This is an optimization exercise on Yosys and OpenROAD, whose aim is small area, a short achievable clock period and few clock cycles, not a production implementation. RTL that was checked went through simulation tests only; none was proved equivalent to the original. Not every run is shown, and edits may drop behaviour that the tests do not exercise. For run 2, only the layout was checked, not whether the RTL still works.

==> design.v <==
module alu(
  input  wire [18:0] alu_op,
  input  wire [31:0] alu_src1,
  input  wire [31:0] alu_src2,
  output wire [31:0] alu_result
);
wire op_add     ;    
wire op_sub     ;    
wire op_slt     ;    
wire op_sltu    ;   
wire op_and     ;    
wire op_nor     ;    
wire op_or      ;     
wire op_xor     ;    
wire op_sll     ;    
wire op_srl     ;    
wire op_sra     ;    
wire op_lui     ;    
wire op_mod_u   ;  
wire op_mod_s   ;
wire op_div_u   ;
wire op_div_s   ;
wire op_mul_u_h ;
wire op_mul_s_h ;
wire op_mul_s_l ;
assign op_add     = alu_op[ 0];
assign op_sub     = alu_op[ 1];
assign op_slt     = alu_op[ 2];
assign op_sltu    = alu_op[ 3];
assign op_and     = alu_op[ 4];
assign op_nor     = alu_op[ 5];
assign op_or      = alu_op[ 6];
assign op_xor     = alu_op[ 7];
assign op_sll     = alu_op[ 8];
assign op_srl     = alu_op[ 9];
assign op_sra     = alu_op[10];
assign op_lui     = alu_op[11];
assign op_mod_u   = alu_op[12];  
assign op_mod_s   = alu_op[13];
assign op_div_u   = alu_op[14];
assign op_div_s   = alu_op[15];
assign op_mul_u_h = alu_op[16];
assign op_mul_s_h = alu_op[17];
assign op_mul_s_l = alu_op[18];
wire [31:0] add_sub_result;
wire [31:0] slt_result;
wire [31:0] sltu_result;
wire [31:0] and_result;
wire [31:0] nor_result;
wire [31:0] or_result;
wire [31:0] xor_result;
wire [31:0] lui_result;
wire [31:0] sll_result;
wire [63:0] sr64_result;
wire [31:0] sr_result;
wire [31:0] mod_u_result;
wire [31:0] mod_s_result;
wire [31:0] div_u_result;
wire [31:0] div_s_result;
wire [31:0] mul_u_h_result;
wire [31:0] mul_s_h_result;
wire [31:0] mul_s_l_result;
wire [31:0] adder_a;
wire [31:0] adder_b;
wire        adder_cin;
wire [31:0] adder_result;
wire        adder_cout;
assign adder_a   = alu_src1;
assign adder_b   = (op_sub | op_slt | op_sltu) ? ~alu_src2 : alu_src2;   
assign adder_cin = (op_sub | op_slt | op_sltu) ? 1'b1      : 1'b0;
assign {adder_cout, adder_result} = adder_a + adder_b + adder_cin;
assign add_sub_result = adder_result;
assign slt_result[31:1] = 31'b0;    
assign slt_result[0]    = (alu_src1[31] & ~alu_src2[31])
                        | ((alu_src1[31] ^~ alu_src2[31]) & adder_result[31]);
assign sltu_result[31:1] = 31'b0;
assign sltu_result[0]    = ~adder_cout;
assign and_result = alu_src1 & alu_src2;
assign or_result  = alu_src1 | alu_src2;
assign nor_result = ~or_result;
assign xor_result = alu_src1 ^ alu_src2;
assign lui_result = alu_src2;
assign sll_result = alu_src1 << alu_src2[4:0];    
assign sr64_result = {{32{op_sra & alu_src1[31]}}, alu_src1[31:0]} >> alu_src2[4:0];  
assign sr_result   = sr64_result[31:0];
wire [63:0] unsigned_prod, signed_prod;
assign unsigned_prod  =  alu_src1 * alu_src2;
assign signed_prod    =  $signed(alu_src1)*$signed(alu_src2);
assign mul_s_l_result =   signed_prod[31: 0];
assign mul_s_h_result =   signed_prod[63:32];
assign mul_u_h_result = unsigned_prod[63:32];
assign mod_u_result = 32'b0; 
assign mod_s_result = 32'b0; 
assign div_u_result = 32'b0; 
assign div_s_result = 32'b0; 
assign alu_result = ({32{op_add|op_sub}} & add_sub_result)
                  | ({32{op_slt       }} & slt_result)
                  | ({32{op_sltu      }} & sltu_result)
                  | ({32{op_and       }} & and_result)
                  | ({32{op_nor       }} & nor_result)
                  | ({32{op_or        }} & or_result)
                  | ({32{op_xor       }} & xor_result)
                  | ({32{op_lui       }} & lui_result)
                  | ({32{op_sll       }} & sll_result)
                  | ({32{op_srl|op_sra}} & sr_result)
                  | ({32{op_mod_u     }} & mod_u_result)
                  | ({32{op_mod_s     }} & mod_s_result)
                  | ({32{op_div_u     }} & div_u_result)
                  | ({32{op_div_s     }} & div_s_result)
                  | ({32{op_mul_u_h   }} & mul_u_h_result)
                  | ({32{op_mul_s_h   }} & mul_s_h_result)
                  | ({32{op_mul_s_l   }} & mul_s_l_result);
endmodule
module RegFile(
	input  wire			clk,
	input  wire[4:0]	r_addr1,
	input  wire[4:0]	r_addr2,
	output wire[31:0]	r_data1,
	output wire[31:0]	r_data2,
	input  wire[31:0]	w_data,
	input  wire[4:0]	w_addr,
	input  wire			w_en 
    );
	reg[31:0]	RegFile[31:0];
	always@(posedge clk)
	begin
		if(w_en)
			RegFile[w_addr]<=w_data;
	end
	assign r_data1=(r_addr1==5'b0)?32'b0:RegFile[r_addr1];
	assign r_data2=(r_addr2==5'b0)?32'b0:RegFile[r_addr2];
endmodule
module BranchUnit(
    input 							reset,
    input  wire[46-1:0]  inst_type,
    input  wire[31:0]               pred_PC,
    input  wire[31:0]               BranchUnit_src1 ,
    input  wire                     src_1_ready     ,
    input  wire[31:0]               BranchUnit_src2 ,
    input  wire                     src_2_ready     ,
    input  wire[31:0]               offset          ,
    input  wire[31:0]               inst_PC         , 
    output reg [31:0]               next_PC,
    output wire                     br_taken_cancel
);
    assign{
            inst_addi_w     ,
            inst_add_w      ,
            inst_sub_w      ,
            inst_or         ,
            inst_ori        ,
            inst_nor        ,
            inst_andi       ,
            inst_and        ,
            inst_xor        ,
            inst_xori       ,
            inst_srl_w      ,
            inst_srli_w     ,
            inst_sll_w      ,
            inst_slli_w     ,
            inst_sra_w      ,
            inst_srai_w     ,
            inst_lu12i_w    ,
            inst_pcaddu12i  ,
            inst_slt        ,
            inst_slti       ,
            inst_sltu       ,
            inst_sltui      ,
            inst_mul_w      ,
            inst_mulh_w     ,
            inst_mulh_wu    ,
            inst_div_w      ,
            inst_mod_w      ,
            inst_div_wu     ,
            inst_mod_wu     ,
            inst_jirl       ,
            inst_b          ,
            inst_beq        ,
            inst_bne        ,
            inst_bge        ,
            inst_bgeu       ,
            inst_bl         ,
            inst_blt        ,
            inst_bltu       ,
            inst_st_w       ,
            inst_ld_w       ,
            inst_st_h       ,
            inst_ld_h       ,
            inst_st_b       ,
            inst_ld_b       ,
            inst_ld_bu      ,
            inst_ld_hu      
    }=inst_type;
    assign is_branch=(inst_jirl | inst_b | inst_beq | inst_bne | inst_bl | inst_bge | inst_bgeu | inst_blt | inst_bltu);
    always@(*)
    begin
        if(reset)
            next_PC<=32'b0;
        else if(inst_jirl)
            next_PC<=BranchUnit_src1+offset;
        else if(inst_b)
            next_PC<=inst_PC+offset;
        else if(inst_beq)
            if(src_1_ready & src_2_ready  && BranchUnit_src1==BranchUnit_src2)
                next_PC<=inst_PC+offset;
            else 
                next_PC<=inst_PC+32'h0000_0004;
        else if(inst_bne)
            if(src_1_ready & src_2_ready  && BranchUnit_src1!=BranchUnit_src2)
                next_PC<=inst_PC+offset;
            else 
                next_PC<=inst_PC+32'h0000_0004;
        else if(inst_bge)
            if(src_1_ready & src_2_ready  && $signed(BranchUnit_src1)>=$signed(BranchUnit_src2))
                next_PC<=inst_PC+offset;
            else 
                next_PC<=inst_PC+32'h0000_0004;
        else if(inst_bgeu)
            if(src_1_ready & src_2_ready  && $unsigned(BranchUnit_src1)>=$unsigned(BranchUnit_src2))
                next_PC<=inst_PC+offset;
            else 
                next_PC<=inst_PC+32'h0000_0004;
        else if(inst_blt)
            if(src_1_ready & src_2_ready  && $signed(BranchUnit_src1)<$signed(BranchUnit_src2))
                next_PC<=inst_PC+offset;
            else 
                next_PC<=inst_PC+32'h0000_0004;
        else if(inst_bltu)
            if(src_1_ready & src_2_ready  && $unsigned(BranchUnit_src1)<$unsigned(BranchUnit_src2))
                next_PC<=inst_PC+offset;
            else 
                next_PC<=inst_PC+32'h0000_0004;
        else if(inst_bl)
            next_PC<=inst_PC+offset;
        else 
            next_PC<=inst_PC+32'h0000_0004;
    end
    assign br_taken_cancel=reset?1'b0:is_branch&(~(pred_PC==next_PC));
endmodule
module Bypassing(
	input  wire[40-1:0]	EXE_to_BY_bus,
	input wire[43-1:0]	PMEM_to_BY_bus,
	input  wire[82-1:0]	MEM_to_BY_bus,
	input  wire[40-1:0]	WB_to_BY_bus,
	output wire[160-1:0]	BY_to_ID_bus
    );
	wire [ 4: 0]	EXE_RegFile_w_addr	;
	wire [31: 0]	EXE_alu_result		;
	wire 	EXE_sel_RF_w_data_valid		;
	wire 	EXE_sel_rf_w_en				;
	wire [31: 0]	EXE_RegFile_w_data	;
	wire [ 2: 0]	PMEM_sel_rf_w_data_valid_stage;
	wire [ 4: 0]	PMEM_RegFile_w_addr	;
	wire [31: 0]	PMEM_alu_result		;
	wire 	PMEM_sel_RF_w_data_valid	;
	wire 	PMEM_valid					;
	wire 	PMEM_sel_rf_w_en			;
	wire [31: 0]	PMEM_RegFile_w_data	;
	wire [ 2: 0]	MEM_sel_RF_w_data_valid_stage;
	wire [ 3: 0]	MEM_data_ram_b_en	;
	wire [ 4: 0]	MEM_RegFile_w_addr	;
	wire [31: 0]	MEM_data_ram_r_data	;
	wire [31: 0]	MEM_alu_result		;
	wire 	MEM_sel_RF_w_data_valid		;
	wire [ 1: 0]	MEM_sel_data_ram_wd			;
	wire 	MEM_sel_rf_w_en				;
	reg  [31: 0]	MEM_RegFile_w_data	;
	wire [ 4: 0]	WB_RegFile_w_addr	;
	wire [31: 0]	WB_RegFile_w_data	;
	wire WB_sel_RF_w_data_valid			;
	wire WB_sel_rf_w_en				 	;
	assign EXE_RegFile_w_data=(EXE_RegFile_w_addr==5'b0)?32'b0:EXE_alu_result;
	assign PMEM_RegFile_w_data=(PMEM_RegFile_w_addr==5'b0)?32'b0:PMEM_alu_result;
    always@(*)
    begin
		if(MEM_RegFile_w_addr==5'b0_0000)
			MEM_RegFile_w_data<=32'b0;
		else if(MEM_sel_RF_w_data_valid_stage[0])
			MEM_RegFile_w_data<=MEM_alu_result;
        else if(MEM_sel_data_ram_wd[1]==1)
            if(MEM_data_ram_b_en==4'b0001)
                if(MEM_sel_data_ram_extend)
					MEM_RegFile_w_data<={24'b0,MEM_data_ram_r_data[7:0]};
				else
					MEM_RegFile_w_data<={{24{MEM_data_ram_r_data[7]}},MEM_data_ram_r_data[7:0]};
            else if(MEM_data_ram_b_en==4'b0010)
                if(MEM_sel_data_ram_extend)
					MEM_RegFile_w_data<={24'b0,MEM_data_ram_r_data[15:8]};
				else
					MEM_RegFile_w_data<={{24{MEM_data_ram_r_data[15]}},MEM_data_ram_r_data[15:8]};
            else if(MEM_data_ram_b_en==4'b0100)
                if(MEM_sel_data_ram_extend)
					MEM_RegFile_w_data<={24'b0,MEM_data_ram_r_data[23:16]};
				else
					MEM_RegFile_w_data<={{24{MEM_data_ram_r_data[23]}},MEM_data_ram_r_data[23:16]};
            else if(MEM_data_ram_b_en==4'b1000)
                if(MEM_sel_data_ram_extend)
					MEM_RegFile_w_data<={24'b0,MEM_data_ram_r_data[31:24]};
				else
					MEM_RegFile_w_data<={{24{MEM_data_ram_r_data[31]}},MEM_data_ram_r_data[31:24]};
            else 
                MEM_RegFile_w_data<=32'b0;
        else if(MEM_sel_data_ram_wd[0]==1)
            if(MEM_data_ram_b_en==4'b0011)
                if(MEM_sel_data_ram_extend)
					MEM_RegFile_w_data<={16'b0,MEM_data_ram_r_data[15: 0]};
				else
					MEM_RegFile_w_data<={{16{MEM_data_ram_r_data[15]}},MEM_data_ram_r_data[15: 0]};
            else if(MEM_data_ram_b_en==4'b1100)
                if(MEM_sel_data_ram_extend)
					MEM_RegFile_w_data<={16'b0,MEM_data_ram_r_data[31:16]};
				else
					MEM_RegFile_w_data<={{16{MEM_data_ram_r_data[31]}},MEM_data_ram_r_data[31:16]};
            else 
                MEM_RegFile_w_data<=32'b0;
		else 
            MEM_RegFile_w_data<=MEM_data_ram_r_data;
    end
	assign {
		EXE_RegFile_w_addr			, 
		EXE_alu_result				, 
		EXE_sel_RF_w_data_valid		, 
		EXE_valid					, 
		EXE_sel_rf_w_en				  
	}=EXE_to_BY_bus;
	assign {
		PMEM_sel_rf_w_data_valid_stage	, 
		PMEM_RegFile_w_addr				, 
		PMEM_alu_result					, 
		PMEM_sel_RF_w_data_valid		, 
		PMEM_valid						, 
		PMEM_sel_rf_w_en				  
	}=PMEM_to_BY_bus;
	assign {
		MEM_sel_RF_w_data_valid_stage	, 
		MEM_data_ram_b_en				, 
		MEM_RegFile_w_addr				, 
		MEM_data_ram_r_data				, 
		MEM_alu_result					, 
		MEM_sel_RF_w_data_valid			, 
		MEM_sel_data_ram_wd				, 
		MEM_sel_data_ram_extend			, 
		MEM_valid						, 
		MEM_sel_rf_w_en					  
	}=MEM_to_BY_bus;
	assign {
		WB_RegFile_w_addr			, 
		WB_RegFile_w_data			, 
		WB_sel_RF_w_data_valid		, 
		WB_valid					, 
		WB_sel_rf_w_en				  
	}=WB_to_BY_bus;
	assign BY_to_ID_bus={
		EXE_RegFile_w_addr			, 
		EXE_RegFile_w_data			, 
		EXE_sel_RF_w_data_valid		, 
		EXE_valid					, 
		EXE_sel_rf_w_en				, 
		PMEM_RegFile_w_addr			, 
		PMEM_RegFile_w_data			, 
		PMEM_sel_RF_w_data_valid	, 
		PMEM_valid					, 
		PMEM_sel_rf_w_en			, 
		MEM_RegFile_w_addr			, 
		MEM_RegFile_w_data			, 
		MEM_sel_RF_w_data_valid		, 
		MEM_valid					, 
		MEM_sel_rf_w_en				, 
		WB_RegFile_w_addr			, 
		WB_RegFile_w_data			, 
		WB_sel_RF_w_data_valid		, 
		WB_valid					, 
		WB_sel_rf_w_en				  
	};
endmodule
module WakeUP(
	input  wire[ 1: 0]					sel_alu_src1,
	input  wire[ 2: 0]					sel_alu_src2,
	input  wire							sel_bu_src1,
	input  wire							sel_bu_src2,
	input  wire[ 4: 0]					RegFile_r_addr1,
	input  wire[ 4: 0]					RegFile_r_addr2,
	input  wire							sel_data_ram_we,
	input  wire[32-1:0]	BY_to_WK_bus,
	output reg 							alu_src_1_ready,
	output reg							alu_src_2_ready,
	output reg 							bu_src_1_ready,
	output reg							bu_src_2_ready,
	output reg 							mem_w_data_ready
    );
	wire [ 4: 0]	EXE_RegFile_w_addr	;
	wire 	EXE_sel_RF_w_data_valid		;
	wire	EXE_valid					;
	wire 	EXE_sel_rf_w_en				;
	wire [ 4: 0]MEM_RegFile_w_addr		;
	wire MEM_sel_RF_w_data_valid		;
	wire MEM_valid						;
	wire MEM_sel_rf_w_en				;
	wire [ 4: 0]PMEM_RegFile_w_addr		;
	wire PMEM_sel_RF_w_data_valid		;
	wire PMEM_valid						;
	wire PMEM_sel_rf_w_en				;
	wire [ 4: 0]	WB_RegFile_w_addr	;
	wire WB_sel_RF_w_data_valid			;
	wire WB_valid						;
	wire WB_sel_rf_w_en				 	;
	always@(*)
	begin
		if(sel_bu_src1)
			if(RegFile_r_addr1==EXE_RegFile_w_addr && EXE_sel_rf_w_en && EXE_valid)
				if(EXE_sel_RF_w_data_valid)
					bu_src_1_ready<=1'b1;
				else 
					bu_src_1_ready<=1'b0;
			else if(RegFile_r_addr1==PMEM_RegFile_w_addr && PMEM_sel_rf_w_en && PMEM_valid)
				if(PMEM_sel_RF_w_data_valid)
					bu_src_1_ready<=1'b1;
				else
					bu_src_1_ready<=1'b0;
			else if(RegFile_r_addr1==MEM_RegFile_w_addr && MEM_sel_rf_w_en && MEM_valid)
				if(MEM_sel_RF_w_data_valid)
					bu_src_1_ready<=1'b1;
				else
					bu_src_1_ready<=1'b0;
			else if(RegFile_r_addr1==WB_RegFile_w_addr && WB_sel_rf_w_en && WB_valid)
				if(WB_sel_RF_w_data_valid)
					bu_src_1_ready<=1'b1;
				else
					bu_src_1_ready<=1'b0;
			else 
				bu_src_1_ready<=1'b1;
		else
			bu_src_1_ready<=1'b1;
	end
	always@(*)
	begin
		if(sel_bu_src2)
			if(RegFile_r_addr2==EXE_RegFile_w_addr && EXE_sel_rf_w_en && EXE_valid)
				if(EXE_sel_RF_w_data_valid)
					bu_src_2_ready<=1'b1;
				else 
					bu_src_2_ready<=1'b0;
			else if(RegFile_r_addr2==PMEM_RegFile_w_addr && PMEM_sel_rf_w_en && PMEM_valid)
				if(PMEM_sel_RF_w_data_valid)
					bu_src_2_ready<=1'b1;
				else
					bu_src_2_ready<=1'b0;
			else if(RegFile_r_addr2==MEM_RegFile_w_addr && MEM_sel_rf_w_en && MEM_valid)
				if(MEM_sel_RF_w_data_valid)
					bu_src_2_ready<=1'b1;
				else
					bu_src_2_ready<=1'b0;
			else if(RegFile_r_addr2==WB_RegFile_w_addr && WB_sel_rf_w_en && WB_valid)
				if(WB_sel_RF_w_data_valid)
					bu_src_2_ready<=1'b1;
				else
					bu_src_2_ready<=1'b0;
			else 
				bu_src_2_ready<=1'b1;
		else
			bu_src_2_ready<=1'b1;
	end
	always@(*)
	begin
		if(sel_alu_src1[1])
			if(RegFile_r_addr1==EXE_RegFile_w_addr && EXE_sel_rf_w_en && EXE_valid)
				if(EXE_sel_RF_w_data_valid)
					alu_src_1_ready<=1'b1;
				else 
					alu_src_1_ready<=1'b0;
			else if(RegFile_r_addr1==PMEM_RegFile_w_addr && PMEM_sel_rf_w_en && PMEM_valid)
				if(PMEM_sel_RF_w_data_valid)
					alu_src_1_ready<=1'b1;
				else
					alu_src_1_ready<=1'b0;
			else if(RegFile_r_addr1==MEM_RegFile_w_addr && MEM_sel_rf_w_en && MEM_valid)
				if(MEM_sel_RF_w_data_valid)
					alu_src_1_ready<=1'b1;
				else
					alu_src_1_ready<=1'b0;
			else if(RegFile_r_addr1==WB_RegFile_w_addr && WB_sel_rf_w_en && WB_valid)
				if(WB_sel_rf_w_en)
					alu_src_1_ready<=1'b1;
				else
					alu_src_1_ready<=1'b0;
			else 
				alu_src_1_ready<=1'b1;
		else 
			alu_src_1_ready<=1'b1;
	end
	always@(*)
	begin
		if(sel_alu_src2[1])
			if(RegFile_r_addr2==EXE_RegFile_w_addr && EXE_sel_rf_w_en && EXE_valid)
				if(EXE_sel_RF_w_data_valid)
					alu_src_2_ready<=1'b1;
				else 
					alu_src_2_ready<=1'b0;
			else if(RegFile_r_addr2==PMEM_RegFile_w_addr && PMEM_sel_rf_w_en && PMEM_valid)
				if(PMEM_sel_RF_w_data_valid)
					alu_src_2_ready<=1'b1;
				else
					alu_src_2_ready<=1'b0;
			else if(RegFile_r_addr2==MEM_RegFile_w_addr && MEM_sel_rf_w_en && MEM_valid)
				if(MEM_sel_RF_w_data_valid)
					alu_src_2_ready<=1'b1;
				else
					alu_src_2_ready<=1'b0;
			else if(RegFile_r_addr2==WB_RegFile_w_addr && WB_sel_rf_w_en && WB_valid)
				if(WB_sel_rf_w_en)
					alu_src_2_ready<=1'b1;
				else
					alu_src_2_ready<=1'b0;
			else 
				alu_src_2_ready<=1'b1;
		else 
			alu_src_2_ready<=1'b1;
	end
	always@(*)
	begin
		if(sel_data_ram_we)
			if(RegFile_r_addr2==EXE_RegFile_w_addr && EXE_sel_rf_w_en && EXE_valid)
				if(EXE_sel_RF_w_data_valid)
					mem_w_data_ready<=1'b1;
				else 
					mem_w_data_ready<=1'b0;
			else if(RegFile_r_addr2==PMEM_RegFile_w_addr && PMEM_sel_rf_w_en && PMEM_valid)
				if(PMEM_sel_RF_w_data_valid)
					mem_w_data_ready<=1'b1;
				else
					mem_w_data_ready<=1'b0;
			else if(RegFile_r_addr2==MEM_RegFile_w_addr && MEM_sel_rf_w_en && MEM_valid)
				if(MEM_sel_RF_w_data_valid)
					mem_w_data_ready<=1'b1;
				else
					mem_w_data_ready<=1'b0;
			else if(RegFile_r_addr2==WB_RegFile_w_addr && WB_sel_rf_w_en && WB_valid)
				if(WB_sel_RF_w_data_valid)
					mem_w_data_ready<=1'b1;
				else
					mem_w_data_ready<=1'b0;
			else 
				mem_w_data_ready<=1'b1;
		else
			mem_w_data_ready<=1'b1;
	end
	assign {
		EXE_RegFile_w_addr			, 
		EXE_sel_RF_w_data_valid		, 
		EXE_valid					, 
		EXE_sel_rf_w_en				, 
		PMEM_RegFile_w_addr			, 
		PMEM_sel_RF_w_data_valid	, 
		PMEM_valid					, 
		PMEM_sel_rf_w_en			, 
		MEM_RegFile_w_addr			, 
		MEM_sel_RF_w_data_valid		, 
		MEM_valid					, 
		MEM_sel_rf_w_en				, 
		WB_RegFile_w_addr			, 
		WB_sel_RF_w_data_valid		, 
		WB_valid					, 
		WB_sel_rf_w_en				  
	}=BY_to_WK_bus;
endmodule
module IF_stage(
	input 								clk,
	input 								reset,
	input  wire[33-1:0]	ID_to_IF_bus,
	output wire[64-1:0]	IF_to_IPD_bus,
	output wire							inst_ram_en, 
	output wire[31:0]					inst_ram_addr,
	output wire[3:0]					inst_ram_w_en,
    input  wire[31:0]					inst_ram_r_data,
	output wire[31:0]					inst_ram_w_data, 
	input  wire							IPD_allow_in,
	output wire							IF_to_IPD_valid,
	output wire							IF_allow_in,
	input  wire 						sel_strcture_hazard
);
	wire [31: 0]		PC_plus_4		;
	reg  [31: 0]		PC				;
	wire [31: 0]		next_PC			;
	wire				br_taken_cancel	;
	wire [31: 0]		PC_fromID		;
	wire [31: 0]		pred_PC			;
	wire				IF_ready_go		;
	reg 				IF_valid		;
	always@(posedge clk) 
	begin
		if(reset)
			IF_valid<=1'b0; 
		else if(IF_allow_in)
			IF_valid<=Pre_to_IF_valid;
		else if(br_taken_cancel)
			IF_valid<=1'b0;
		else
			IF_valid<=IF_valid;
	end
	assign IF_ready_go 		= ~sel_strcture_hazard;
	assign IF_allow_in 		= (~IF_valid) | (IF_ready_go & IPD_allow_in);
	assign Pre_to_IF_valid	= ~reset;
	assign IF_to_IPD_valid	= IF_valid & IF_ready_go;
	assign pred_PC=PC_plus_4;
	always@(posedge clk)
	begin
		if(reset)
			PC<=32'h8000_0000-32'b100; 
		else if(IF_allow_in & Pre_to_IF_valid)
			PC<=next_PC;
		else 
			PC<=PC;
	end
	assign PC_plus_4=PC+3'b100;
	assign next_PC=br_taken_cancel?PC_fromID:pred_PC;
	assign inst_ram_en=1'b1;
	assign inst_ram_addr=PC;
	assign inst_ram_w_data=32'b0;
	assign inst_ram_w_en=4'b0;
	assign {
		br_taken_cancel	, 
		PC_fromID		  
	}=ID_to_IF_bus;
	assign IF_to_IPD_bus={
			PC			 	, 
			inst_ram_r_data	  
		};
endmodule
module IPreD_stage(
    input								clk,
	input								reset,
	input  wire[64-1:0]	IF_to_IPD_bus,
	output wire[161-1:0]	IPD_to_ID_bus,
    input  wire[33-1:0]  ID_to_IPD_bus,
    output  wire[31:0]                  IPD_to_BU_bus,
	input  wire							ID_allow_in,
	input  wire							IF_to_IPD_valid,
	output wire							IPD_allow_in,
	output wire							IPD_to_ID_valid
);
    wire [31: 0]    inst_ram_r_data;
	wire [31: 0]	inst_PC;
    wire			IPD_ready_go    ;
	reg				IPD_valid       ;
    reg [64-1:0] IF_to_IPD_reg   ;
    wire            br_taken_cancel ;
    wire [31: 0]    PC_fromID       ;
    wire [46-1: 0]	inst_type;
    wire    inst_addi_w     ;
    wire    inst_add_w      ;
    wire    inst_sub_w      ;
    wire    inst_or         ;
    wire    inst_ori        ;
    wire    inst_nor        ;
    wire    inst_andi       ;
    wire    inst_and        ;
    wire    inst_xor        ;
    wire    inst_xori       ;
    wire    inst_srl_w      ;
    wire    inst_srli_w     ;
    wire    inst_sll_w      ;
    wire    inst_slli_w     ;
    wire    inst_sra_w      ;
    wire    inst_srai_w     ;
    wire    inst_lu12i_w    ;
    wire    inst_pcaddu12i  ;
    wire    inst_slt        ;
    wire    inst_slti       ;
    wire    inst_sltu       ;
    wire    inst_sltui      ;
    wire    inst_mul_w      ;
    wire    inst_mulh_w     ;
    wire    inst_mulh_wu    ;
    wire    inst_div_w      ;
    wire    inst_mod_w      ;
    wire    inst_div_wu     ;
    wire    inst_mod_wu     ;
    wire    inst_jirl       ;
    wire    inst_b          ;
    wire    inst_beq        ;
    wire    inst_bne        ;
    wire    inst_bge        ;
    wire    inst_bgeu       ;
    wire    inst_bl         ;
    wire    inst_blt        ;
    wire    inst_bltu       ;
    wire    inst_st_w       ;
    wire    inst_ld_w       ;
    wire    inst_st_h       ;
    wire    inst_ld_h       ;
    wire    inst_st_b       ;
    wire    inst_ld_b       ;
    wire    inst_ld_bu      ;
    wire    inst_ld_hu      ;
    wire [ 4: 0]                RegFile_r_addr1 ;
    wire [ 4: 0]                RegFile_r_addr2 ;
    wire [ 4: 0]                RegFile_w_addr  ;
    wire [31: 0]                immediate       ;
    wire [31: 0]                inst            ;
    wire [ 4: 0]                rk              ;
    wire [ 4: 0]                rj              ;
    wire [ 4: 0]                rd              ;
    wire [21: 0]                opcode_22b      ;
    wire [16: 0]                opcode_17b      ;
    wire [ 9: 0]                opcode_10b      ;
    wire [ 7: 0]                opcode_08b      ;
    wire [ 6: 0]                opcode_07b      ;
    wire [ 5: 0]                opcode_06b      ;
    wire [ 1: 0]                sel_alu_src1    ;
    wire [ 2: 0]                sel_alu_src2    ;
    wire                        sel_bu_src1     ;
    wire                        sel_bu_src2     ;
    wire [ 1: 0]                sel_rf_r_addr_1    ;
    wire [ 1: 0]                sel_rf_r_addr_2    ;
    wire [ 1: 0]                sel_rf_w_addr      ;
    wire [18: 0]                alu_op          ;
    wire    op_mul_s_l;
    wire    op_mul_s_h;
    wire    op_mul_u_h;
    wire    op_div_s  ;
    wire    op_div_u  ;
    wire    op_mod_s  ;
    wire    op_mod_u  ;
    wire    op_lui;
    wire    op_sra;
    wire    op_srl;
    wire    op_sll;
    wire    op_xor;
    wire    op_or ;
    wire    op_nor;
    wire    op_and;
    wire    op_sltu;
    wire    op_slt;
    wire    op_sub;
    wire    op_add;
    wire            sel_data_ram_we ;
    wire            sel_data_ram_en ;
    wire            sel_data_ram_extend ;
    wire[ 1: 0]     sel_data_ram_wd ;
    wire    sel_rf_w_en     ;
    wire    sel_rf_w_data   ;  
    wire [ 2: 0]    sel_rf_w_data_valid_stage;
    assign IPD_ready_go=1'b1;
	assign IPD_allow_in=(~IPD_valid)|(IPD_ready_go & ID_allow_in);
	assign IPD_to_ID_valid=IPD_ready_go&IPD_valid;
    always@(posedge clk)
    begin
        if(reset)
            IPD_valid<=1'b0;
        else if(IPD_allow_in)
            IPD_valid<=IF_to_IPD_valid;
        else 
            IPD_valid<=IPD_valid;
    end
    assign inst=inst_ram_r_data;
    assign rk=inst[14:10];
    assign rj=inst[ 9: 5];
    assign rd=inst[ 4: 0];
    assign opcode_22b=inst[31:10];
    assign opcode_17b=inst[31:15];
    assign opcode_10b=inst[31:22];
    assign opcode_08b=inst[31:24];
    assign opcode_07b=inst[31:25];
    assign opcode_06b=inst[31:26];
    assign inst_addi_w      = opcode_10b==10'b00_0000_1010;
    assign inst_add_w       = opcode_17b==17'b0_0000_0000_0010_0000;
    assign inst_sub_w       = opcode_17b==17'b0_0000_0000_0010_0010;
    assign inst_or          = opcode_17b==17'b0_0000_0000_0010_1010;
    assign inst_ori         = opcode_10b==10'b00_0000_1110;
    assign inst_nor         = opcode_17b==17'b0_0000_0000_0010_1000;
    assign inst_andi        = opcode_10b==10'b00_0000_1101;
    assign inst_and         = opcode_17b==17'b0_0000_0000_0010_1001;
    assign inst_xor         = opcode_17b==17'b0_0000_0000_0010_1011;
    assign inst_xori        = opcode_10b==10'b00_0000_1111;
    assign inst_srl_w       = opcode_17b==17'b0_0000_0000_0010_1111;
    assign inst_srli_w      = opcode_17b==17'b0_0000_0000_1000_1001;
    assign inst_sll_w       = opcode_17b==17'b0_0000_0000_0010_1110;
    assign inst_slli_w      = opcode_17b==17'b0_0000_0000_1000_0001;
    assign inst_sra_w       = opcode_17b==17'b0_0000_0000_0011_0000;
    assign inst_srai_w      = opcode_17b==17'b0_0000_0000_1001_0001;
    assign inst_lu12i_w     = opcode_07b==6'b000_1010;
    assign inst_pcaddu12i   = opcode_07b==6'b000_1110;
    assign inst_slt         = opcode_17b==17'b0_0000_0000_0010_0100;
    assign inst_slti        = opcode_10b==10'b00_0000_1000;
    assign inst_sltu        = opcode_17b==17'b0_0000_0000_0010_0101;
    assign inst_sltui       = opcode_10b==10'b00_0000_1001;
    assign inst_mul_w       = opcode_17b==17'b0_0000_0000_0011_1000;
    assign inst_mulh_w      = opcode_17b==17'b0_0000_0000_0011_1001;
    assign inst_mulh_wu     = opcode_17b==17'b0_0000_0000_0011_1010;
    assign inst_div_w       = opcode_17b==17'b0_0000_0000_0100_0000;
    assign inst_mod_w       = opcode_17b==17'b0_0000_0000_0100_0001;
    assign inst_div_wu      = opcode_17b==17'b0_0000_0000_0100_0010;
    assign inst_mod_wu      = opcode_17b==17'b0_0000_0000_0100_0011;
    assign inst_jirl        = opcode_06b==6'b01_0011;
    assign inst_b           = opcode_06b==6'b01_0100;
    assign inst_beq         = opcode_06b==6'b01_0110;
    assign inst_bne         = opcode_06b==6'b01_0111;
    assign inst_bge         = opcode_06b==6'b01_1001;
    assign inst_bgeu        = opcode_06b==6'b01_1011;
    assign inst_bl          = opcode_06b==6'b01_0101;
    assign inst_blt         = opcode_06b==6'b01_1000;
    assign inst_bltu        = opcode_06b==6'b01_1010;
    assign inst_st_w        = opcode_10b==10'b00_1010_0110;
    assign inst_ld_w        = opcode_10b==10'b00_1010_0010;
    assign inst_st_h        = opcode_10b==10'b00_1010_0101;
    assign inst_ld_h        = opcode_10b==10'b00_1010_0001;
    assign inst_st_b        = opcode_10b==10'b00_1010_0100;
    assign inst_ld_b        = opcode_10b==10'b00_1010_0000;
    assign inst_ld_bu       = opcode_10b==10'b00_1010_1000;
    assign inst_ld_hu       = opcode_10b==10'b00_1010_1001;
    assign inst_type        ={
            inst_addi_w     ,
            inst_add_w      ,
            inst_sub_w      ,
            inst_or         ,
            inst_ori        ,
            inst_nor        ,
            inst_andi       ,
            inst_and        ,
            inst_xor        ,
            inst_xori       ,
            inst_srl_w      ,
            inst_srli_w     ,
            inst_sll_w      ,
            inst_slli_w     ,
            inst_sra_w      ,
            inst_srai_w     ,
            inst_lu12i_w    ,
            inst_pcaddu12i  ,
            inst_slt        ,
            inst_slti       ,
            inst_sltu       ,
            inst_sltui      ,
            inst_mul_w      ,
            inst_mulh_w     ,
            inst_mulh_wu    ,
            inst_div_w      ,
            inst_mod_w      ,
            inst_div_wu     ,
            inst_mod_wu     ,
            inst_jirl       ,
            inst_b          ,
            inst_beq        ,
            inst_bne        ,
            inst_bge        ,
            inst_bgeu       ,
            inst_bl         ,
            inst_blt        ,
            inst_bltu       ,
            inst_st_w       ,
            inst_ld_w       ,
            inst_st_h       ,
            inst_ld_h       ,
            inst_st_b       ,
            inst_ld_b       ,
            inst_ld_bu      ,
            inst_ld_hu      
    };
    assign sel_rf_r_addr_1[1] = 1'b0;
    assign sel_rf_r_addr_1[0] = inst_add_w | inst_addi_w | inst_sub_w 
                                | inst_mul_w | inst_mulh_w | inst_mulh_wu
                                | inst_div_w | inst_div_wu | inst_mod_w | inst_mod_wu
                                | inst_or | inst_ori | inst_nor | inst_and | inst_andi | inst_xor | inst_xori
                                | inst_srl_w | inst_sll_w | inst_sra_w 
                                | inst_srli_w | inst_slli_w | inst_srai_w
                                | inst_slt | inst_sltu | inst_slti | inst_sltui
                                | inst_jirl | inst_beq | inst_bne | inst_bge | inst_bgeu | inst_blt | inst_bltu 
                                | inst_st_w | inst_st_h | inst_st_b | inst_ld_w | inst_ld_h | inst_ld_b
                                | inst_ld_bu | inst_ld_hu;
    assign RegFile_r_addr1    = sel_rf_r_addr_1[0]?rj:5'b0;
    assign sel_rf_r_addr_2[1] =  inst_add_w | inst_sub_w 
                                | inst_mul_w | inst_mulh_w | inst_mulh_wu 
                                | inst_div_w | inst_div_wu | inst_mod_w | inst_mod_wu
                                | inst_or | inst_nor | inst_and | inst_xor 
                                | inst_srl_w | inst_sll_w | inst_sra_w
                                | inst_slt | inst_sltu;
    assign sel_rf_r_addr_2[0] = inst_beq | inst_bne | inst_bge | inst_bgeu | inst_blt | inst_bltu
                                | inst_st_w | inst_st_h | inst_st_b;
    assign RegFile_r_addr2    = sel_rf_r_addr_2[1]?rk:
                                sel_rf_r_addr_2[0]?rd:5'b0;
    assign sel_rf_w_addr[1] = inst_addi_w | inst_add_w | inst_sub_w | inst_mul_w | inst_mulh_w | inst_mulh_wu 
                                | inst_div_w | inst_div_wu | inst_mod_w | inst_mod_wu
                                | inst_or | inst_ori | inst_nor | inst_andi | inst_and | inst_xor | inst_xori
                                | inst_srl_w | inst_srli_w | inst_sll_w | inst_slli_w | inst_sra_w | inst_srai_w   
                                | inst_lu12i_w | inst_pcaddu12i 
                                | inst_slt | inst_slti | inst_sltu | inst_sltui | inst_jirl     
                                | inst_ld_w | inst_ld_h | inst_ld_b | inst_ld_bu | inst_ld_hu;
    assign sel_rf_w_addr[0] = inst_bl;
    assign RegFile_w_addr   = sel_rf_w_addr[1]?rd:
                            sel_rf_w_addr[0]?5'b0_0001:5'b0;
    assign immediate =  (inst_addi_w | inst_st_w | inst_ld_w | inst_st_h | inst_ld_h | inst_st_b | inst_ld_b | inst_ld_bu | inst_ld_hu | inst_slti | inst_sltui)?{{20{inst[21]}},inst[21:10]}:
                        (inst_ori | inst_andi | inst_xori)?{20'b0,inst[21:10]}:
                        (inst_srli_w | inst_slli_w | inst_srai_w)?{27'b0,inst[14:10]}:
                        (inst_lu12i_w | inst_pcaddu12i)?{inst[24: 5],12'b0}:
                        (inst_jirl | inst_beq | inst_bne | inst_bge | inst_bgeu | inst_blt | inst_bltu)?{{14{inst[25]}},inst[25:10],2'b0}:
                        (inst_b | inst_bl)?{{4{inst[9]}},inst[ 9: 0],inst[25:10],2'b0}:32'b0;
    assign sel_bu_src1 = inst_jirl | inst_beq | inst_bne | inst_bge | inst_bgeu | inst_blt | inst_bltu;
    assign sel_bu_src2 = inst_beq | inst_bne | inst_bge | inst_bgeu | inst_blt | inst_bltu;
    assign op_mul_s_l  = inst_mul_w;
    assign op_mul_s_h  = inst_mulh_w;
	assign op_mul_u_h  = inst_mulh_wu;
	assign op_div_s    = inst_div_w;
	assign op_div_u    = inst_div_wu;
	assign op_mod_s    = inst_mod_w;
	assign op_mod_u    = inst_mod_wu;
	assign op_lui      = inst_lu12i_w;
	assign op_sra      = inst_srai_w | inst_sra_w;
	assign op_srl      = inst_srli_w | inst_srl_w;
	assign op_sll      = inst_slli_w | inst_sll_w;
	assign op_xor      = inst_xor | inst_xori;
	assign op_or       = inst_or | inst_ori;
	assign op_nor      = inst_nor;
	assign op_and      = inst_and | inst_andi;
	assign op_sltu     = inst_sltu | inst_sltui; 
	assign op_slt      = inst_slt | inst_slti;
	assign op_sub      = inst_sub_w;
	assign op_add      = inst_addi_w | inst_add_w 
					    | inst_jirl | inst_bl
					    | inst_st_w | inst_ld_w | inst_st_h | inst_ld_h | inst_st_b | inst_ld_b 
					    | inst_ld_bu | inst_ld_hu
                        | inst_pcaddu12i;
	assign alu_op  = {
        op_mul_s_l  ,
        op_mul_s_h  ,
        op_mul_u_h  ,
        op_div_s    ,
        op_div_u    ,
        op_mod_s    ,
        op_mod_u    ,
		op_lui	    ,
		op_sra	    ,
		op_srl	    ,
		op_sll	    ,
		op_xor	    ,
		op_or 	    ,
		op_nor	    ,
		op_and	    ,
		op_sltu	    ,
		op_slt	    ,
		op_sub	    ,
		op_add	
	};
	assign sel_alu_src1[1] =  inst_addi_w | inst_add_w | inst_sub_w
                            | inst_mul_w | inst_mulh_w | inst_mulh_wu 
                            | inst_div_w | inst_div_wu | inst_mod_w | inst_mod_wu
							| inst_or | inst_nor| inst_and | inst_xor 
                            | inst_ori | inst_andi | inst_xori
							| inst_srli_w | inst_slli_w | inst_srai_w 
                            | inst_srl_w | inst_sll_w |inst_sra_w
							| inst_slt | inst_sltu | inst_slti | inst_sltui
							| inst_st_w | inst_st_h | inst_st_b
                            | inst_ld_w | inst_ld_h | inst_ld_b
                            | inst_ld_bu | inst_ld_hu;
	assign sel_alu_src1[0] = inst_pcaddu12i | inst_bl | inst_jirl;
    assign sel_alu_src2[2] = inst_bl | inst_jirl;
	assign sel_alu_src2[1] =  inst_add_w | inst_sub_w | inst_mul_w | inst_mulh_w | inst_mulh_wu 
                            | inst_div_w | inst_div_wu | inst_mod_w | inst_mod_wu
							| inst_or | inst_nor | inst_and | inst_xor
                            | inst_srl_w | inst_sll_w | inst_sra_w
							| inst_slt | inst_sltu; 
	assign sel_alu_src2[0]=   inst_addi_w | inst_ori | inst_andi | inst_xori
                            | inst_srli_w | inst_slli_w | inst_srai_w
                            | inst_slti | inst_sltui
							| inst_lu12i_w | inst_pcaddu12i
							| inst_st_w | inst_st_h |  inst_st_b
                            | inst_ld_w | inst_ld_h | inst_ld_b
                            | inst_ld_bu | inst_ld_hu;
	assign sel_data_ram_we = inst_st_b | inst_st_w | inst_st_h;
	assign sel_data_ram_en =  inst_st_b | inst_st_w | inst_st_h
							| inst_ld_b | inst_ld_w | inst_ld_h
                            | inst_ld_bu | inst_ld_hu;
    assign sel_data_ram_extend = inst_ld_bu | inst_ld_hu;
	assign sel_data_ram_wd[1]= inst_st_b | inst_ld_b | inst_ld_bu;
    assign sel_data_ram_wd[0]= inst_st_h | inst_ld_h | inst_ld_hu;
	assign sel_rf_w_en =      inst_addi_w | inst_add_w | inst_sub_w 
                            | inst_mul_w | inst_mulh_w | inst_mulh_wu
                            | inst_div_w | inst_div_wu | inst_mod_w | inst_mod_wu
							| inst_or | inst_and | inst_xor | inst_nor
                            | inst_ori | inst_andi | inst_xori
							| inst_srli_w | inst_slli_w | inst_srai_w | 
                            | inst_srl_w | inst_sll_w | inst_sra_w
							| inst_lu12i_w | inst_pcaddu12i
                            | inst_slt | inst_sltu
                            | inst_slti | inst_sltui
                            | inst_jirl | inst_bl
                            | inst_ld_w | inst_ld_b | inst_ld_h | inst_ld_hu | inst_ld_bu;
	assign sel_rf_w_data = inst_ld_w | inst_ld_b | inst_ld_h | inst_ld_bu | inst_ld_hu;
    assign sel_rf_w_data_valid_stage[2] = 1'b0; 
    assign sel_rf_w_data_valid_stage[1] = inst_ld_w | inst_ld_b | inst_ld_h | inst_ld_hu | inst_ld_bu;
    assign sel_rf_w_data_valid_stage[0] = inst_addi_w | inst_add_w | inst_sub_w 
                                        | inst_mul_w | inst_mulh_w | inst_mulh_wu
                                        | inst_div_w | inst_div_wu | inst_mod_w | inst_mod_wu
                                        | inst_or  | inst_and | inst_xor | inst_nor 
                                        | inst_ori | inst_andi | inst_xori
                                        | inst_srli_w | inst_slli_w | inst_srai_w 
                                        | inst_srl_w | inst_sll_w | inst_sra_w
                                        | inst_lu12i_w | inst_pcaddu12i
                                        | inst_slt | inst_sltu
                                        | inst_slti | inst_sltui
                                        | inst_jirl | inst_bl;
    always@(posedge clk)
	begin
        if(reset)
            IF_to_IPD_reg<=0;
        else if(br_taken_cancel)
            IF_to_IPD_reg<=0;
        else if(IF_to_IPD_valid & IPD_allow_in)
			IF_to_IPD_reg<=IF_to_IPD_bus;
		else
			IF_to_IPD_reg<=IF_to_IPD_reg;
	end
    assign {
		inst_PC 	    , 
		inst_ram_r_data  
    } = IF_to_IPD_reg;
    assign inst=inst_ram_r_data;
    assign {
		br_taken_cancel	, 
		PC_fromID		  
	}=ID_to_IPD_bus;
    assign IPD_to_ID_bus={
            sel_rf_w_data_valid_stage   , 
            sel_alu_src2                , 
            sel_alu_src1                , 
            sel_bu_src1                 , 
            sel_bu_src2                 , 
            sel_rf_w_en		            , 
		    sel_rf_w_data	            , 
		    sel_data_ram_wd	            , 
            sel_data_ram_extend         , 
		    sel_data_ram_we	            , 
		    sel_data_ram_en	            , 
            inst_type                   , 
		    alu_op			            , 
            inst_PC                     , 
            immediate                   , 
            RegFile_w_addr              , 
            RegFile_r_addr2             , 
            RegFile_r_addr1               
    };
    assign IPD_to_BU_bus=inst_PC;
endmodule
module ID_stage(
	input								clk,
	input								reset,
    input  wire[161-1:0]	IPD_to_ID_bus,
	output wire[162-1:0]	ID_to_EXE_bus,
	output wire[33-1:0]	ID_to_IF_bus,
    output wire[33-1:0]  ID_to_IPD_bus,
	input  wire[38-1:0]	WB_to_ID_bus,
	input  wire[160-1:0]	BY_to_ID_bus,
	input  wire[31:0]					IPD_to_BU_bus,
	input  wire							IF_allow_in,
	input  wire							EXE_allow_in,
	input  wire							IPD_to_ID_valid,
	output wire							ID_allow_in,
	output wire							ID_to_EXE_valid
);
	wire [31: 0]	inst_PC;
	wire ID_ready_go;
	reg  ID_valid;
	reg [161-1:0]	IPD_to_ID_reg;
	wire [ 4: 0]	RegFile_r_addr1;
	wire [ 4: 0]	RegFile_r_addr2;
	wire [31: 0]	RegFile_r_data1;
	wire [31: 0]	RegFile_r_data2;
	wire 			w_en;
	wire [31: 0]	w_data;
	wire [ 4: 0]	w_addr;
	wire [ 4: 0]	RegFile_w_addr; 
	wire [31: 0]	immediate;
	wire [ 1: 0]	sel_alu_src1;
	wire [ 2: 0]	sel_alu_src2;
	reg  [31: 0]	alu_src1;
	reg  [31: 0]	alu_src2;
	wire [18: 0]	alu_op;
	wire 			sel_bu_src1;
	wire			sel_bu_src2;
	reg  [31: 0]	bu_src1;
	reg  [31: 0]	bu_src2;
	wire		sel_data_ram_en;
	wire 		sel_data_ram_we;
	wire [ 1:0]	sel_data_ram_wd;
	wire		sel_data_ram_extend;
	reg  [31:0]	data_ram_wdata;
	wire 		sel_rf_w_en;
	wire		sel_rf_w_data;
	wire [46-1: 0]	inst_type;
	wire [31: 0] 				pred_PC;
	wire [31: 0]				PC_fromID;
	wire 						br_taken_cancel;
	wire [32-1:0]	BY_to_WK_bus	;
	wire [ 2: 0]				sel_rf_w_data_valid_stage;
	wire 						alu_src_1_ready	;
	wire 						alu_src_2_ready	;
	wire 						bu_src_1_ready	;
	wire 						bu_src_2_ready	;
	wire						mem_w_data_ready;
	wire [ 4: 0]	EXE_RegFile_w_addr		;
	wire 			EXE_sel_RF_w_data_valid	;
	wire 			EXE_sel_rf_w_en			;
	wire [31: 0]	EXE_RegFile_w_data		;
	wire [ 4: 0]	MEM_RegFile_w_addr		;
	wire 			MEM_sel_RF_w_data_valid	;
	wire 			MEM_sel_rf_w_en			;
	wire [31: 0]	MEM_RegFile_w_data		;
	wire [ 4: 0]	PMEM_RegFile_w_addr		;
	wire 			PMEM_sel_RF_w_data_valid;
	wire 			PMEM_sel_rf_w_en		;
	wire [31: 0]	PMEM_RegFile_w_data		;
	wire [ 4: 0]	WB_RegFile_w_addr		;
	wire [31: 0]	WB_RegFile_w_data		;
	wire 			WB_sel_RF_w_data_valid	;
	wire 			WB_sel_rf_w_en			;
    assign ID_ready_go=alu_src_1_ready & alu_src_2_ready & bu_src_1_ready & bu_src_2_ready & mem_w_data_ready;
	assign ID_allow_in=(~ID_valid)|(ID_ready_go & EXE_allow_in);
	assign ID_to_EXE_valid=ID_ready_go&ID_valid;
    always@(posedge clk)
    begin
        if(reset)
            ID_valid<=1'b0;
        else if(ID_allow_in)
            ID_valid<=IPD_to_ID_valid;
        else if(br_taken_cancel)
			if(IF_allow_in)
            	ID_valid<=1'b0;
			else 
				ID_valid<=ID_valid;
        else 
            ID_valid<=ID_valid;
    end
	RegFile RF(
		.clk		(				clk),
		.r_addr1	(	RegFile_r_addr1),
		.r_addr2	(	RegFile_r_addr2),
		.r_data1	(	RegFile_r_data1),
		.r_data2	(	RegFile_r_data2),
		.w_data		(w_data	),
		.w_addr		(w_addr	),
		.w_en 		(w_en	)
    );
	assign BY_to_WK_bus={
		EXE_RegFile_w_addr			, 
		EXE_sel_RF_w_data_valid		, 
		EXE_valid					, 
		EXE_sel_rf_w_en				, 
		PMEM_RegFile_w_addr			, 
		PMEM_sel_RF_w_data_valid	, 
		PMEM_valid					, 
		PMEM_sel_rf_w_en			, 
		MEM_RegFile_w_addr			, 
		MEM_sel_RF_w_data_valid		, 
		MEM_valid					, 
		MEM_sel_rf_w_en				, 
		WB_RegFile_w_addr			, 
		WB_sel_RF_w_data_valid		, 
		WB_valid					, 
		WB_sel_rf_w_en				  
	};
	WakeUP Wake_UP(
		.sel_alu_src1			(sel_alu_src1),
		.sel_alu_src2			(sel_alu_src2),
		.sel_bu_src1			(sel_bu_src1),
		.sel_bu_src2			(sel_bu_src2),
		.RegFile_r_addr1		(RegFile_r_addr1),
		.RegFile_r_addr2		(RegFile_r_addr2),
		.sel_data_ram_we		(sel_data_ram_we),
		.BY_to_WK_bus			(BY_to_WK_bus	),
		.alu_src_1_ready		(alu_src_1_ready),
		.alu_src_2_ready		(alu_src_2_ready),
		.bu_src_1_ready			(bu_src_1_ready),
		.bu_src_2_ready			(bu_src_2_ready),
		.mem_w_data_ready		(mem_w_data_ready)
	);
	always@(*)
	begin
		if(sel_bu_src1)
			if(RegFile_r_addr1==EXE_RegFile_w_addr && EXE_sel_rf_w_en && EXE_valid)
				if(EXE_sel_RF_w_data_valid)
					bu_src1<=EXE_RegFile_w_data;
				else 
					bu_src1<=32'b0;
			else if(RegFile_r_addr1==PMEM_RegFile_w_addr && PMEM_sel_rf_w_en && PMEM_valid)
				if(PMEM_sel_RF_w_data_valid)
					bu_src1<=PMEM_RegFile_w_data;
				else
					bu_src1<=32'b0;
			else if(RegFile_r_addr1==MEM_RegFile_w_addr && MEM_sel_rf_w_en && MEM_valid)
				if(MEM_sel_RF_w_data_valid)
					bu_src1<=MEM_RegFile_w_data;
				else
					bu_src1<=32'b0;
			else if(RegFile_r_addr1==WB_RegFile_w_addr && WB_sel_rf_w_en && WB_valid)
				if(WB_sel_RF_w_data_valid)
					bu_src1<=WB_RegFile_w_data;
				else
					bu_src1<=32'b0;
			else 
				bu_src1<=RegFile_r_data1;
		else
			bu_src1<=32'b0;
	end
	always@(*)
	begin
		if(sel_bu_src2)
			if(RegFile_r_addr2==EXE_RegFile_w_addr && EXE_sel_rf_w_en && EXE_valid)
				if(EXE_sel_RF_w_data_valid)
					bu_src2<=EXE_RegFile_w_data;
				else 
					bu_src2<=32'b0;
			else if(RegFile_r_addr2==PMEM_RegFile_w_addr && PMEM_sel_rf_w_en && PMEM_valid)
				if(PMEM_sel_RF_w_data_valid)
					bu_src2<=PMEM_RegFile_w_data;
				else
					bu_src2<=32'b0;
			else if(RegFile_r_addr2==MEM_RegFile_w_addr && MEM_sel_rf_w_en && MEM_valid)
				if(MEM_sel_RF_w_data_valid)
					bu_src2<=MEM_RegFile_w_data;
				else
					bu_src2<=32'b0;
			else if(RegFile_r_addr2==WB_RegFile_w_addr && WB_sel_rf_w_en && WB_valid)
				if(WB_sel_RF_w_data_valid)
					bu_src2<=WB_RegFile_w_data;
				else
					bu_src2<=32'b0;
			else 
				bu_src2<=RegFile_r_data2;
		else
			bu_src2<=32'b0;
	end
	assign pred_PC = IPD_to_BU_bus;
	BranchUnit BU(
		.reset				(reset			),
		.inst_type			(inst_type		),
    	.pred_PC			(pred_PC		),
    	.BranchUnit_src1	(bu_src1		),
		.src_1_ready		(bu_src_1_ready	),
    	.BranchUnit_src2	(bu_src2		),
		.src_2_ready		(bu_src_2_ready	),
		.offset				(immediate		),
		.inst_PC			(inst_PC		),
    	.next_PC			(PC_fromID		),
    	.br_taken_cancel	(br_taken_cancel)
	);
	always@(*)
	begin
		if(sel_alu_src1[1])
			if(RegFile_r_addr1==EXE_RegFile_w_addr && EXE_sel_rf_w_en && EXE_valid)
				if(EXE_sel_RF_w_data_valid)
					alu_src1<=EXE_RegFile_w_data;
				else 
					alu_src1<=32'b0;
			else if(RegFile_r_addr1==PMEM_RegFile_w_addr && PMEM_sel_rf_w_en && PMEM_valid)
				if(PMEM_sel_RF_w_data_valid)
					alu_src1<=PMEM_RegFile_w_data;
				else
					alu_src1<=32'b0;
			else if(RegFile_r_addr1==MEM_RegFile_w_addr && MEM_sel_rf_w_en && MEM_valid)
				if(MEM_sel_RF_w_data_valid)
					alu_src1<=MEM_RegFile_w_data;
				else
					alu_src1<=32'b0;
			else if(RegFile_r_addr1==WB_RegFile_w_addr && WB_sel_rf_w_en && WB_valid)
				if(WB_sel_RF_w_data_valid)
					alu_src1<=WB_RegFile_w_data;
				else
					alu_src1<=32'b0;
			else 
				alu_src1<=RegFile_r_data1;
		else if(sel_alu_src1[0])
			alu_src1<=inst_PC;
		else
			alu_src1<=32'b0;
	end
	always@(*)
	begin
		if(sel_alu_src2[1])
			if(RegFile_r_addr2==EXE_RegFile_w_addr && EXE_sel_rf_w_en && EXE_valid)
				if(EXE_sel_RF_w_data_valid)
					alu_src2<=EXE_RegFile_w_data;
				else 
					alu_src2<=32'b0;
			else if(RegFile_r_addr2==PMEM_RegFile_w_addr && PMEM_sel_rf_w_en && PMEM_valid)
				if(PMEM_sel_RF_w_data_valid)
					alu_src2<=PMEM_RegFile_w_data;
				else
					alu_src2<=32'b0;
			else if(RegFile_r_addr2==MEM_RegFile_w_addr && MEM_sel_rf_w_en && MEM_valid)
				if(MEM_sel_RF_w_data_valid)
					alu_src2<=MEM_RegFile_w_data;
				else
					alu_src2<=32'b0;
			else if(RegFile_r_addr2==WB_RegFile_w_addr && WB_sel_rf_w_en && WB_valid)
				if(WB_sel_RF_w_data_valid)
					alu_src2<=WB_RegFile_w_data;
				else
					alu_src2<=32'b0;
			else 
				alu_src2<=RegFile_r_data2;
		else if(sel_alu_src2[2])
			alu_src2<=32'h0000_0004;
		else if(sel_alu_src2[0])
			alu_src2<=immediate;
		else
			alu_src2<=32'b0;
	end
	always@(*)
	begin
		if(sel_data_ram_we)
			if(RegFile_r_addr2==EXE_RegFile_w_addr && EXE_sel_rf_w_en && EXE_valid)
				if(EXE_sel_RF_w_data_valid)
					data_ram_wdata<=EXE_RegFile_w_data;
				else 
					data_ram_wdata<=32'b0;
			else if(RegFile_r_addr2==PMEM_RegFile_w_addr && PMEM_sel_rf_w_en && PMEM_valid)
				if(PMEM_sel_RF_w_data_valid)
					data_ram_wdata<=PMEM_RegFile_w_data;
				else
					data_ram_wdata<=32'b0;
			else if(RegFile_r_addr2==MEM_RegFile_w_addr && MEM_sel_rf_w_en && MEM_valid)
				if(MEM_sel_RF_w_data_valid)
					data_ram_wdata<=MEM_RegFile_w_data;
				else
					data_ram_wdata<=32'b0;
			else if(RegFile_r_addr2==WB_RegFile_w_addr && WB_sel_rf_w_en && WB_valid)
				if(WB_sel_RF_w_data_valid)
					data_ram_wdata<=WB_RegFile_w_data;
				else
					data_ram_wdata<=32'b0;
			else 
				data_ram_wdata<=RegFile_r_data2;
		else 
			data_ram_wdata<=32'b0;
	end
	always@(posedge clk)
	begin
		if(reset)
			IPD_to_ID_reg<=0;
		else if(br_taken_cancel)
			if(IF_allow_in)
				IPD_to_ID_reg<=0;
			else
				IPD_to_ID_reg<=IPD_to_ID_reg;
		else if(IPD_to_ID_valid & ID_allow_in)
			IPD_to_ID_reg<=IPD_to_ID_bus;
		else
			IPD_to_ID_reg<=IPD_to_ID_reg;
	end
	assign {
			sel_rf_w_data_valid_stage   , 
            sel_alu_src2                , 
            sel_alu_src1                , 
            sel_bu_src1                 , 
            sel_bu_src2                 , 
            sel_rf_w_en		            , 
		    sel_rf_w_data	            , 
		    sel_data_ram_wd	            , 
            sel_data_ram_extend         , 
		    sel_data_ram_we	            , 
		    sel_data_ram_en	            , 
            inst_type                   , 
		    alu_op			            , 
            inst_PC                     , 
            immediate                   , 
            RegFile_w_addr              , 
            RegFile_r_addr2             , 
            RegFile_r_addr1               
    } = IPD_to_ID_reg;
	assign {
		EXE_RegFile_w_addr			, 
		EXE_RegFile_w_data			, 
		EXE_sel_RF_w_data_valid		, 
		EXE_valid					, 
		EXE_sel_rf_w_en				, 
		PMEM_RegFile_w_addr			, 
		PMEM_RegFile_w_data			, 
		PMEM_sel_RF_w_data_valid	, 
		PMEM_valid					, 
		PMEM_sel_rf_w_en			, 
		MEM_RegFile_w_addr			, 
		MEM_RegFile_w_data			, 
		MEM_sel_RF_w_data_valid		, 
		MEM_valid					, 
		MEM_sel_rf_w_en				, 
		WB_RegFile_w_addr			, 
		WB_RegFile_w_data			, 
		WB_sel_RF_w_data_valid		, 
		WB_valid					, 
		WB_sel_rf_w_en				  
	}=BY_to_ID_bus;
	assign {
		w_en	    , 
		w_data		, 
		w_addr	 	  
	}=WB_to_ID_bus;
	assign ID_to_IF_bus={
			br_taken_cancel	, 
			PC_fromID		  
	};
	assign ID_to_IPD_bus = {
			br_taken_cancel	, 
			PC_fromID		  
	};
	assign ID_to_EXE_bus ={
		sel_rf_w_data_valid_stage	, 
		sel_rf_w_en					, 
		sel_rf_w_data				, 
		sel_data_ram_wd				, 
		sel_data_ram_extend			, 
		sel_data_ram_we				, 
		sel_data_ram_en				, 
		data_ram_wdata				, 
		RegFile_w_addr				, 
		alu_op						, 
		alu_src2					, 
		alu_src1					, 
		inst_PC						  
	};
endmodule
module EXE_stage(
	input  wire							clk,
	input  wire							reset,
	input  wire[162-1:0]	ID_to_EXE_bus,
	output wire[111-1:0]EXE_to_PMEM_bus,
	output wire[40-1:0]	EXE_to_BY_bus,
	input  wire							PMEM_allow_in,
	output wire							EXE_to_PMEM_valid,
	input  wire							ID_to_EXE_valid,
	output wire							EXE_allow_in
    );
	wire [31: 0]	inst_PC;
	wire EXE_ready_go;
	reg  EXE_valid;
	reg [162-1:0]	ID_to_EXE_reg;
	wire [18: 0]	alu_op;
	wire [31: 0]	alu_bu_src1;
	wire [31: 0]	alu_bu_src2;
	wire [31: 0]	alu_result;
	wire sel_data_ram_en;
	wire sel_data_ram_we;
	wire sel_data_ram_extend;
	wire [ 1: 0]	sel_data_ram_wd;
	wire [31: 0]	data_ram_wdata;
	wire [ 2: 0]    sel_rf_w_data_valid_stage;
	wire 			EXE_sel_rf_w_data_valid;
	wire [ 4: 0]	RegFile_w_addr;
	wire	sel_rf_w_data;
	wire 	sel_rf_w_en;
    assign EXE_ready_go=1'b1;
	assign EXE_allow_in=(~EXE_valid)|(EXE_ready_go & PMEM_allow_in);
	assign EXE_to_PMEM_valid=EXE_ready_go&EXE_valid;
    always@(posedge clk)
    begin
        if(reset)
            EXE_valid<=1'b0;
        else if(EXE_allow_in)
            EXE_valid<=ID_to_EXE_valid;
        else 
            EXE_valid<=EXE_valid;
    end
	alu ALU(
  		.alu_op			(alu_op 	),
  		.alu_src1		(alu_bu_src1),
  		.alu_src2		(alu_bu_src2),
  		.alu_result		(alu_result	)
	);
	assign EXE_sel_rf_w_data_valid = EXE_ready_go & EXE_valid & sel_rf_w_data_valid_stage[0];
	always@(posedge clk)
	begin
		if(reset)
			ID_to_EXE_reg<=0;
		else if(ID_to_EXE_valid & EXE_allow_in)
			ID_to_EXE_reg<=ID_to_EXE_bus;
		else
			ID_to_EXE_reg<=ID_to_EXE_reg;
	end
	assign  {
		sel_rf_w_data_valid_stage	, 
		sel_rf_w_en					, 
		sel_rf_w_data				, 
		sel_data_ram_wd				, 
		sel_data_ram_extend			, 
		sel_data_ram_we				, 
		sel_data_ram_en				, 
		data_ram_wdata				, 
		RegFile_w_addr				, 
		alu_op						, 
		alu_bu_src2					, 
		alu_bu_src1					, 
		inst_PC						  
	}=ID_to_EXE_reg;
	assign EXE_to_PMEM_bus = {
		sel_rf_w_data_valid_stage	, 
		sel_rf_w_en					, 
		sel_rf_w_data				, 
		sel_data_ram_wd				, 
		sel_data_ram_extend			, 
        sel_data_ram_we				, 
        sel_data_ram_en				, 
        data_ram_wdata				, 
		RegFile_w_addr				, 
		alu_result					, 
		inst_PC						  
	};
	assign EXE_to_BY_bus={
		RegFile_w_addr				, 
		alu_result					, 
		EXE_sel_rf_w_data_valid		, 
		EXE_valid					, 
		sel_rf_w_en					  
	};
endmodule
module PreMEM_stage(
    input  wire 						clk,
	input  wire							reset,
	input  wire[111-1:0]EXE_to_PMEM_bus,
	output wire[113-1:0]PMEM_to_MEM_bus,
	output wire[43-1:0]	PMEM_to_BY_bus,
	input  wire							EXE_to_PMEM_valid,
	output wire							PMEM_allow_in,
	input  wire							MEM_allow_in,
	output wire							PMEM_to_MEM_valid,
	output wire							data_ram_en,
	output wire[31:0]					data_ram_addr,
	output wire[3:0]					data_ram_w_en,
	input  wire[31:0]					data_ram_r_data,
	output reg [31:0]					data_ram_w_data
);
	wire [31: 0]	inst_PC;
	wire PMEM_ready_go;
	reg  PMEM_valid;
	wire [31: 0]	alu_result;
	wire sel_data_ram_en;
	wire sel_data_ram_we;
	wire sel_data_ram_extend;
	wire [ 1: 0]	sel_data_ram_wd;
	reg  [ 3: 0]	data_ram_b_en;
	wire [31: 0]	data_ram_wdata;
	wire [31: 0]	data_ram_addr_from_alu;
    wire [ 2: 0]    sel_rf_w_data_valid_stage;
	wire 			PMEM_sel_rf_w_data_valid;
	wire [ 4: 0]	RegFile_w_addr;
	wire	sel_rf_w_data;
	wire 	sel_rf_w_en;
	reg [111-1:0]	EXE_to_PMEM_reg;
    assign PMEM_ready_go=1'b1;
	assign PMEM_allow_in=(~PMEM_valid)|(MEM_allow_in & PMEM_ready_go);
	assign PMEM_to_MEM_valid=PMEM_valid & PMEM_ready_go;
	always@(posedge clk)
	begin
		if(reset)
			PMEM_valid<=1'b0;
		else if(PMEM_allow_in)
			PMEM_valid<=EXE_to_PMEM_valid;
		else
			PMEM_valid<=PMEM_valid;
	end
	assign PMEM_sel_rf_w_data_valid = PMEM_valid & PMEM_ready_go & sel_rf_w_data_valid_stage[0];
	assign data_ram_en=sel_data_ram_en & PMEM_valid;
	assign data_ram_addr=data_ram_addr_from_alu;
	assign data_ram_addr_from_alu=alu_result;
	always@(*)
	begin
		if(sel_data_ram_wd[1])
			begin
				if(data_ram_addr_from_alu[1:0]==2'b00)
					data_ram_b_en<=4'b0001;
				else if(data_ram_addr_from_alu[1:0]==2'b01)
					data_ram_b_en<=4'b0010;
				else if(data_ram_addr_from_alu[1:0]==2'b10)
					data_ram_b_en<=4'b0100;
				else if(data_ram_addr_from_alu[1:0]==2'b11)
					data_ram_b_en<=4'b1000;
				else 
					data_ram_b_en<=4'b0000; 
			end
		else if(sel_data_ram_wd[0])
			begin
				if(data_ram_addr_from_alu[1:0]==2'b00)
					data_ram_b_en<=4'b0011;
				else if(data_ram_addr_from_alu[1:0]==2'b01)
					data_ram_b_en<=4'b1100;
				else if(data_ram_addr_from_alu[1:0]==2'b10)
					data_ram_b_en<=4'b1100;
				else if(data_ram_addr_from_alu[1:0]==2'b11)
					data_ram_b_en<=4'b1100;
				else 
					data_ram_b_en<=4'b0000; 
			end
		else 
			data_ram_b_en<=4'b1111; 
	end
	assign data_ram_w_en = sel_data_ram_we?data_ram_b_en:4'b0000;
	always@(*)
	begin
		if(sel_data_ram_wd[1])
			begin
				if(data_ram_addr_from_alu[1:0]==2'b00)
					data_ram_w_data<={24'b0,data_ram_wdata[7:0]};
				else if(data_ram_addr_from_alu[1:0]==2'b01)
					data_ram_w_data<={16'b0,data_ram_wdata[7:0],8'b0};
				else if(data_ram_addr_from_alu[1:0]==2'b10)
					data_ram_w_data<={8'b0,data_ram_wdata[7:0],16'b0};
				else if(data_ram_addr_from_alu[1:0]==2'b11)
					data_ram_w_data<={data_ram_wdata[7:0],24'b0};
				else 
					data_ram_w_data<=32'b0; 
			end
		else if(sel_data_ram_wd[0])
			begin
				if(data_ram_addr_from_alu[1:0]==2'b00)
					data_ram_w_data<={16'b0,data_ram_wdata[15:0]};
				else if(data_ram_addr_from_alu[1:0]==2'b01)
					data_ram_w_data<={data_ram_wdata[15:0],16'b0};
				else if(data_ram_addr_from_alu[1:0]==2'b10)
					data_ram_w_data<={data_ram_wdata[15:0],16'b0};
				else if(data_ram_addr_from_alu[1:0]==2'b11)
					data_ram_w_data<={data_ram_wdata[15:0],16'b0};
				else 
					data_ram_w_data<=32'b0; 
			end
		else 
			data_ram_w_data<=data_ram_wdata; 
	end
    always@(posedge clk)
	begin
		if(reset)
			EXE_to_PMEM_reg<=0;
		else if(EXE_to_PMEM_valid & PMEM_allow_in)
			EXE_to_PMEM_reg<=EXE_to_PMEM_bus;
		else
			EXE_to_PMEM_reg<=EXE_to_PMEM_reg;
	end
    assign {
		sel_rf_w_data_valid_stage	, 
		sel_rf_w_en					, 
		sel_rf_w_data				, 
		sel_data_ram_wd				, 
		sel_data_ram_extend			, 
        sel_data_ram_we				, 
        sel_data_ram_en				, 
        data_ram_wdata				, 
		RegFile_w_addr				, 
		alu_result					, 
		inst_PC						  
	}=EXE_to_PMEM_reg;
    assign PMEM_to_MEM_bus = {
		sel_rf_w_data_valid_stage	, 
		sel_rf_w_en					, 
		sel_rf_w_data				, 
		sel_data_ram_wd				, 
		sel_data_ram_extend			, 
		data_ram_b_en				, 
		data_ram_r_data				, 
		RegFile_w_addr				, 
		alu_result					, 
		inst_PC						  
    };
	assign PMEM_to_BY_bus={
		sel_rf_w_data_valid_stage	, 
		RegFile_w_addr				, 
		alu_result					, 
		PMEM_sel_rf_w_data_valid	, 
		PMEM_valid					, 
		sel_rf_w_en					  
	};
endmodule
module MEM_stage(
    input  wire 						clk,
	input  wire							reset,
	input  wire[113-1:0]PMEM_to_MEM_bus,
	output wire[113-1:0]	MEM_to_WB_bus,
	output wire[82-1:0]	MEM_to_BY_bus,
	input  wire							PMEM_to_MEM_valid,
	output wire							MEM_allow_in,
	input  wire							WB_allow_in,
	output wire							MEM_to_WB_valid
    );
	wire [31: 0]	inst_PC;
	wire MEM_ready_go;
	reg  MEM_valid;
    reg [113-1:0]    PMEM_to_MEM_reg;
	wire [ 2: 0]    sel_rf_w_data_valid_stage;
	wire 			MEM_sel_rf_w_data_valid;
	wire [31: 0]	data_ram_r_data;
    wire [31: 0]    alu_result;
    wire [ 4: 0]    RegFile_w_addr;
    wire [ 3: 0]	data_ram_b_en;
    wire [ 1: 0]	sel_data_ram_wd;
	wire 	sel_data_ram_extend;
    wire    sel_rf_w_data;
    wire    sel_rf_w_en;
    assign MEM_ready_go=1'b1;
	assign MEM_allow_in=(~MEM_valid)|(WB_allow_in & MEM_ready_go);
	assign MEM_to_WB_valid=MEM_valid & MEM_ready_go;
	always@(posedge clk)
	begin
		if(reset)
			MEM_valid<=1'b0;
		else if(MEM_allow_in)
			MEM_valid<=PMEM_to_MEM_valid;
		else
			MEM_valid<=MEM_valid;
	end
	assign MEM_sel_rf_w_data_valid = MEM_valid & MEM_ready_go & (sel_rf_w_data_valid_stage[0] | sel_rf_w_data_valid_stage[1]);
    always@(posedge clk)
	begin
		if(reset)
			PMEM_to_MEM_reg<=0;
		else if(PMEM_to_MEM_valid & MEM_allow_in)
			PMEM_to_MEM_reg<=PMEM_to_MEM_bus;
		else
			PMEM_to_MEM_reg<=PMEM_to_MEM_bus;
	end
    assign {
		sel_rf_w_data_valid_stage	, 
		sel_rf_w_en					, 
		sel_rf_w_data				, 
		sel_data_ram_wd				, 
		sel_data_ram_extend			, 
		data_ram_b_en				, 
		data_ram_r_data				, 
		RegFile_w_addr				, 
		alu_result					, 
		inst_PC						  
	}=PMEM_to_MEM_reg;
    assign MEM_to_WB_bus = {
		sel_rf_w_data_valid_stage	, 
        sel_rf_w_en					, 
		sel_rf_w_data				, 
        sel_data_ram_wd 			, 
		sel_data_ram_extend			, 
		data_ram_b_en				, 
        data_ram_r_data 			, 
        RegFile_w_addr  			, 
		alu_result					, 
        inst_PC         			  
    };
	assign MEM_to_BY_bus={
		sel_rf_w_data_valid_stage	, 
		data_ram_b_en				, 
		RegFile_w_addr				, 
		data_ram_r_data				, 
		alu_result					, 
		MEM_sel_rf_w_data_valid		, 
		sel_data_ram_wd				, 
		sel_data_ram_extend			, 
		MEM_valid					, 
		sel_rf_w_en					  
	};
endmodule
module WB_stage(
	input  wire							clk,
	input  wire							reset,
	input  wire[113-1:0]	MEM_to_WB_bus,
	output wire[38-1:0]	WB_to_ID_bus,
    output wire[40-1:0]	WB_to_BY_bus,
	output [31:0] 						debug_wb_pc     ,
    output [3:0] 						debug_wb_rf_wen ,
    output [4:0] 						debug_wb_rf_wnum,
    output [31:0] 						debug_wb_rf_wdata,
	input  wire							MEM_to_WB_valid,
	output wire							WB_allow_in
    );
	wire [31: 0]	inst_PC;
	wire WB_ready_go;
    wire WB_to_RF_valid;
	reg  WB_valid;
    reg [113-1:0] MEM_to_WB_reg;
    wire [31: 0]	RF_w_data_from_ALU;
    reg  [31: 0]	RF_w_data_from_RAM;
    wire [31: 0]	data_ram_r_data;
    wire [31: 0]	alu_result;
    wire [ 4: 0]	RegFile_w_addr;
    wire [31: 0]    RegFile_w_data;
    wire [ 3: 0]    data_ram_b_en;
    wire    sel_rf_w_data;
    wire [ 1: 0]    sel_data_ram_wd;
    wire    sel_data_ram_extend;
    wire [ 2: 0]    sel_rf_w_data_valid_stage;
    wire RegFile_w_en;
    wire sel_rf_w_en;
    assign WB_ready_go=1'b1;
	assign WB_allow_in=(~WB_valid)|(WB_ready_go); 
    assign WB_to_RF_valid = WB_valid & WB_ready_go;
	always@(posedge clk)
	begin
		if(reset)
			WB_valid<=1'b0;
		else if(WB_allow_in)
			WB_valid<=MEM_to_WB_valid;
		else
			WB_valid<=WB_valid;
	end
    assign RegFile_w_en = WB_to_RF_valid & sel_rf_w_en;
    assign RF_w_data_from_ALU=alu_result;
    always@(*)
    begin
        if(sel_data_ram_wd[1]==1)
            if(data_ram_b_en==4'b0001)
                if(sel_data_ram_extend)
                    RF_w_data_from_RAM<={24'b0,data_ram_r_data[ 7: 0]};
                else 
                    RF_w_data_from_RAM<={{24{data_ram_r_data[7]}},data_ram_r_data[ 7: 0]};
            else if(data_ram_b_en==4'b0010)
                if(sel_data_ram_extend)
                    RF_w_data_from_RAM<={24'b0,data_ram_r_data[15:8]};
                else 
                    RF_w_data_from_RAM<={{24{data_ram_r_data[15]}},data_ram_r_data[15:8]};
            else if(data_ram_b_en==4'b0100)
                if(sel_data_ram_extend)
                    RF_w_data_from_RAM<={24'b0,data_ram_r_data[23:16]};
                else
                    RF_w_data_from_RAM<={{24{data_ram_r_data[23]}},data_ram_r_data[23:16]};
            else if(data_ram_b_en==4'b1000)
                if(sel_data_ram_extend)
                    RF_w_data_from_RAM<={24'b0,data_ram_r_data[31:24]};
                else
                    RF_w_data_from_RAM<={{24{data_ram_r_data[31]}},data_ram_r_data[31:24]};
            else 
                RF_w_data_from_RAM<=32'b0;
        else if(sel_data_ram_wd[0]==1)
            if(data_ram_b_en==4'b0011)
                if(sel_data_ram_extend)
                    RF_w_data_from_RAM<={16'b0,data_ram_r_data[15: 0]};
                else
                    RF_w_data_from_RAM<={{16{data_ram_r_data[15]}},data_ram_r_data[15: 0]};
            else if(data_ram_b_en==4'b1100)
                if(sel_data_ram_extend)
                    RF_w_data_from_RAM<={16'b0,data_ram_r_data[31:16]};
                else
                    RF_w_data_from_RAM<={{16{data_ram_r_data[31]}},data_ram_r_data[31:16]};
            else 
                RF_w_data_from_RAM<=32'b0;
        else 
            RF_w_data_from_RAM<=data_ram_r_data;
    end
    assign RegFile_w_data = (RegFile_w_addr==5'b0_0000)?32'b0:sel_rf_w_data?RF_w_data_from_RAM:RF_w_data_from_ALU;
    assign WB_sel_rf_w_data_valid = WB_valid & WB_ready_go 
                & ( sel_rf_w_data_valid_stage[0] | sel_rf_w_data_valid_stage[1] | sel_rf_w_data_valid_stage[2]);
    always@(posedge clk)
	begin
        if(reset)
            MEM_to_WB_reg<=0;
		else if(MEM_to_WB_valid & WB_allow_in)
			MEM_to_WB_reg<=MEM_to_WB_bus;
		else
			MEM_to_WB_reg<=MEM_to_WB_reg;
	end
	assign{
        sel_rf_w_data_valid_stage	, 
        sel_rf_w_en					, 
		sel_rf_w_data				, 
        sel_data_ram_wd 			, 
		sel_data_ram_extend			, 
		data_ram_b_en				, 
        data_ram_r_data 			, 
        RegFile_w_addr  			, 
		alu_result					, 
        inst_PC         			  
    }=MEM_to_WB_reg;
    assign WB_to_ID_bus={
		RegFile_w_en        , 
		RegFile_w_data	    , 
		RegFile_w_addr	      
	};
    assign WB_to_BY_bus={
		RegFile_w_addr			, 
		RegFile_w_data			, 
		WB_sel_rf_w_data_valid	, 
        WB_valid                , 
		sel_rf_w_en 		      
    };
    assign debug_wb_pc          = inst_PC;
    assign debug_wb_rf_wen      = {4{RegFile_w_en}};
    assign debug_wb_rf_wnum     = RegFile_w_addr;
    assign debug_wb_rf_wdata    = RegFile_w_data;
endmodule
module YK_Core(
    input  wire        clk,
    input  wire        reset,
    output wire        inst_sram_en,
    output wire [ 3:0] inst_sram_we,
    output wire [31:0] inst_sram_addr,
    output wire [31:0] inst_sram_wdata,
    input  wire [31:0] inst_sram_rdata,
    output wire        data_sram_en,
    output wire [ 3:0] data_sram_we,
    output wire [31:0] data_sram_addr,
    output wire [31:0] data_sram_wdata,
    input  wire [31:0] data_sram_rdata
);
	wire sel_strcture_hazard = 1'b0;
	wire 			IF_allow_in		;
    wire            IPD_allow_in    ;
    wire            IF_to_IPD_valid ;
    wire            ID_allow_in     ;
    wire            IPD_to_ID_valid ;
    wire            EXE_allow_in    ;
    wire            ID_to_EXE_valid ;
    wire            MEM_allow_in    ;    
    wire            EXE_to_MEM_valid;    
    wire            WB_allow_in     ;
    wire            MEM_to_WB_valid ;
    wire [64-1:0]    IF_to_IPD_bus   ;
    wire [161-1:0]    IPD_to_ID_bus   ;
    wire [162-1:0]    ID_to_EXE_bus   ;
    wire [111-1:0]	EXE_to_PMEM_bus	;
	wire [113-1:0]	PMEM_to_MEM_bus	;
    wire [113-1:0]    MEM_to_WB_bus   ;
    wire [38-1:0]     WB_to_ID_bus    ;
    wire [33-1:0]     ID_to_IF_bus    ;
    wire [33-1:0]    ID_to_IPD_bus   ;
	wire [31:0]						IPD_to_BU_bus	;
	wire[40-1:0]		EXE_to_BY_bus	;
	wire[43-1:0]	PMEM_to_BY_bus	;
	wire[82-1:0]		MEM_to_BY_bus	;
	wire[40-1:0]		WB_to_BY_bus	;
	wire[160-1:0]		BY_to_ID_bus	;
	wire [31:0] 					debug_wb_pc     ;
    wire [3:0] 						debug_wb_rf_we  ;
    wire [4:0] 						debug_wb_rf_wnum;
    wire [31:0] 					debug_wb_rf_wdata;
    IF_stage IF_stage(
        .clk                (clk),
        .reset              (reset),
        .ID_to_IF_bus       (ID_to_IF_bus),
        .IF_to_IPD_bus      (IF_to_IPD_bus),
        .inst_ram_en        (inst_sram_en), 
        .inst_ram_addr      (inst_sram_addr),
        .inst_ram_w_en      (inst_sram_we),
        .inst_ram_r_data    (inst_sram_rdata),
        .inst_ram_w_data    (inst_sram_wdata), 
		.IF_allow_in		(IF_allow_in),
        .IPD_allow_in       (IPD_allow_in),
        .IF_to_IPD_valid    (IF_to_IPD_valid),
        .sel_strcture_hazard(sel_strcture_hazard)
    );
    IPreD_stage IPreD_stage(
        .clk                (clk),
	    .reset              (reset),
	    .IF_to_IPD_bus      (IF_to_IPD_bus),
	    .IPD_to_ID_bus      (IPD_to_ID_bus),
        .ID_to_IPD_bus      (ID_to_IPD_bus),
		.IPD_to_BU_bus		(IPD_to_BU_bus),
	    .ID_allow_in        (ID_allow_in),
	    .IF_to_IPD_valid    (IF_to_IPD_valid),
	    .IPD_allow_in       (IPD_allow_in),
	    .IPD_to_ID_valid    (IPD_to_ID_valid)
    );
    ID_stage ID_stage(
	    .clk                (clk),
	    .reset              (reset),
        .IPD_to_ID_bus      (IPD_to_ID_bus),
	    .ID_to_EXE_bus      (ID_to_EXE_bus),
	    .ID_to_IF_bus       (ID_to_IF_bus),  
        .ID_to_IPD_bus      (ID_to_IPD_bus),
	    .WB_to_ID_bus       (WB_to_ID_bus),  
		.BY_to_ID_bus		(BY_to_ID_bus),
		.IPD_to_BU_bus		(IPD_to_BU_bus),
		.IF_allow_in		(IF_allow_in),
	    .EXE_allow_in       (EXE_allow_in),
	    .IPD_to_ID_valid    (IPD_to_ID_valid),
	    .ID_allow_in        (ID_allow_in),
	    .ID_to_EXE_valid    (ID_to_EXE_valid)
    );
    EXE_stage EXE_stage(
	    .clk                (clk),
	    .reset              (reset),
	    .ID_to_EXE_bus      (ID_to_EXE_bus),
	    .EXE_to_PMEM_bus    (EXE_to_PMEM_bus),
		.EXE_to_BY_bus		(EXE_to_BY_bus),
	    .PMEM_allow_in      (PMEM_allow_in),
	    .EXE_to_PMEM_valid  (EXE_to_PMEM_valid),
	    .ID_to_EXE_valid    (ID_to_EXE_valid),
	    .EXE_allow_in       (EXE_allow_in)
    );
	PreMEM_stage PreMEM_stage(
    	.clk				(clk),
		.reset				(reset),
		.EXE_to_PMEM_bus	(EXE_to_PMEM_bus),
		.PMEM_to_MEM_bus	(PMEM_to_MEM_bus),
		.PMEM_to_BY_bus		(PMEM_to_BY_bus),
		.EXE_to_PMEM_valid	(EXE_to_PMEM_valid),
		.PMEM_allow_in		(PMEM_allow_in),
		.MEM_allow_in		(MEM_allow_in),
		.PMEM_to_MEM_valid	(PMEM_to_MEM_valid),
	    .data_ram_en        (data_sram_en),
	    .data_ram_addr      (data_sram_addr),
	    .data_ram_w_en      (data_sram_we),
	    .data_ram_r_data    (data_sram_rdata),
	    .data_ram_w_data    (data_sram_wdata)
);
    MEM_stage MEM_stage(
        .clk                (clk),
	    .reset              (reset),
	    .PMEM_to_MEM_bus    (PMEM_to_MEM_bus),
	    .MEM_to_WB_bus      (MEM_to_WB_bus),
		.MEM_to_BY_bus		(MEM_to_BY_bus),
	    .PMEM_to_MEM_valid  (PMEM_to_MEM_valid),
	    .MEM_allow_in       (MEM_allow_in),
	    .WB_allow_in        (WB_allow_in),
	    .MEM_to_WB_valid    (MEM_to_WB_valid)
    );
    WB_stage WB_stage(
	    .clk                (clk),
	    .reset              (reset),
	    .MEM_to_WB_bus      (MEM_to_WB_bus),
	    .WB_to_ID_bus       (WB_to_ID_bus),
		.WB_to_BY_bus		(WB_to_BY_bus),
	    .debug_wb_pc        (debug_wb_pc),
        .debug_wb_rf_wen    (debug_wb_rf_we),
        .debug_wb_rf_wnum   (debug_wb_rf_wnum),
        .debug_wb_rf_wdata  (debug_wb_rf_wdata),
	    .MEM_to_WB_valid    (MEM_to_WB_valid),
	    .WB_allow_in        (WB_allow_in)
    );
	Bypassing Bypassing(
	.EXE_to_BY_bus			(EXE_to_BY_bus),
	.PMEM_to_BY_bus			(PMEM_to_BY_bus),
	.MEM_to_BY_bus			(MEM_to_BY_bus),
	.WB_to_BY_bus			(WB_to_BY_bus),
	.BY_to_ID_bus			(BY_to_ID_bus)
    );
endmodule
==> run.sh <==
#!/bin/bash
# synth_recipe.tcl (not shown) runs the flow's synth.tcl, then flattens the netlist and writes it again
# the make line also repeats each setting of config.mk as NAME=value (left out here)
make -C /OpenROAD-flow-scripts/flow DESIGN_CONFIG=/design/flow/config.mk WORK_HOME=/design/flow/orfs CLKGATE_MAP_FILE= SYNTH_SCRIPT=/design/flow/synth_recipe.tcl finish
==> config.mk <==
export PLATFORM = sky130hd
export DESIGN_NAME = YK_Core
export DESIGN_NICKNAME = YK_Core
export VERILOG_FILES = /design/flow/design.v
export SDC_FILE = /design/flow/constraint.sdc
export NUM_CORES = 4
export LEC_CHECK = 0
export CAP_MARGIN = 20
export CORE_MARGIN = 2
export CORE_UTILIZATION = 40
export SLEW_MARGIN = 20
==> constraint.sdc <==
create_clock -name core_clock -period 20.0 [get_ports {clk}]
set_input_delay 4.0000 -clock core_clock [delete_from_list [all_inputs] [get_ports {clk}]]
set_output_delay 4.0000 -clock core_clock [all_outputs]
set_load 0.01 [all_outputs]
Fig. 1: run 1, power grid
Pins as bars on the die edge. Tap cells in grey.
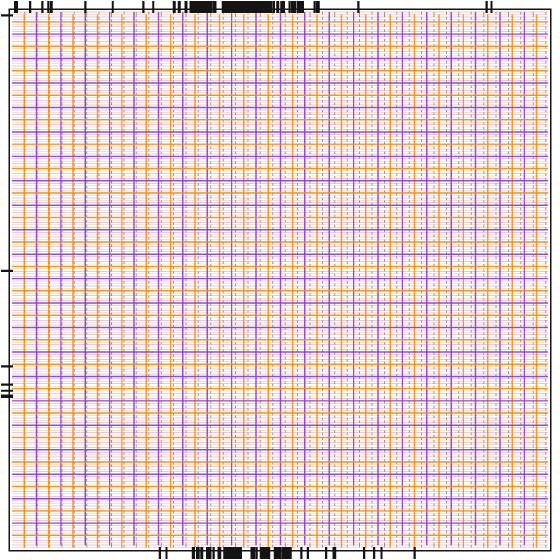
colour	net
purple	VDD
orange	VSS
met4 straps	43
signal pins	204
met5 straps	43
rows	219
Core Footprint: 355,000 um2
vertical die dimension: 601 um
floorplan die width: 601 um

Fig. 2: run 1, cell classes on the final placement
Bar = 200 um.
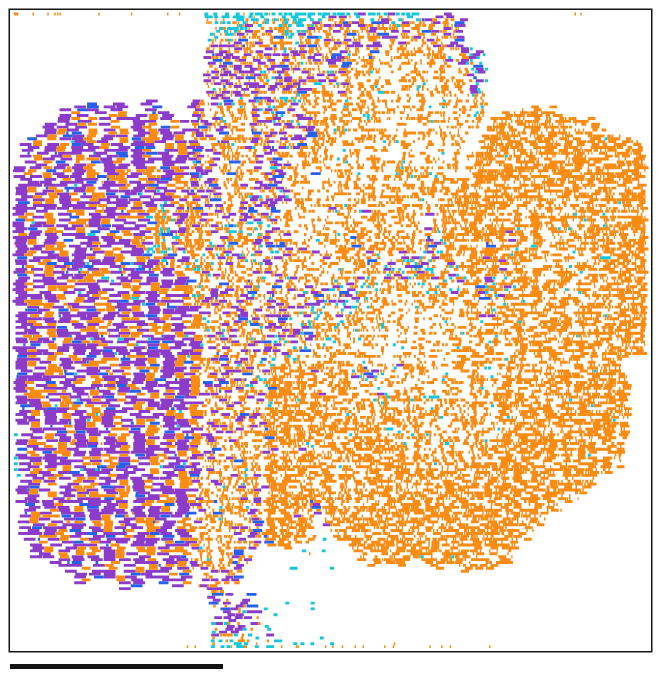
colour	class	cells	share of their area
orange	all other logic	10,956	64%
cyan	other buffers and delay cells	576	3.3%
purple	flip-flops	1,619	28%
blue	clock drivers and dummy loads	317	4.0%
design area: 156,000 um2
end-of-flow core utilization: 0.439

==> results_tabular.tex, run 1 <==
\begin{tabular}{lr}
\hline
Metric & Value \\
\hline
\multicolumn{2}{l}{\textbf{Outcome}} \\
\quad Run status & timing/DRC/antenna clean \\
\multicolumn{2}{l}{\textbf{GRT}} \\
\quad Largest net degree at the start of global routing & 82 \\
\quad Final global-route overflow total & 0 \\
\quad First-pass GRT wire length & 844,000 um \\
\multicolumn{2}{l}{\textbf{STA}} \\
\quad Setup repair after global routing missed its margin & false \\
\quad Maximum clock rate & 0.0536 GHz \\
\quad PnR worst setup slack & 1.35 ns \\
\quad Final clock period utilization by the worst path & 0.933 \\
\quad Worst slew margin relative to its limit & 0.155 \\
\multicolumn{2}{l}{\textbf{Clock tree}} \\
\quad Clock transition time at the flip-flop clock pins of the worst setup and hold paths & 0.06 ns \\
\quad Clock tree from TritonCTS & built \\
\quad Number of gates resized after cts & 0 \\
\quad Buffer cell driving the clock tree root & clkbuf\_16 \\
\quad Clock buffer depth & 4 \\
\quad Post-CTS setup repair buffer count & 0 \\
\quad Clock latency on the worst-skew pair & 0.92 ns \\
\multicolumn{2}{l}{\textbf{Placement}} \\
\quad Last weighted congestion value of the routability-driven placer & 1.08 \\
\quad Inst Count DP & 17,900 \\
\quad Worst setup timing slack at the placement stage & 1.99 ns \\
\multicolumn{2}{l}{\textbf{Drt}} \\
\quad Total routed wirelength & 595,000 um \\
\quad Via density per instance & 6.23 \\
\multicolumn{2}{l}{\textbf{Final layout}} \\
\quad Net total in the final layout & 15,500 \\
\quad Post-layout instance count excluding filler cells & 18,200 \\
\quad Fraction of area in registers & 0.274 \\
\quad Non-clock buffering overhead & 0.0314 \\
\quad Multi-input logic area & 89,700 um2 \\
\quad Commonest non-fill, non-tap cell in the layout & inv\_1 \\
\multicolumn{2}{l}{\textbf{Logic synthesis}} \\
\quad Number of library cell types mapped by synthesis & 113 \\
\quad Cell area after synthesis & 142,000 um2 \\
\quad Share of async-settable or async-resettable flops after synthesis & 0 \\
\quad Main flop type after synthesis & edfxtp\_1 \\
\quad Flop and latch count out of synthesis & 1,619 \\
\quad Sequential cell area fraction in the yosys report & 0.299 \\
\quad Post-Synthesis Mean Instance Area & 10.5 um2 \\
\quad Post-synthesis instance total & 13,500 \\
\multicolumn{2}{l}{\textbf{Die}} \\
\quad Tapcell count & 4,751 \\
\multicolumn{2}{l}{\textbf{Worst setup path}} \\
\quad Largest fanout on the critical path & 45 \\
\quad Max stage delay on crit path & 0.92 ns \\
\quad Startpoint-to-endpoint class of the critical path & flip-flop to flip-flop \\
\quad Standard cell with the maximum stage delay on the critical path & clkinv\_1 \\
\multicolumn{2}{l}{\textbf{Worst hold path}} \\
\quad Path type of the worst min-delay path & flip-flop to flip-flop \\
\hline
\end{tabular}
Testbench counts for the RTL of run 1, summed over its fixed seeds: cycles 66,269.
Fig. 3: run 1, clock wires, drivers and flops
Bar = 200 um.
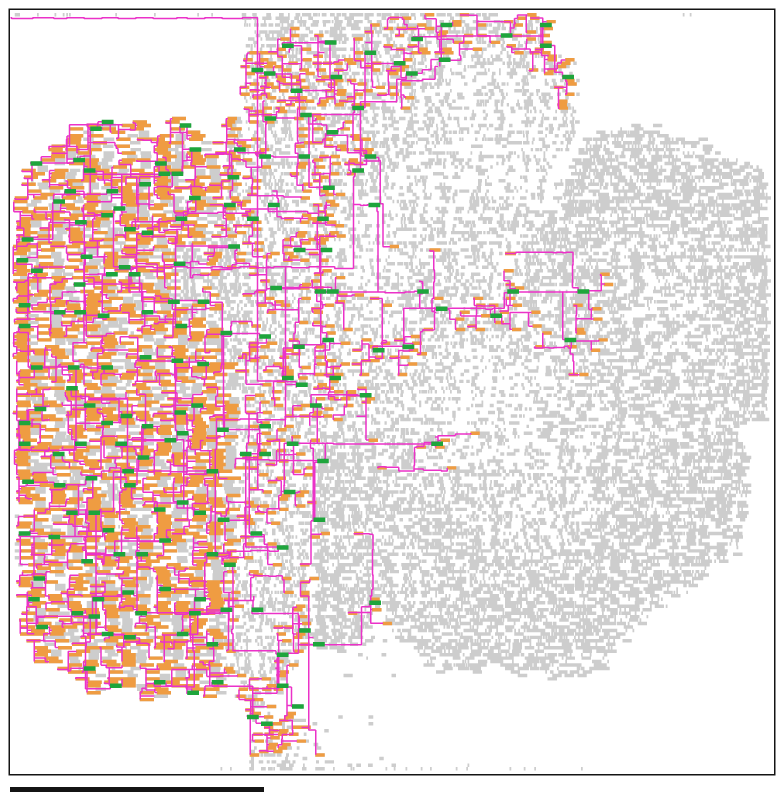
[green] cells driving clock nets | count: 178
[orange] flip-flops | count: 1,619
[magenta] clock wires | length: 22.4 mm
routed clock nets	179

Fig. 4: run 1, routed metal, one colour a layer
Bar = 200 um.
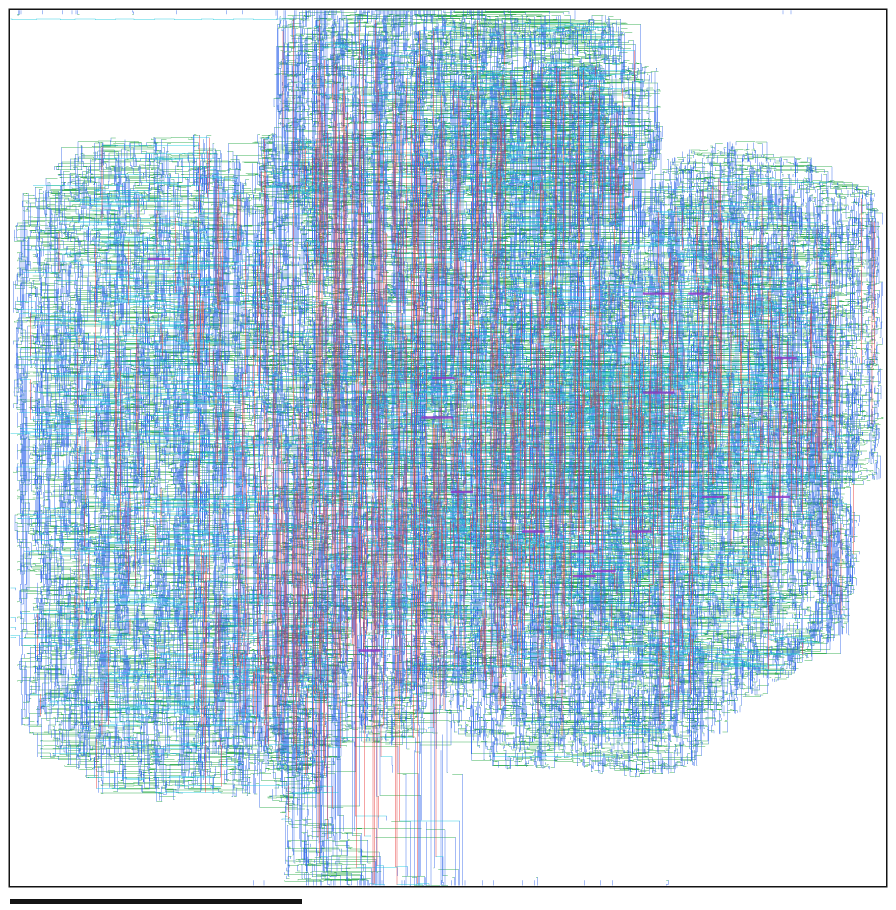
colour	layer	wire length
purple	met5	237 um
red	met4	51.3 mm
cyan	met3	62.4 mm
green	met1	213 mm
blue	met2	268 mm

run 1: cells by family (layout without fill, tap and decap cells):
kind of cell / after synthesis / count (layout) / synth area share
and+or+nand+nor: 3443 / 3443 / 0.107
AOI/OAI and AO/OA: 2387 / 2387 / 0.115
other: 2 / 64 / 0.0000527
adders and majority gates: 2053 / 2053 / 0.258
DFF: 1619 / 1619 / 0.299
xor gates and xnor gates: 254 / 254 / 0.0157
muxes: 1019 / 1019 / 0.130
buffers and inverters: 2741 / 2656 / 0.0749
run 1: Yosys cell counts (all sizes together), types with 99 or more instances:
master,number,share of area
a21o,121,0.0064
a211oi,199,0.011
fa,1474,0.21
clkbuf,663,0.017
edfxtp,1024,0.22
a221oi,99,0.0062
o21ai,401,0.014
nor2,1259,0.033
mux2i,322,0.023
inv,1739,0.046
nor3,130,0.0047
ha,579,0.051
a21oi,592,0.021
mux4,667,0.11
dfxtp,595,0.084
buf,315,0.011
xnor2,160,0.0098
nand4,106,0.0047
nand2,1201,0.032
nor2b,119,0.0052
nand3,236,0.0083
run 1: path summary, 6_finish.rpt:
check | from | slack (ns) | endpoint | depth (start not counted)
setup / recovery | EXE_stage.ID_to_EXE_reg[70]$_SDFFE_PP0P_ | 1.35 | ID_stage.IPD_to_ID_reg[120]$_SDFFE_PP0P_ | 54
hold / removal | EXE_stage.ID_to_EXE_reg[125]$_SDFFE_PP0P_ | 0.45 | EXE_stage.ID_to_EXE_reg[125]$_SDFFE_PP0P_ | 2
setup reg to reg | EXE_stage.ID_to_EXE_reg[70]$_SDFFE_PP0P_ | 1.35 | ID_stage.IPD_to_ID_reg[120]$_SDFFE_PP0P_ | 54
hold reg to reg | EXE_stage.ID_to_EXE_reg[125]$_SDFFE_PP0P_ | 0.45 | EXE_stage.ID_to_EXE_reg[125]$_SDFFE_PP0P_ | 2
run 1: layer usage:
layer	global-route usage	vias up	wire length (um)
li1	-	46800	-
met2	0.507	7243	268000
met5	0	-	237
met1	0.398	57700	213000
met3	0.0769	1921	62400
met4	0.228	32	51300
run 1: worst min-delay path, cell delays in order, from the launching register on:
cell	delay (ns)
dfxtp_1	0.31
nand2_1	0.05
a21oi_1	0.05
==> run 2: a larger rewrite; changed files in full <==
==> design.v <==
module YK_Core(
    input  wire        clk,
    input  wire        reset,
    output wire        inst_sram_en,
    output wire [ 3:0] inst_sram_we,
    output wire [31:0] inst_sram_addr,
    output wire [31:0] inst_sram_wdata,
    input  wire [31:0] inst_sram_rdata,
    output wire        data_sram_en,
    output wire [ 3:0] data_sram_we,
    output wire [31:0] data_sram_addr,
    output wire [31:0] data_sram_wdata,
    input  wire [31:0] data_sram_rdata
);
    reg  [31:0] e_a, e_b, e_c;    
    reg  [ 4:0] e_rd;
    reg         e_we;             
    reg         e_add, e_sub, e_slt, e_sltu;
    reg         e_and, e_or, e_xor, e_nor;
    reg         e_shl, e_shr, e_sra;
    reg         e_mul, e_mulh, e_muls;
    reg         e_link;           
    reg         e_ld, e_st;
    reg  [ 1:0] e_size;           
    reg         e_ldu;
    reg         e_jmp;            
    reg         e_jirl;           
    reg         e_bcc;            
    reg         e_beq;            
    reg         e_bu;             
    reg         e_binv;           
    reg         e_mcyc;           
    reg  [48:0] e_acc;            
    reg  [31:0] pc;               
    wire        cmp_sub = e_sub | e_slt | e_sltu | e_bcc;
    wire [32:0] sum33   = {1'b0, e_a} + {1'b0, e_b ^ {32{cmp_sub}}} + {32'b0, cmp_sub};
    wire [31:0] sum     = sum33[31:0];
    wire        ltu     = ~sum33[32];
    wire        lts     = (e_a[31] ^ e_b[31]) ? e_a[31] : sum[31];
    wire        eq      = (e_a == e_b);
    wire [31:0] a_rev;
    genvar gi;
    generate for (gi = 0; gi < 32; gi = gi + 1) begin : g_rev
        assign a_rev[gi] = e_a[31-gi];
    end endgenerate
    wire [31:0] sh_in  = e_shl ? a_rev : e_a;
    wire [32:0] sh_ext = {e_sra & e_a[31], sh_in};
    wire [32:0] sh_out = $signed(sh_ext) >>> e_b[4:0];
    wire [31:0] sh_rev;
    generate for (gi = 0; gi < 32; gi = gi + 1) begin : g_rev2
        assign sh_rev[gi] = sh_out[31-gi];
    end endgenerate
    wire        [32:0] m_a  = {e_muls & e_a[31], e_a};
    wire        [16:0] m_b  = e_mcyc ? {e_muls & e_b[31], e_b[31:16]} : {1'b0, e_b[15:0]};
    wire        [32:0] m_ad = e_mcyc ? e_acc[48:16] : 33'b0;
    wire signed [48:0] m_s  = $signed(m_a) * $signed(m_b) + $signed(m_ad);
    wire        [31:0] mul_res = e_mulh ? m_s[47:16] : {m_s[15:0], e_acc[15:0]};
    wire [ 1:0] ba = sum[1:0];
    wire [ 7:0] ld_byte = ba[1] ? (ba[0] ? data_sram_rdata[31:24] : data_sram_rdata[23:16])
                                : (ba[0] ? data_sram_rdata[15: 8] : data_sram_rdata[ 7: 0]);
    wire [15:0] ld_half = ba[1] ? data_sram_rdata[31:16] : data_sram_rdata[15:0];
    wire [31:0] ld_res  = e_size[1] ? data_sram_rdata :
                          e_size[0] ? {{16{~e_ldu & ld_half[15]}}, ld_half} :
                                      {{24{~e_ldu & ld_byte[7]}}, ld_byte};
    wire [31:0] alu_res =
          ({32{e_add | e_sub}} & sum)
        | {31'b0, (e_slt & lts) | (e_sltu & ltu)}
        | ({32{e_and}} & (e_a & e_b))
        | ({32{e_or }} & (e_a | e_b))
        | ({32{e_xor}} & (e_a ^ e_b))
        | ({32{e_nor}} & ~(e_a | e_b))
        | ({32{e_shl}} & sh_rev)
        | ({32{e_shr}} & sh_out[31:0])
        | ({32{e_link}} & e_c);
    wire [31:0] e_res = e_ld ? ld_res : e_mul ? mul_res : alu_res;
    wire stall = e_mul & ~e_mcyc;
    wire lt       = e_bu ? ltu : lts;
    wire cond     = (e_beq ? eq : lt) ^ e_binv;
    wire redirect = e_jmp | e_jirl | (e_bcc & cond);
    wire [31:0] fetch_pc = redirect ? (e_jirl ? sum : e_c) : pc;
    assign data_sram_en    = e_ld | e_st;
    assign data_sram_addr  = sum;
    assign data_sram_we    = ~e_st ? 4'b0000 :
                             e_size[1] ? 4'b1111 :
                             e_size[0] ? (ba[1] ? 4'b1100 : 4'b0011) :
                             (4'b0001 << ba);
    assign data_sram_wdata = e_size[1] ? e_c :
                             e_size[0] ? {2{e_c[15:0]}} : {4{e_c[7:0]}};
    assign inst_sram_en    = 1'b1;
    assign inst_sram_we    = 4'b0;
    assign inst_sram_addr  = fetch_pc;
    assign inst_sram_wdata = 32'b0;
    reg  [31:0] rf [1:31];
    wire        rf_we = e_we & ~stall;
    always @(posedge clk) begin
        if (rf_we) rf[e_rd] <= e_res;
    end
    wire [31:0] ir = inst_sram_rdata;
    wire [4:0]  f_rd = ir[4:0];
    wire [4:0]  f_rj = ir[9:5];
    wire [4:0]  f_rk = ir[14:10];
    wire g_br   = ir[30];
    wire g_mem  = ~ir[30] & ir[29];
    wire g_u20  = ~ir[30] & ~ir[29] & ir[28];              
    wire g_i12  = ~ir[30] & ~ir[29] & ~ir[28] & ir[25];    
    wire g_shi  = ~ir[30] & ~ir[29] & ~ir[28] & ~ir[25] & ir[22];
    wire g_3r   = ~ir[30] & ~ir[29] & ~ir[28] & ~ir[25] & ~ir[22];
    wire d_jirl = g_br & ~ir[29] & ~ir[28];
    wire d_jmp  = g_br & ~ir[29] &  ir[28] & ~ir[27];      
    wire d_bl   = d_jmp & ir[26];
    wire d_bcc  = g_br & (ir[29] | (ir[28] & ir[27]));
    wire d_beq  = ~ir[29];
    wire d_st   = g_mem & ir[24];
    wire d_ld   = g_mem & ~ir[24];
    wire d_pcu  = g_u20 & ir[27];
    wire [4:0] f3 = ir[19:15];
    wire r_add  = g_3r & (f3 == 5'b00000);
    wire r_sub  = g_3r & (f3 == 5'b00010);
    wire r_slt  = g_3r & (f3 == 5'b00100);
    wire r_sltu = g_3r & (f3 == 5'b00101);
    wire r_nor  = g_3r & (f3 == 5'b01000);
    wire r_and  = g_3r & (f3 == 5'b01001);
    wire r_or   = g_3r & (f3 == 5'b01010);
    wire r_xor  = g_3r & (f3 == 5'b01011);
    wire r_sll  = g_3r & (f3 == 5'b01110);
    wire r_srl  = g_3r & (f3 == 5'b01111);
    wire r_sra  = g_3r & (f3 == 5'b10000);
    wire r_mul  = g_3r & f3[4] & f3[3];
    wire [2:0] f2 = ir[24:22];
    wire i_slt  = g_i12 & (f2 == 3'b000);
    wire i_sltu = g_i12 & (f2 == 3'b001);
    wire i_add  = g_i12 & (f2 == 3'b010);
    wire i_and  = g_i12 & (f2 == 3'b101);
    wire i_or   = g_i12 & (f2 == 3'b110);
    wire i_xor  = g_i12 & (f2 == 3'b111);
    wire d_writes = g_3r | g_i12 | g_shi | g_u20 | d_ld | d_jirl | d_bl;
    wire [4:0] d_rd = d_bl ? 5'd1 : f_rd;
    wire d_we = d_writes & (d_rd != 5'd0);
    wire [4:0]  ra1 = f_rj;
    wire [4:0]  ra2 = g_3r ? f_rk : f_rd;
    wire [31:0] rf1 = (ra1 == 5'd0) ? 32'b0 : rf[ra1];
    wire [31:0] rf2 = (ra2 == 5'd0) ? 32'b0 : rf[ra2];
    wire        by1 = e_we & (e_rd == ra1);
    wire        by2 = e_we & (e_rd == ra2);
    wire [31:0] v1  = by1 ? e_res : rf1;
    wire [31:0] v2  = by2 ? e_res : rf2;
    wire [31:0] si12  = {{20{ir[21]}}, ir[21:10]};
    wire [31:0] ui12  = {20'b0, ir[21:10]};
    wire [31:0] si20  = {ir[24:5], 12'b0};
    wire [31:0] offs16 = {{14{ir[25]}}, ir[25:10], 2'b0};
    wire [31:0] offs26 = {{4{ir[9]}}, ir[9:0], ir[25:10], 2'b0};
    wire [31:0] br_target = fetch_pc + (d_jmp ? offs26 : offs16);
    wire [31:0] pc4       = fetch_pc + 32'd4;
    wire [31:0] d_a = (d_pcu | d_bl) ? fetch_pc : (g_u20 ? 32'b0 : v1);
    wire [31:0] d_b = (g_3r | d_bcc) ? v2 :
                      g_u20          ? si20 :
                      d_jirl         ? offs16 :
                      d_bl           ? 32'd4 :
                      (g_i12 & ir[24]) ? ui12 : si12;
    wire [31:0] d_c = d_st ? v2 : d_jirl ? pc4 : br_target;
    always @(posedge clk) begin
        if (reset) begin
            pc     <= 32'h8000_0000;
            e_we   <= 1'b0;
            e_mul  <= 1'b0;
            e_mcyc <= 1'b0;
            e_ld   <= 1'b0;
            e_st   <= 1'b0;
            e_jmp  <= 1'b0;
            e_jirl <= 1'b0;
            e_bcc  <= 1'b0;
        end else if (stall) begin
            e_mcyc <= 1'b1;
        end else begin
            pc     <= pc4;
            e_we   <= d_we;
            e_mul  <= r_mul;
            e_mcyc <= 1'b0;
            e_ld   <= d_ld;
            e_st   <= d_st;
            e_jmp  <= d_jmp;
            e_jirl <= d_jirl;
            e_bcc  <= d_bcc;
        end
    end
    always @(posedge clk) begin
        if (stall) begin
            e_acc <= m_s;
        end else begin
            e_a    <= d_a;
            e_b    <= d_b;
            e_c    <= d_c;
            e_rd   <= d_rd;
            e_add  <= r_add | i_add | g_u20 | g_mem | d_bl;
            e_sub  <= r_sub;
            e_slt  <= r_slt | i_slt;
            e_sltu <= r_sltu | i_sltu;
            e_and  <= r_and | i_and;
            e_or   <= r_or | i_or;
            e_xor  <= r_xor | i_xor;
            e_nor  <= r_nor;
            e_shl  <= r_sll | (g_shi & ~ir[19] & ~ir[18]);
            e_shr  <= r_srl | r_sra | (g_shi & (ir[19] | ir[18]));
            e_sra  <= r_sra | (g_shi & ir[19]);
            e_mulh <= ir[15] | ir[16];
            e_muls <= ~ir[16];
            e_link <= d_jirl;
            e_size <= ir[23:22];
            e_ldu  <= ir[25];
            e_beq  <= d_beq;
            e_bu   <= ir[27];
            e_binv <= ir[26];
        end
    end
endmodule
Fig. 5: run 2, cell classes on the final placement
Bar = 100 um.
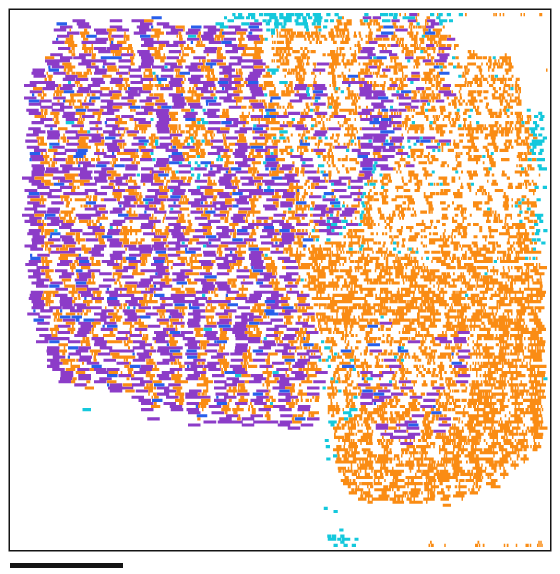
colour	class	cells	share of their area
cyan	other buffers and delay cells	389	3.7%
blue	clock drivers and dummy loads	233	4.3%
purple	flip-flops	1,202	38%
orange	all other logic	6,281	54%
design area: 98,500 um2
Core Footprint: 222,000 um2
Cell Rows: 173

Fig. 6: run 2, power grid
Pins as bars on the die edge. Tap cells in grey.
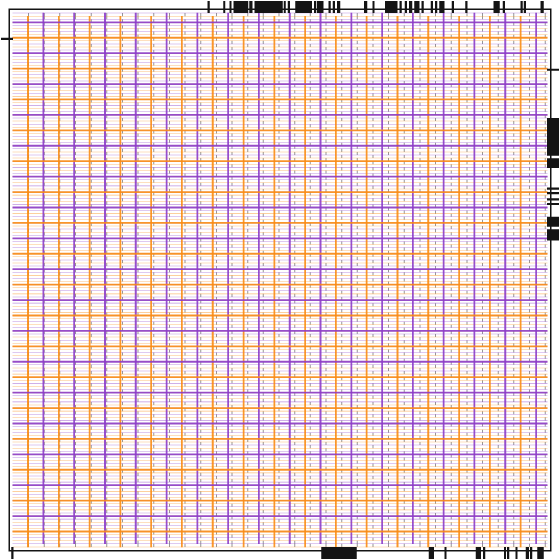
colour	net
orange	VSS
purple	VDD
rows	173
signal pins	204
met4 straps	34
met1 rails	174
floorplan die width: 476 um
vertical die dimension: 476 um

Fig. 7: run 2, routed metal, one colour a layer
Bar = 100 um.
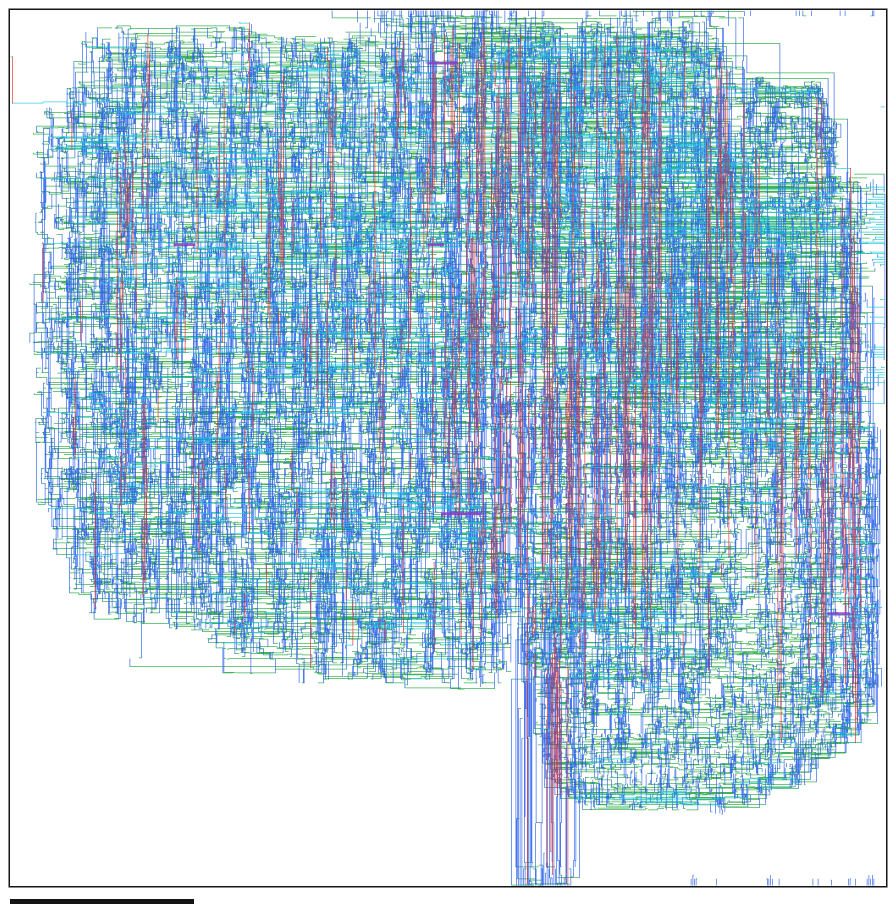
colour	layer	wire length
red	met4	24.4 mm
green	met1	130 mm
blue	met2	151 mm
purple	met5	63.5 um
cyan	met3	34.4 mm
total routed wirelength: 339,000 um
Total GRT Usage: 0.297
WL/cell: 30.6 um

==> results_tabular.tex, run 2 <==
\begin{tabular}{lr}
\hline
Metric & Value \\
\hline
\multicolumn{2}{l}{\textbf{Outcome}} \\
\quad Run status & timing/DRC/antenna clean \\
\multicolumn{2}{l}{\textbf{STA}} \\
\quad Measured slew at the worst slew-check pin & 1.29 ns \\
\quad Worst slew margin relative to its limit & 0.137 \\
\quad Final min period & 11.80 ns \\
\quad Final clock period utilization by the worst path & 0.590 \\
\quad Setup repair after global routing missed its margin & false \\
\quad PnR worst setup slack & 8.20 ns \\
\quad Maximum clock rate & 0.0848 GHz \\
\multicolumn{2}{l}{\textbf{Logic synthesis}} \\
\quad Flop and latch count out of synthesis & 1,202 \\
\quad Cell taking the most area after synthesis & edfxtp\_1 \\
\quad Post-synthesis instance total & 8,095 \\
\quad Post-synth top area share & 0.392 \\
\quad Post-Synthesis Mean Instance Area & 11.0 um2 \\
\quad Main flop type after synthesis & edfxtp\_1 \\
\quad Share of async-settable or async-resettable flops after synthesis & 0 \\
\quad Cell area after synthesis & 89,100 um2 \\
\quad Sequential cell area fraction in the yosys report & 0.401 \\
\quad List of most frequent post-synthesis cells & edfxtp\_1, nand2\_1, inv\_1, fa\_1, clkbuf\_1 \\
\quad Number of library cell types mapped by synthesis & 99 \\
\quad Most area-consuming cells after synthesis & edfxtp\_1, fa\_1, mux4\_2, nand2\_1, ha\_1 \\
\quad Most common cell in the netlist & edfxtp\_1 \\
\multicolumn{2}{l}{\textbf{Worst setup path}} \\
\quad Family of cells with the greatest summed delay on the critical path & compound AO/OA/AOI/OAI gates \\
\quad Endpoint type of the worst setup path & primary output \\
\quad Standard cell with the maximum stage delay on the critical path & mux2i\_2 \\
\quad Required time at the worst-slack endpoint & 16.00 ns \\
\quad Max stage delay on crit path & 0.73 ns \\
\quad Largest fanout on the critical path & 31 \\
\quad Startpoint-to-endpoint class of the critical path & flip-flop to primary output \\
\quad Sort of element at the start of the critical path & flip-flop \\
\multicolumn{2}{l}{\textbf{Drt}} \\
\quad Detailed-router iteration count before antenna repair & 9 \\
\quad Via density per instance & 6.23 \\
\multicolumn{2}{l}{\textbf{Placement}} \\
\quad Post-detail-place hpwl & 234,000 um \\
\quad Worst setup timing slack at the placement stage & 9.26 ns \\
\quad Last weighted congestion value of the routability-driven placer & 1.01 \\
\multicolumn{2}{l}{\textbf{Final layout}} \\
\quad Commonest non-fill, non-tap cell in the layout & edfxtp\_1 \\
\quad Net total in the final layout & 8,885 \\
\quad Number of flip-flops in the largest register & 992 \\
\multicolumn{2}{l}{\textbf{Clock tree}} \\
\quad Buffer cell driving the clock tree root & clkbuf\_16 \\
\quad Number of buffers created by CTS & 134 \\
\quad Number of gates resized after cts & 0 \\
\quad Clock transition time at the flip-flop clock pins of the worst setup and hold paths & 0.06 ns \\
\quad Clock tree from TritonCTS & built \\
\quad Clock buffer depth & 3 \\
\quad Clock latency on the worst-skew pair & 0.78 ns \\
\quad Post-CTS setup repair buffer count & 0 \\
\multicolumn{2}{l}{\textbf{GRT}} \\
\quad Largest net degree at the start of global routing & 143 \\
\quad Antenna violations before repair & 23 \\
\quad Final global-route overflow total & 0 \\
\quad First-pass GRT wire length & 485,000 um \\
\multicolumn{2}{l}{\textbf{Job}} \\
\quad Max-cap violations & 0 \\
\multicolumn{2}{l}{\textbf{Worst hold path}} \\
\quad Path type of the worst min-delay path & flip-flop to flip-flop \\
\hline
\end{tabular}
run 2: kinds of logic (layout without fill, tap and decap cells):
logic type	Yosys count	after routing	share of synthesized area
and+or+nand+nor	2255	2255	0.114
other	2	50	0.0000843
AOI/OAI and AO/OA	1577	1577	0.121
buffers and inverters	1433	1408	0.0629
muxes	652	652	0.123
DFF	1202	1202	0.401
xor gates and xnor gates	163	163	0.0160
adders and majority gates	811	811	0.161
run 2: path summary, 6_finish.rpt:
path	from	end	slack, ns	cells past startpoint
max	e_sltu$_DFFE_PN_	inst_sram_addr[6]	8.20	16
min	pc[0]$_SDFFE_PP0N_	pc[0]$_SDFFE_PP0N_	0.46	2
max reg2reg	e_mcyc$_SDFF_PP0_	e_b[14]$_DFFE_PN_	9.44	30
min reg2reg	pc[0]$_SDFFE_PP0N_	pc[0]$_SDFFE_PP0N_	0.46	2
run 2: worst min-delay path: cells and delay by family, from the launching register on:
family	cells	cell delay, ns
AOI/OAI and AO/OA	1	0.05
and+or+nand+nor	1	0.05
DFF	1	0.31
run 2: stage by stage:
stage	utilization	hold slack [ns]	cells
2_1_floorplan	-	0.432	8130
3_3_place_gp	0.425	0.441	10800
3_5_place_dp	0.425	0.451	10800
4_1_cts	0.444	0.459	11100
5_1_grt	0.444	0.481	11100
6_report	0.444	0.459	11100
run 2: layout make-up:
cell class                 instances  area [um2]
timing repair buffer             389        3460
clock buffer                     180        3630
inverter                         786        2950
fill                           20500      123000
clock inverter                    53         482
sequential                      1202       35700
multi-input combinational       5495       48500
antenna                           13        32.5
tap                             2975        3720
run 2: metal layers:
| metal | track usage | vias up | part of all wire |
|---|---|---|---|
| met3 | 0.0627 | 938 | 0.10 |
| met4 | 0.185 | 10 | 0.072 |
| met1 | 0.390 | 35300 | 0.38 |
| met5 | 0 | - | 0.00019 |
| li1 | - | 28800 | - |
| met2 | 0.449 | 4062 | 0.44 |
## Run 3: what changed since run 2
--- a/design.v
+++ b/design.v
@@ -16,5 +16,5 @@
     reg  [ 4:0] e_rd;
     reg         e_we;             
-    reg         e_add, e_sub, e_slt, e_sltu;
+    reg         e_add, e_sub, e_slt, e_cs;
     reg         e_and, e_or, e_xor, e_nor;
     reg         e_shl, e_shr, e_sra;
@@ -28,14 +28,10 @@
     reg         e_bcc;            
     reg         e_beq;            
-    reg         e_bu;             
     reg         e_binv;           
     reg         e_mcyc;           
     reg  [48:0] e_acc;            
     reg  [31:0] pc;               
-    wire        cmp_sub = e_sub | e_slt | e_sltu | e_bcc;
-    wire [32:0] sum33   = {1'b0, e_a} + {1'b0, e_b ^ {32{cmp_sub}}} + {32'b0, cmp_sub};
-    wire [31:0] sum     = sum33[31:0];
-    wire        ltu     = ~sum33[32];
-    wire        lts     = (e_a[31] ^ e_b[31]) ? e_a[31] : sum[31];
+    wire [31:0] sum     = e_a + e_b + {31'b0, e_sub};
+    wire        lt      = $signed({e_cs & e_a[31], e_a}) < $signed({e_cs & e_b[31], e_b});
     wire        eq      = (e_a == e_b);
     wire [31:0] a_rev;
@@ -52,7 +48,31 @@
     end endgenerate
     wire        [32:0] m_a  = {e_muls & e_a[31], e_a};
-    wire        [16:0] m_b  = e_mcyc ? {e_muls & e_b[31], e_b[31:16]} : {1'b0, e_b[15:0]};
+    wire        [17:0] m_b  = {e_b[17:16] & {2{e_mcyc}}, e_b[15:0]};
     wire        [32:0] m_ad = e_mcyc ? e_acc[48:16] : 33'b0;
-    wire signed [48:0] m_s  = $signed(m_a) * $signed(m_b) + $signed(m_ad);
+    wire        [18:0] m_bx = {m_b, 1'b0};
+    reg         [48:0] m_rows [0:8];
+    reg         [48:0] m_negs;
+    integer mi;
+    always @* begin
+        m_negs = 49'b0;
+        for (mi = 0; mi < 9; mi = mi + 1) begin : booth
+            reg b0, b1, b2, one, two, neg;
+            reg [33:0] x;
+            b0  = m_bx[2*mi];
+            b1  = m_bx[2*mi+1];
+            b2  = m_bx[2*mi+2];
+            one = b1 ^ b0;
+            two = (b2 & ~b1 & ~b0) | (~b2 & b1 & b0);
+            neg = b2 & ~(b1 & b0);
+            x   = (({34{one}} & {m_a[32], m_a}) | ({34{two}} & {m_a, 1'b0})) ^ {34{neg}};
+            x[33] = ~x[33];
+            m_rows[mi] = {15'b0, x} << (2*mi);
+            m_negs[2*mi] = neg;
+        end
+    end
+    localparam [48:0] M_K = 49'h1_5555_0000_0000;
+    wire        [48:0] m_s = m_rows[0] + m_rows[1] + m_rows[2] + m_rows[3] + m_rows[4]
+                           + m_rows[5] + m_rows[6] + m_rows[7] + m_rows[8]
+                           + m_negs + {16'b0, ~m_ad[32], m_ad[31:0]} + M_K;
     wire        [31:0] mul_res = e_mulh ? m_s[47:16] : {m_s[15:0], e_acc[15:0]};
     wire [ 1:0] ba = sum[1:0];
@@ -65,5 +85,5 @@
     wire [31:0] alu_res =
           ({32{e_add | e_sub}} & sum)
-        | {31'b0, (e_slt & lts) | (e_sltu & ltu)}
+        | {31'b0, e_slt & lt}
         | ({32{e_and}} & (e_a & e_b))
         | ({32{e_or }} & (e_a | e_b))
@@ -75,8 +95,7 @@
     wire [31:0] e_res = e_ld ? ld_res : e_mul ? mul_res : alu_res;
     wire stall = e_mul & ~e_mcyc;
-    wire lt       = e_bu ? ltu : lts;
     wire cond     = (e_beq ? eq : lt) ^ e_binv;
-    wire redirect = e_jmp | e_jirl | (e_bcc & cond);
-    wire [31:0] fetch_pc = redirect ? (e_jirl ? sum : e_c) : pc;
+    wire br_go    = e_jmp | (e_bcc & cond);
+    wire [31:0] fetch_pc = e_jirl ? sum : br_go ? e_c : pc;
     assign data_sram_en    = e_ld | e_st;
     assign data_sram_addr  = sum;
@@ -139,6 +158,14 @@
     wire [4:0]  ra1 = f_rj;
     wire [4:0]  ra2 = g_3r ? f_rk : f_rd;
-    wire [31:0] rf1 = (ra1 == 5'd0) ? 32'b0 : rf[ra1];
-    wire [31:0] rf2 = (ra2 == 5'd0) ? 32'b0 : rf[ra2];
+    reg  [31:0] rf1, rf2;
+    integer ri;
+    always @* begin
+        rf1 = 32'b0;
+        rf2 = 32'b0;
+        for (ri = 1; ri < 32; ri = ri + 1) begin
+            rf1 = rf1 | ({32{ra1 == ri}} & rf[ri]);
+            rf2 = rf2 | ({32{ra2 == ri}} & rf[ri]);
+        end
+    end
     wire        by1 = e_we & (e_rd == ra1);
     wire        by2 = e_we & (e_rd == ra2);
@@ -185,31 +212,34 @@
     end
     always @(posedge clk) begin
-        if (stall) begin
-            e_acc <= m_s;
-        end else begin
+        if (!stall) begin
             e_a    <= d_a;
-            e_b    <= d_b;
-            e_c    <= d_c;
             e_rd   <= d_rd;
-            e_add  <= r_add | i_add | g_u20 | g_mem | d_bl;
-            e_sub  <= r_sub;
-            e_slt  <= r_slt | i_slt;
-            e_sltu <= r_sltu | i_sltu;
-            e_and  <= r_and | i_and;
-            e_or   <= r_or | i_or;
-            e_xor  <= r_xor | i_xor;
-            e_nor  <= r_nor;
-            e_shl  <= r_sll | (g_shi & ~ir[19] & ~ir[18]);
-            e_shr  <= r_srl | r_sra | (g_shi & (ir[19] | ir[18]));
-            e_sra  <= r_sra | (g_shi & ir[19]);
             e_mulh <= ir[15] | ir[16];
             e_muls <= ~ir[16];
-            e_link <= d_jirl;
-            e_size <= ir[23:22];
-            e_ldu  <= ir[25];
-            e_beq  <= d_beq;
-            e_bu   <= ir[27];
-            e_binv <= ir[26];
-        end
+        end
+    end
+    always @(posedge clk) begin
+        if (stall) e_b <= {{16{e_muls & e_b[31]}}, e_b[31:16]};
+        else       e_b <= d_b ^ {32{r_sub}};
+    end
+    always @(posedge clk) begin
+        e_acc  <= m_s;
+        e_c    <= d_c;
+        e_add  <= r_add | i_add | g_u20 | g_mem | d_bl;
+        e_sub  <= r_sub;
+        e_slt  <= r_slt | i_slt | r_sltu | i_sltu;
+        e_cs   <= r_slt | i_slt | (d_bcc & ~ir[27]);
+        e_and  <= r_and | i_and;
+        e_or   <= r_or | i_or;
+        e_xor  <= r_xor | i_xor;
+        e_nor  <= r_nor;
+        e_shl  <= r_sll | (g_shi & ~ir[19] & ~ir[18]);
+        e_shr  <= r_srl | r_sra | (g_shi & (ir[19] | ir[18]));
+        e_sra  <= r_sra | (g_shi & ir[19]);
+        e_link <= d_jirl;
+        e_size <= ir[23:22];
+        e_ldu  <= ir[25];
+        e_beq  <= d_beq;
+        e_binv <= ir[26];
     end
 endmodule
Fig. 8: run 3, cell classes on the final placement
Bar = 100 um.
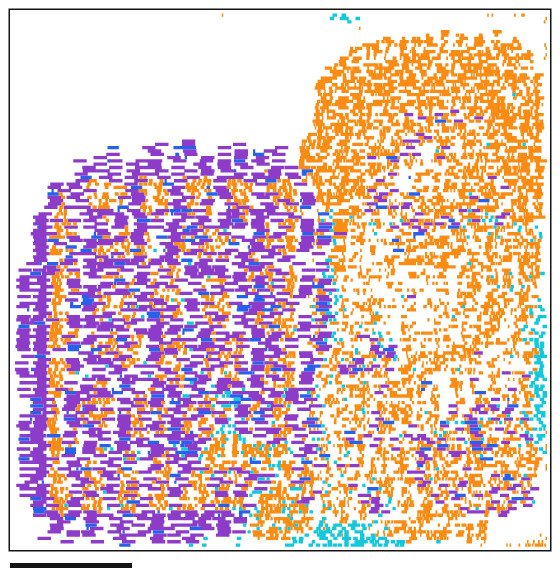
colour	class	cells	share of their area
blue	clock drivers and dummy loads	232	5.3%
cyan	other buffers and delay cells	464	4.6%
orange	all other logic	5,310	49%
purple	flip-flops	1,201	41%

Fig. 9: run 3, clock wires, drivers and flops
Bar = 100 um.
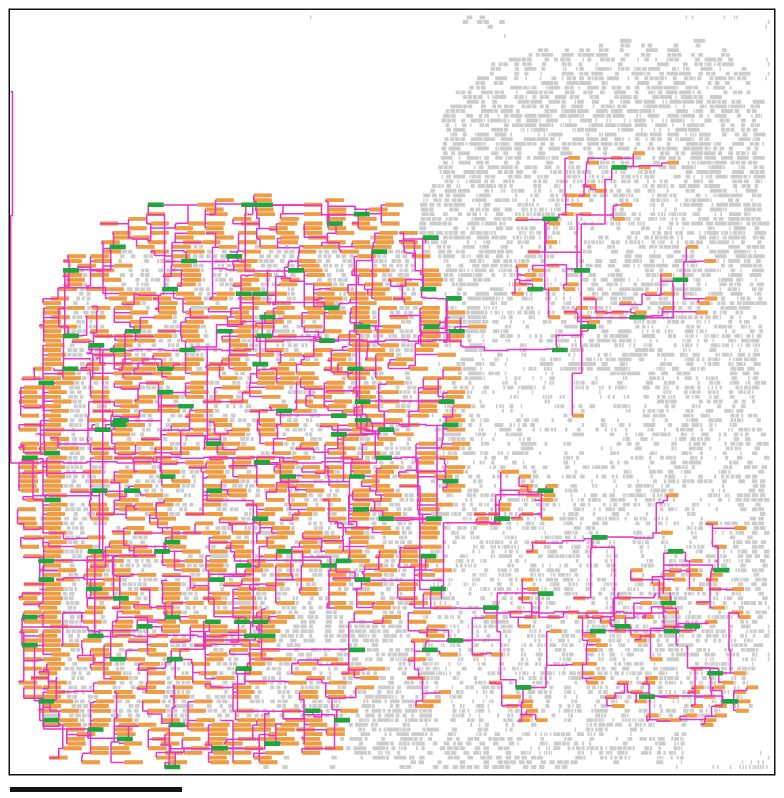
[orange] flip-flops | count: 1,201
[green] cells driving clock nets | count: 130
[magenta] clock wires | length: 15,600 um
routed clock nets	131
worst clock skew on the final layout: 0.0861 ns
clock latency on the worst-skew pair: 0.83 ns

Fig. 10: run 3, routed metal, one colour a layer
Bar = 100 um.
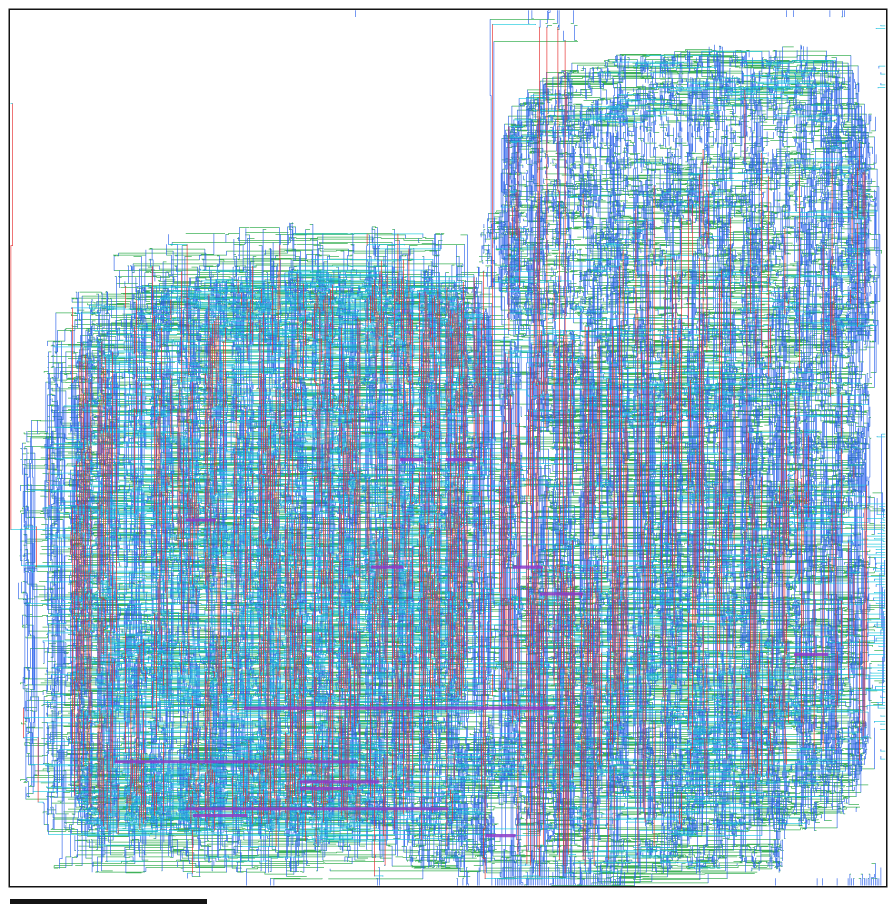
colour	layer	wire length
cyan	met3	63.6 mm
red	met4	37.1 mm
green	met1	136 mm
blue	met2	165 mm
purple	met5	616 um
WL/cell: 41.2 um
total routed wirelength: 402,000 um

==> results_tabular.tex, run 3 <==
\begin{tabular}{lr}
\hline
Metric & Value \\
\hline
\multicolumn{2}{l}{\textbf{Worst setup path}} \\
\quad Max stage delay on crit path & 0.95 ns \\
\quad Required time at the worst-slack endpoint & 16.00 ns \\
\quad Standard cell with the maximum stage delay on the critical path & a2111oi\_1 \\
\quad Largest fanout on the critical path & 37 \\
\quad Endpoint type of the worst setup path & primary output \\
\multicolumn{2}{l}{\textbf{Logic synthesis}} \\
\quad Post-synthesis instance total & 7,113 \\
\quad Post-synth top area share & 0.401 \\
\quad Main flop type after synthesis & edfxtp\_1 \\
\quad Cell area after synthesis & 77,300 um2 \\
\quad Most area-consuming cells after synthesis & edfxtp\_1, fa\_1, a22oi\_1, dfxtp\_1, ha\_1 \\
\quad Number of library cell types mapped by synthesis & 104 \\
\quad List of most frequent post-synthesis cells & edfxtp\_1, a22oi\_1, clkbuf\_1, nand2\_1, inv\_1 \\
\quad Cell taking the most area after synthesis & edfxtp\_1 \\
\quad Most common cell in the netlist & edfxtp\_1 \\
\quad Share of async-settable or async-resettable flops after synthesis & 0 \\
\quad Sequential cell area fraction in the yosys report & 0.445 \\
\quad Post-Synthesis Mean Instance Area & 10.9 um2 \\
\quad Flop and latch count out of synthesis & 1,201 \\
\multicolumn{2}{l}{\textbf{GRT}} \\
\quad Largest net degree at the start of global routing & 76 \\
\quad First-pass GRT wire length & 546,000 um \\
\quad Global routing met1 resource utilization & 0.480 \\
\quad GR Util met3 & 0.163 \\
\quad Total GRT Usage & 0.395 \\
\quad Antenna violations before repair & 31 \\
\quad Met2 track demand over resource in global routing & 0.564 \\
\quad Final global-route overflow total & 0 \\
\multicolumn{2}{l}{\textbf{Die}} \\
\quad Cell Rows & 161 \\
\quad Core Footprint & 192,000 um2 \\
\quad Vertical die dimension & 444 um \\
\multicolumn{2}{l}{\textbf{Final layout}} \\
\quad Commonest non-fill, non-tap cell in the layout & edfxtp\_1 \\
\quad Reg area & 34,400 um2 \\
\quad Total of fill cells in the finished design & 17,700 \\
\quad Multi-input logic area & 40,100 um2 \\
\quad End-of-flow core utilization & 0.456 \\
\quad Number of flip-flops in the largest register & 992 \\
\multicolumn{2}{l}{\textbf{Drt}} \\
\quad Detailed-router iteration count before antenna repair & 12 \\
\quad Via density per instance & 7.40 \\
\multicolumn{2}{l}{\textbf{Placement}} \\
\quad Last weighted congestion value of the routability-driven placer & 1.02 \\
\quad Worst setup timing slack at the placement stage & 9.35 ns \\
\quad Post-detail-place hpwl & 255,000 um \\
\multicolumn{2}{l}{\textbf{STA}} \\
\quad Measured slew at the worst slew-check pin & 1.41 ns \\
\quad PnR worst setup slack & 8.25 ns \\
\quad Final clock period utilization by the worst path & 0.588 \\
\quad Setup repair after global routing missed its margin & false \\
\quad Maximum clock rate & 0.0851 GHz \\
\quad Smallest hold slack & 0.455 ns \\
\multicolumn{2}{l}{\textbf{Job}} \\
\quad Max-cap violations & 0 \\
\multicolumn{2}{l}{\textbf{Clock tree}} \\
\quad Post-CTS setup repair buffer count & 0 \\
\quad Number of gates resized after cts & 0 \\
\quad Clock tree from TritonCTS & built \\
\quad Clock buffer depth & 3 \\
\quad Number of buffers created by CTS & 130 \\
\quad Buffer cell driving the clock tree root & clkbuf\_16 \\
\multicolumn{2}{l}{\textbf{Outcome}} \\
\quad Run status & timing/DRC/antenna clean \\
\multicolumn{2}{l}{\textbf{Worst hold path}} \\
\quad Path type of the worst min-delay path & flip-flop to flip-flop \\
\hline
\end{tabular}
Testbench counts for the RTL of run 3, summed over its fixed seeds: cycles 52,834.
run 3: kinds of logic (layout without fill, tap and decap cells):
kind of cell,after synthesis,count (layout),synth area share
compound gates,2321,2321,0.225
xor+xnor,404,404,0.0460
fa+ha+maj,522,522,0.109
buf+inv,1033,1092,0.0530
flops,1201,1201,0.445
mux,174,174,0.0290
other cells,2,75,0.0000972
simple gates,1456,1456,0.0934
run 3: worst paths after layout:
kind,to,from,cells past startpoint,slack (ns)
worst min-delay path,pc[1]$_SDFFE_PP0N_,pc[1]$_SDFFE_PP0N_,2,0.45
worst min register to register,pc[1]$_SDFFE_PP0N_,pc[1]$_SDFFE_PP0N_,2,0.45
worst max register to register,e_b[5]$_DFF_P_,e_b[3]$_DFF_P_,31,9.79
worst max-delay path,inst_sram_addr[19],e_b[3]$_DFF_P_,13,8.25
run 3: per-layer routing:
metal / vias up / wire, um
li1: 27500 / -
met1: 35200 / 136000
met2: 7491 / 165000
met3: 2091 / 63600
met4: 28 / 37100
met5: - / 615
run 3: area by class of cell:
type / instances / area share
inverter: 396 / 0.0170
antenna: 38 / 0.00109
tap: 2526 / 0.0361
clock inverter: 77 / 0.0121
timing repair buffer: 464 / 0.0446
clock buffer: 155 / 0.0394
sequential: 1201 / 0.392
multi-input combinational: 4914 / 0.457
run 3: critical path: cells and delay by family (launching register included):
family | cells | cell delay, ns
buffers and inverters | 4 | 2.17
AND/OR/NAND/NOR | 4 | 1.17
AO/OA/AOI/OAI | 4 | 2.56
flip-flops | 1 | 0.31
adder cells (fa/ha/maj) | 1 | 0.70
run 3: stage by stage:
stage	std cells	instance area, um2
after floorplan	7148	77400
after global placement	9498	82900
after detailed placement	9498	82900
after CTS	9730	87400
after global routing	9737	87500
final	9771	87600

==> what the ideal ports hide <==
Ports are ideal in the flow. The routed layouts listed here were re-timed in OpenROAD. Step 1 sets driving cells, clkbuf_16 on the clock port and buf_2 on the other inputs (assumed; they add their load-dependent delay and slew). Step 2, shift: input delay + t, output delay - t, t = (earliest + latest rising clock arrival at the registers) / 2. This alone moves slack from input paths to output paths. a / b / c = ideal / step 1 / step 2; a / b = the first two.
| run | t (ns) | slack for setup (ns) | worst setup path after step 2 | worst slew at a driven data input, ns |
|---|---|---|---|---|
| run 1 | 0.978 | 1.350 / 1.350 / 1.350 | register to register | 0.07 |
| run 2 | 0.847 | 8.203 / 8.117 / 8.964 | register to output | 0.25 |
| run 3 | 0.875 | 8.248 / 8.159 / 9.034 | register to output | 0.05 |
After both steps every run listed still meets setup and hold.
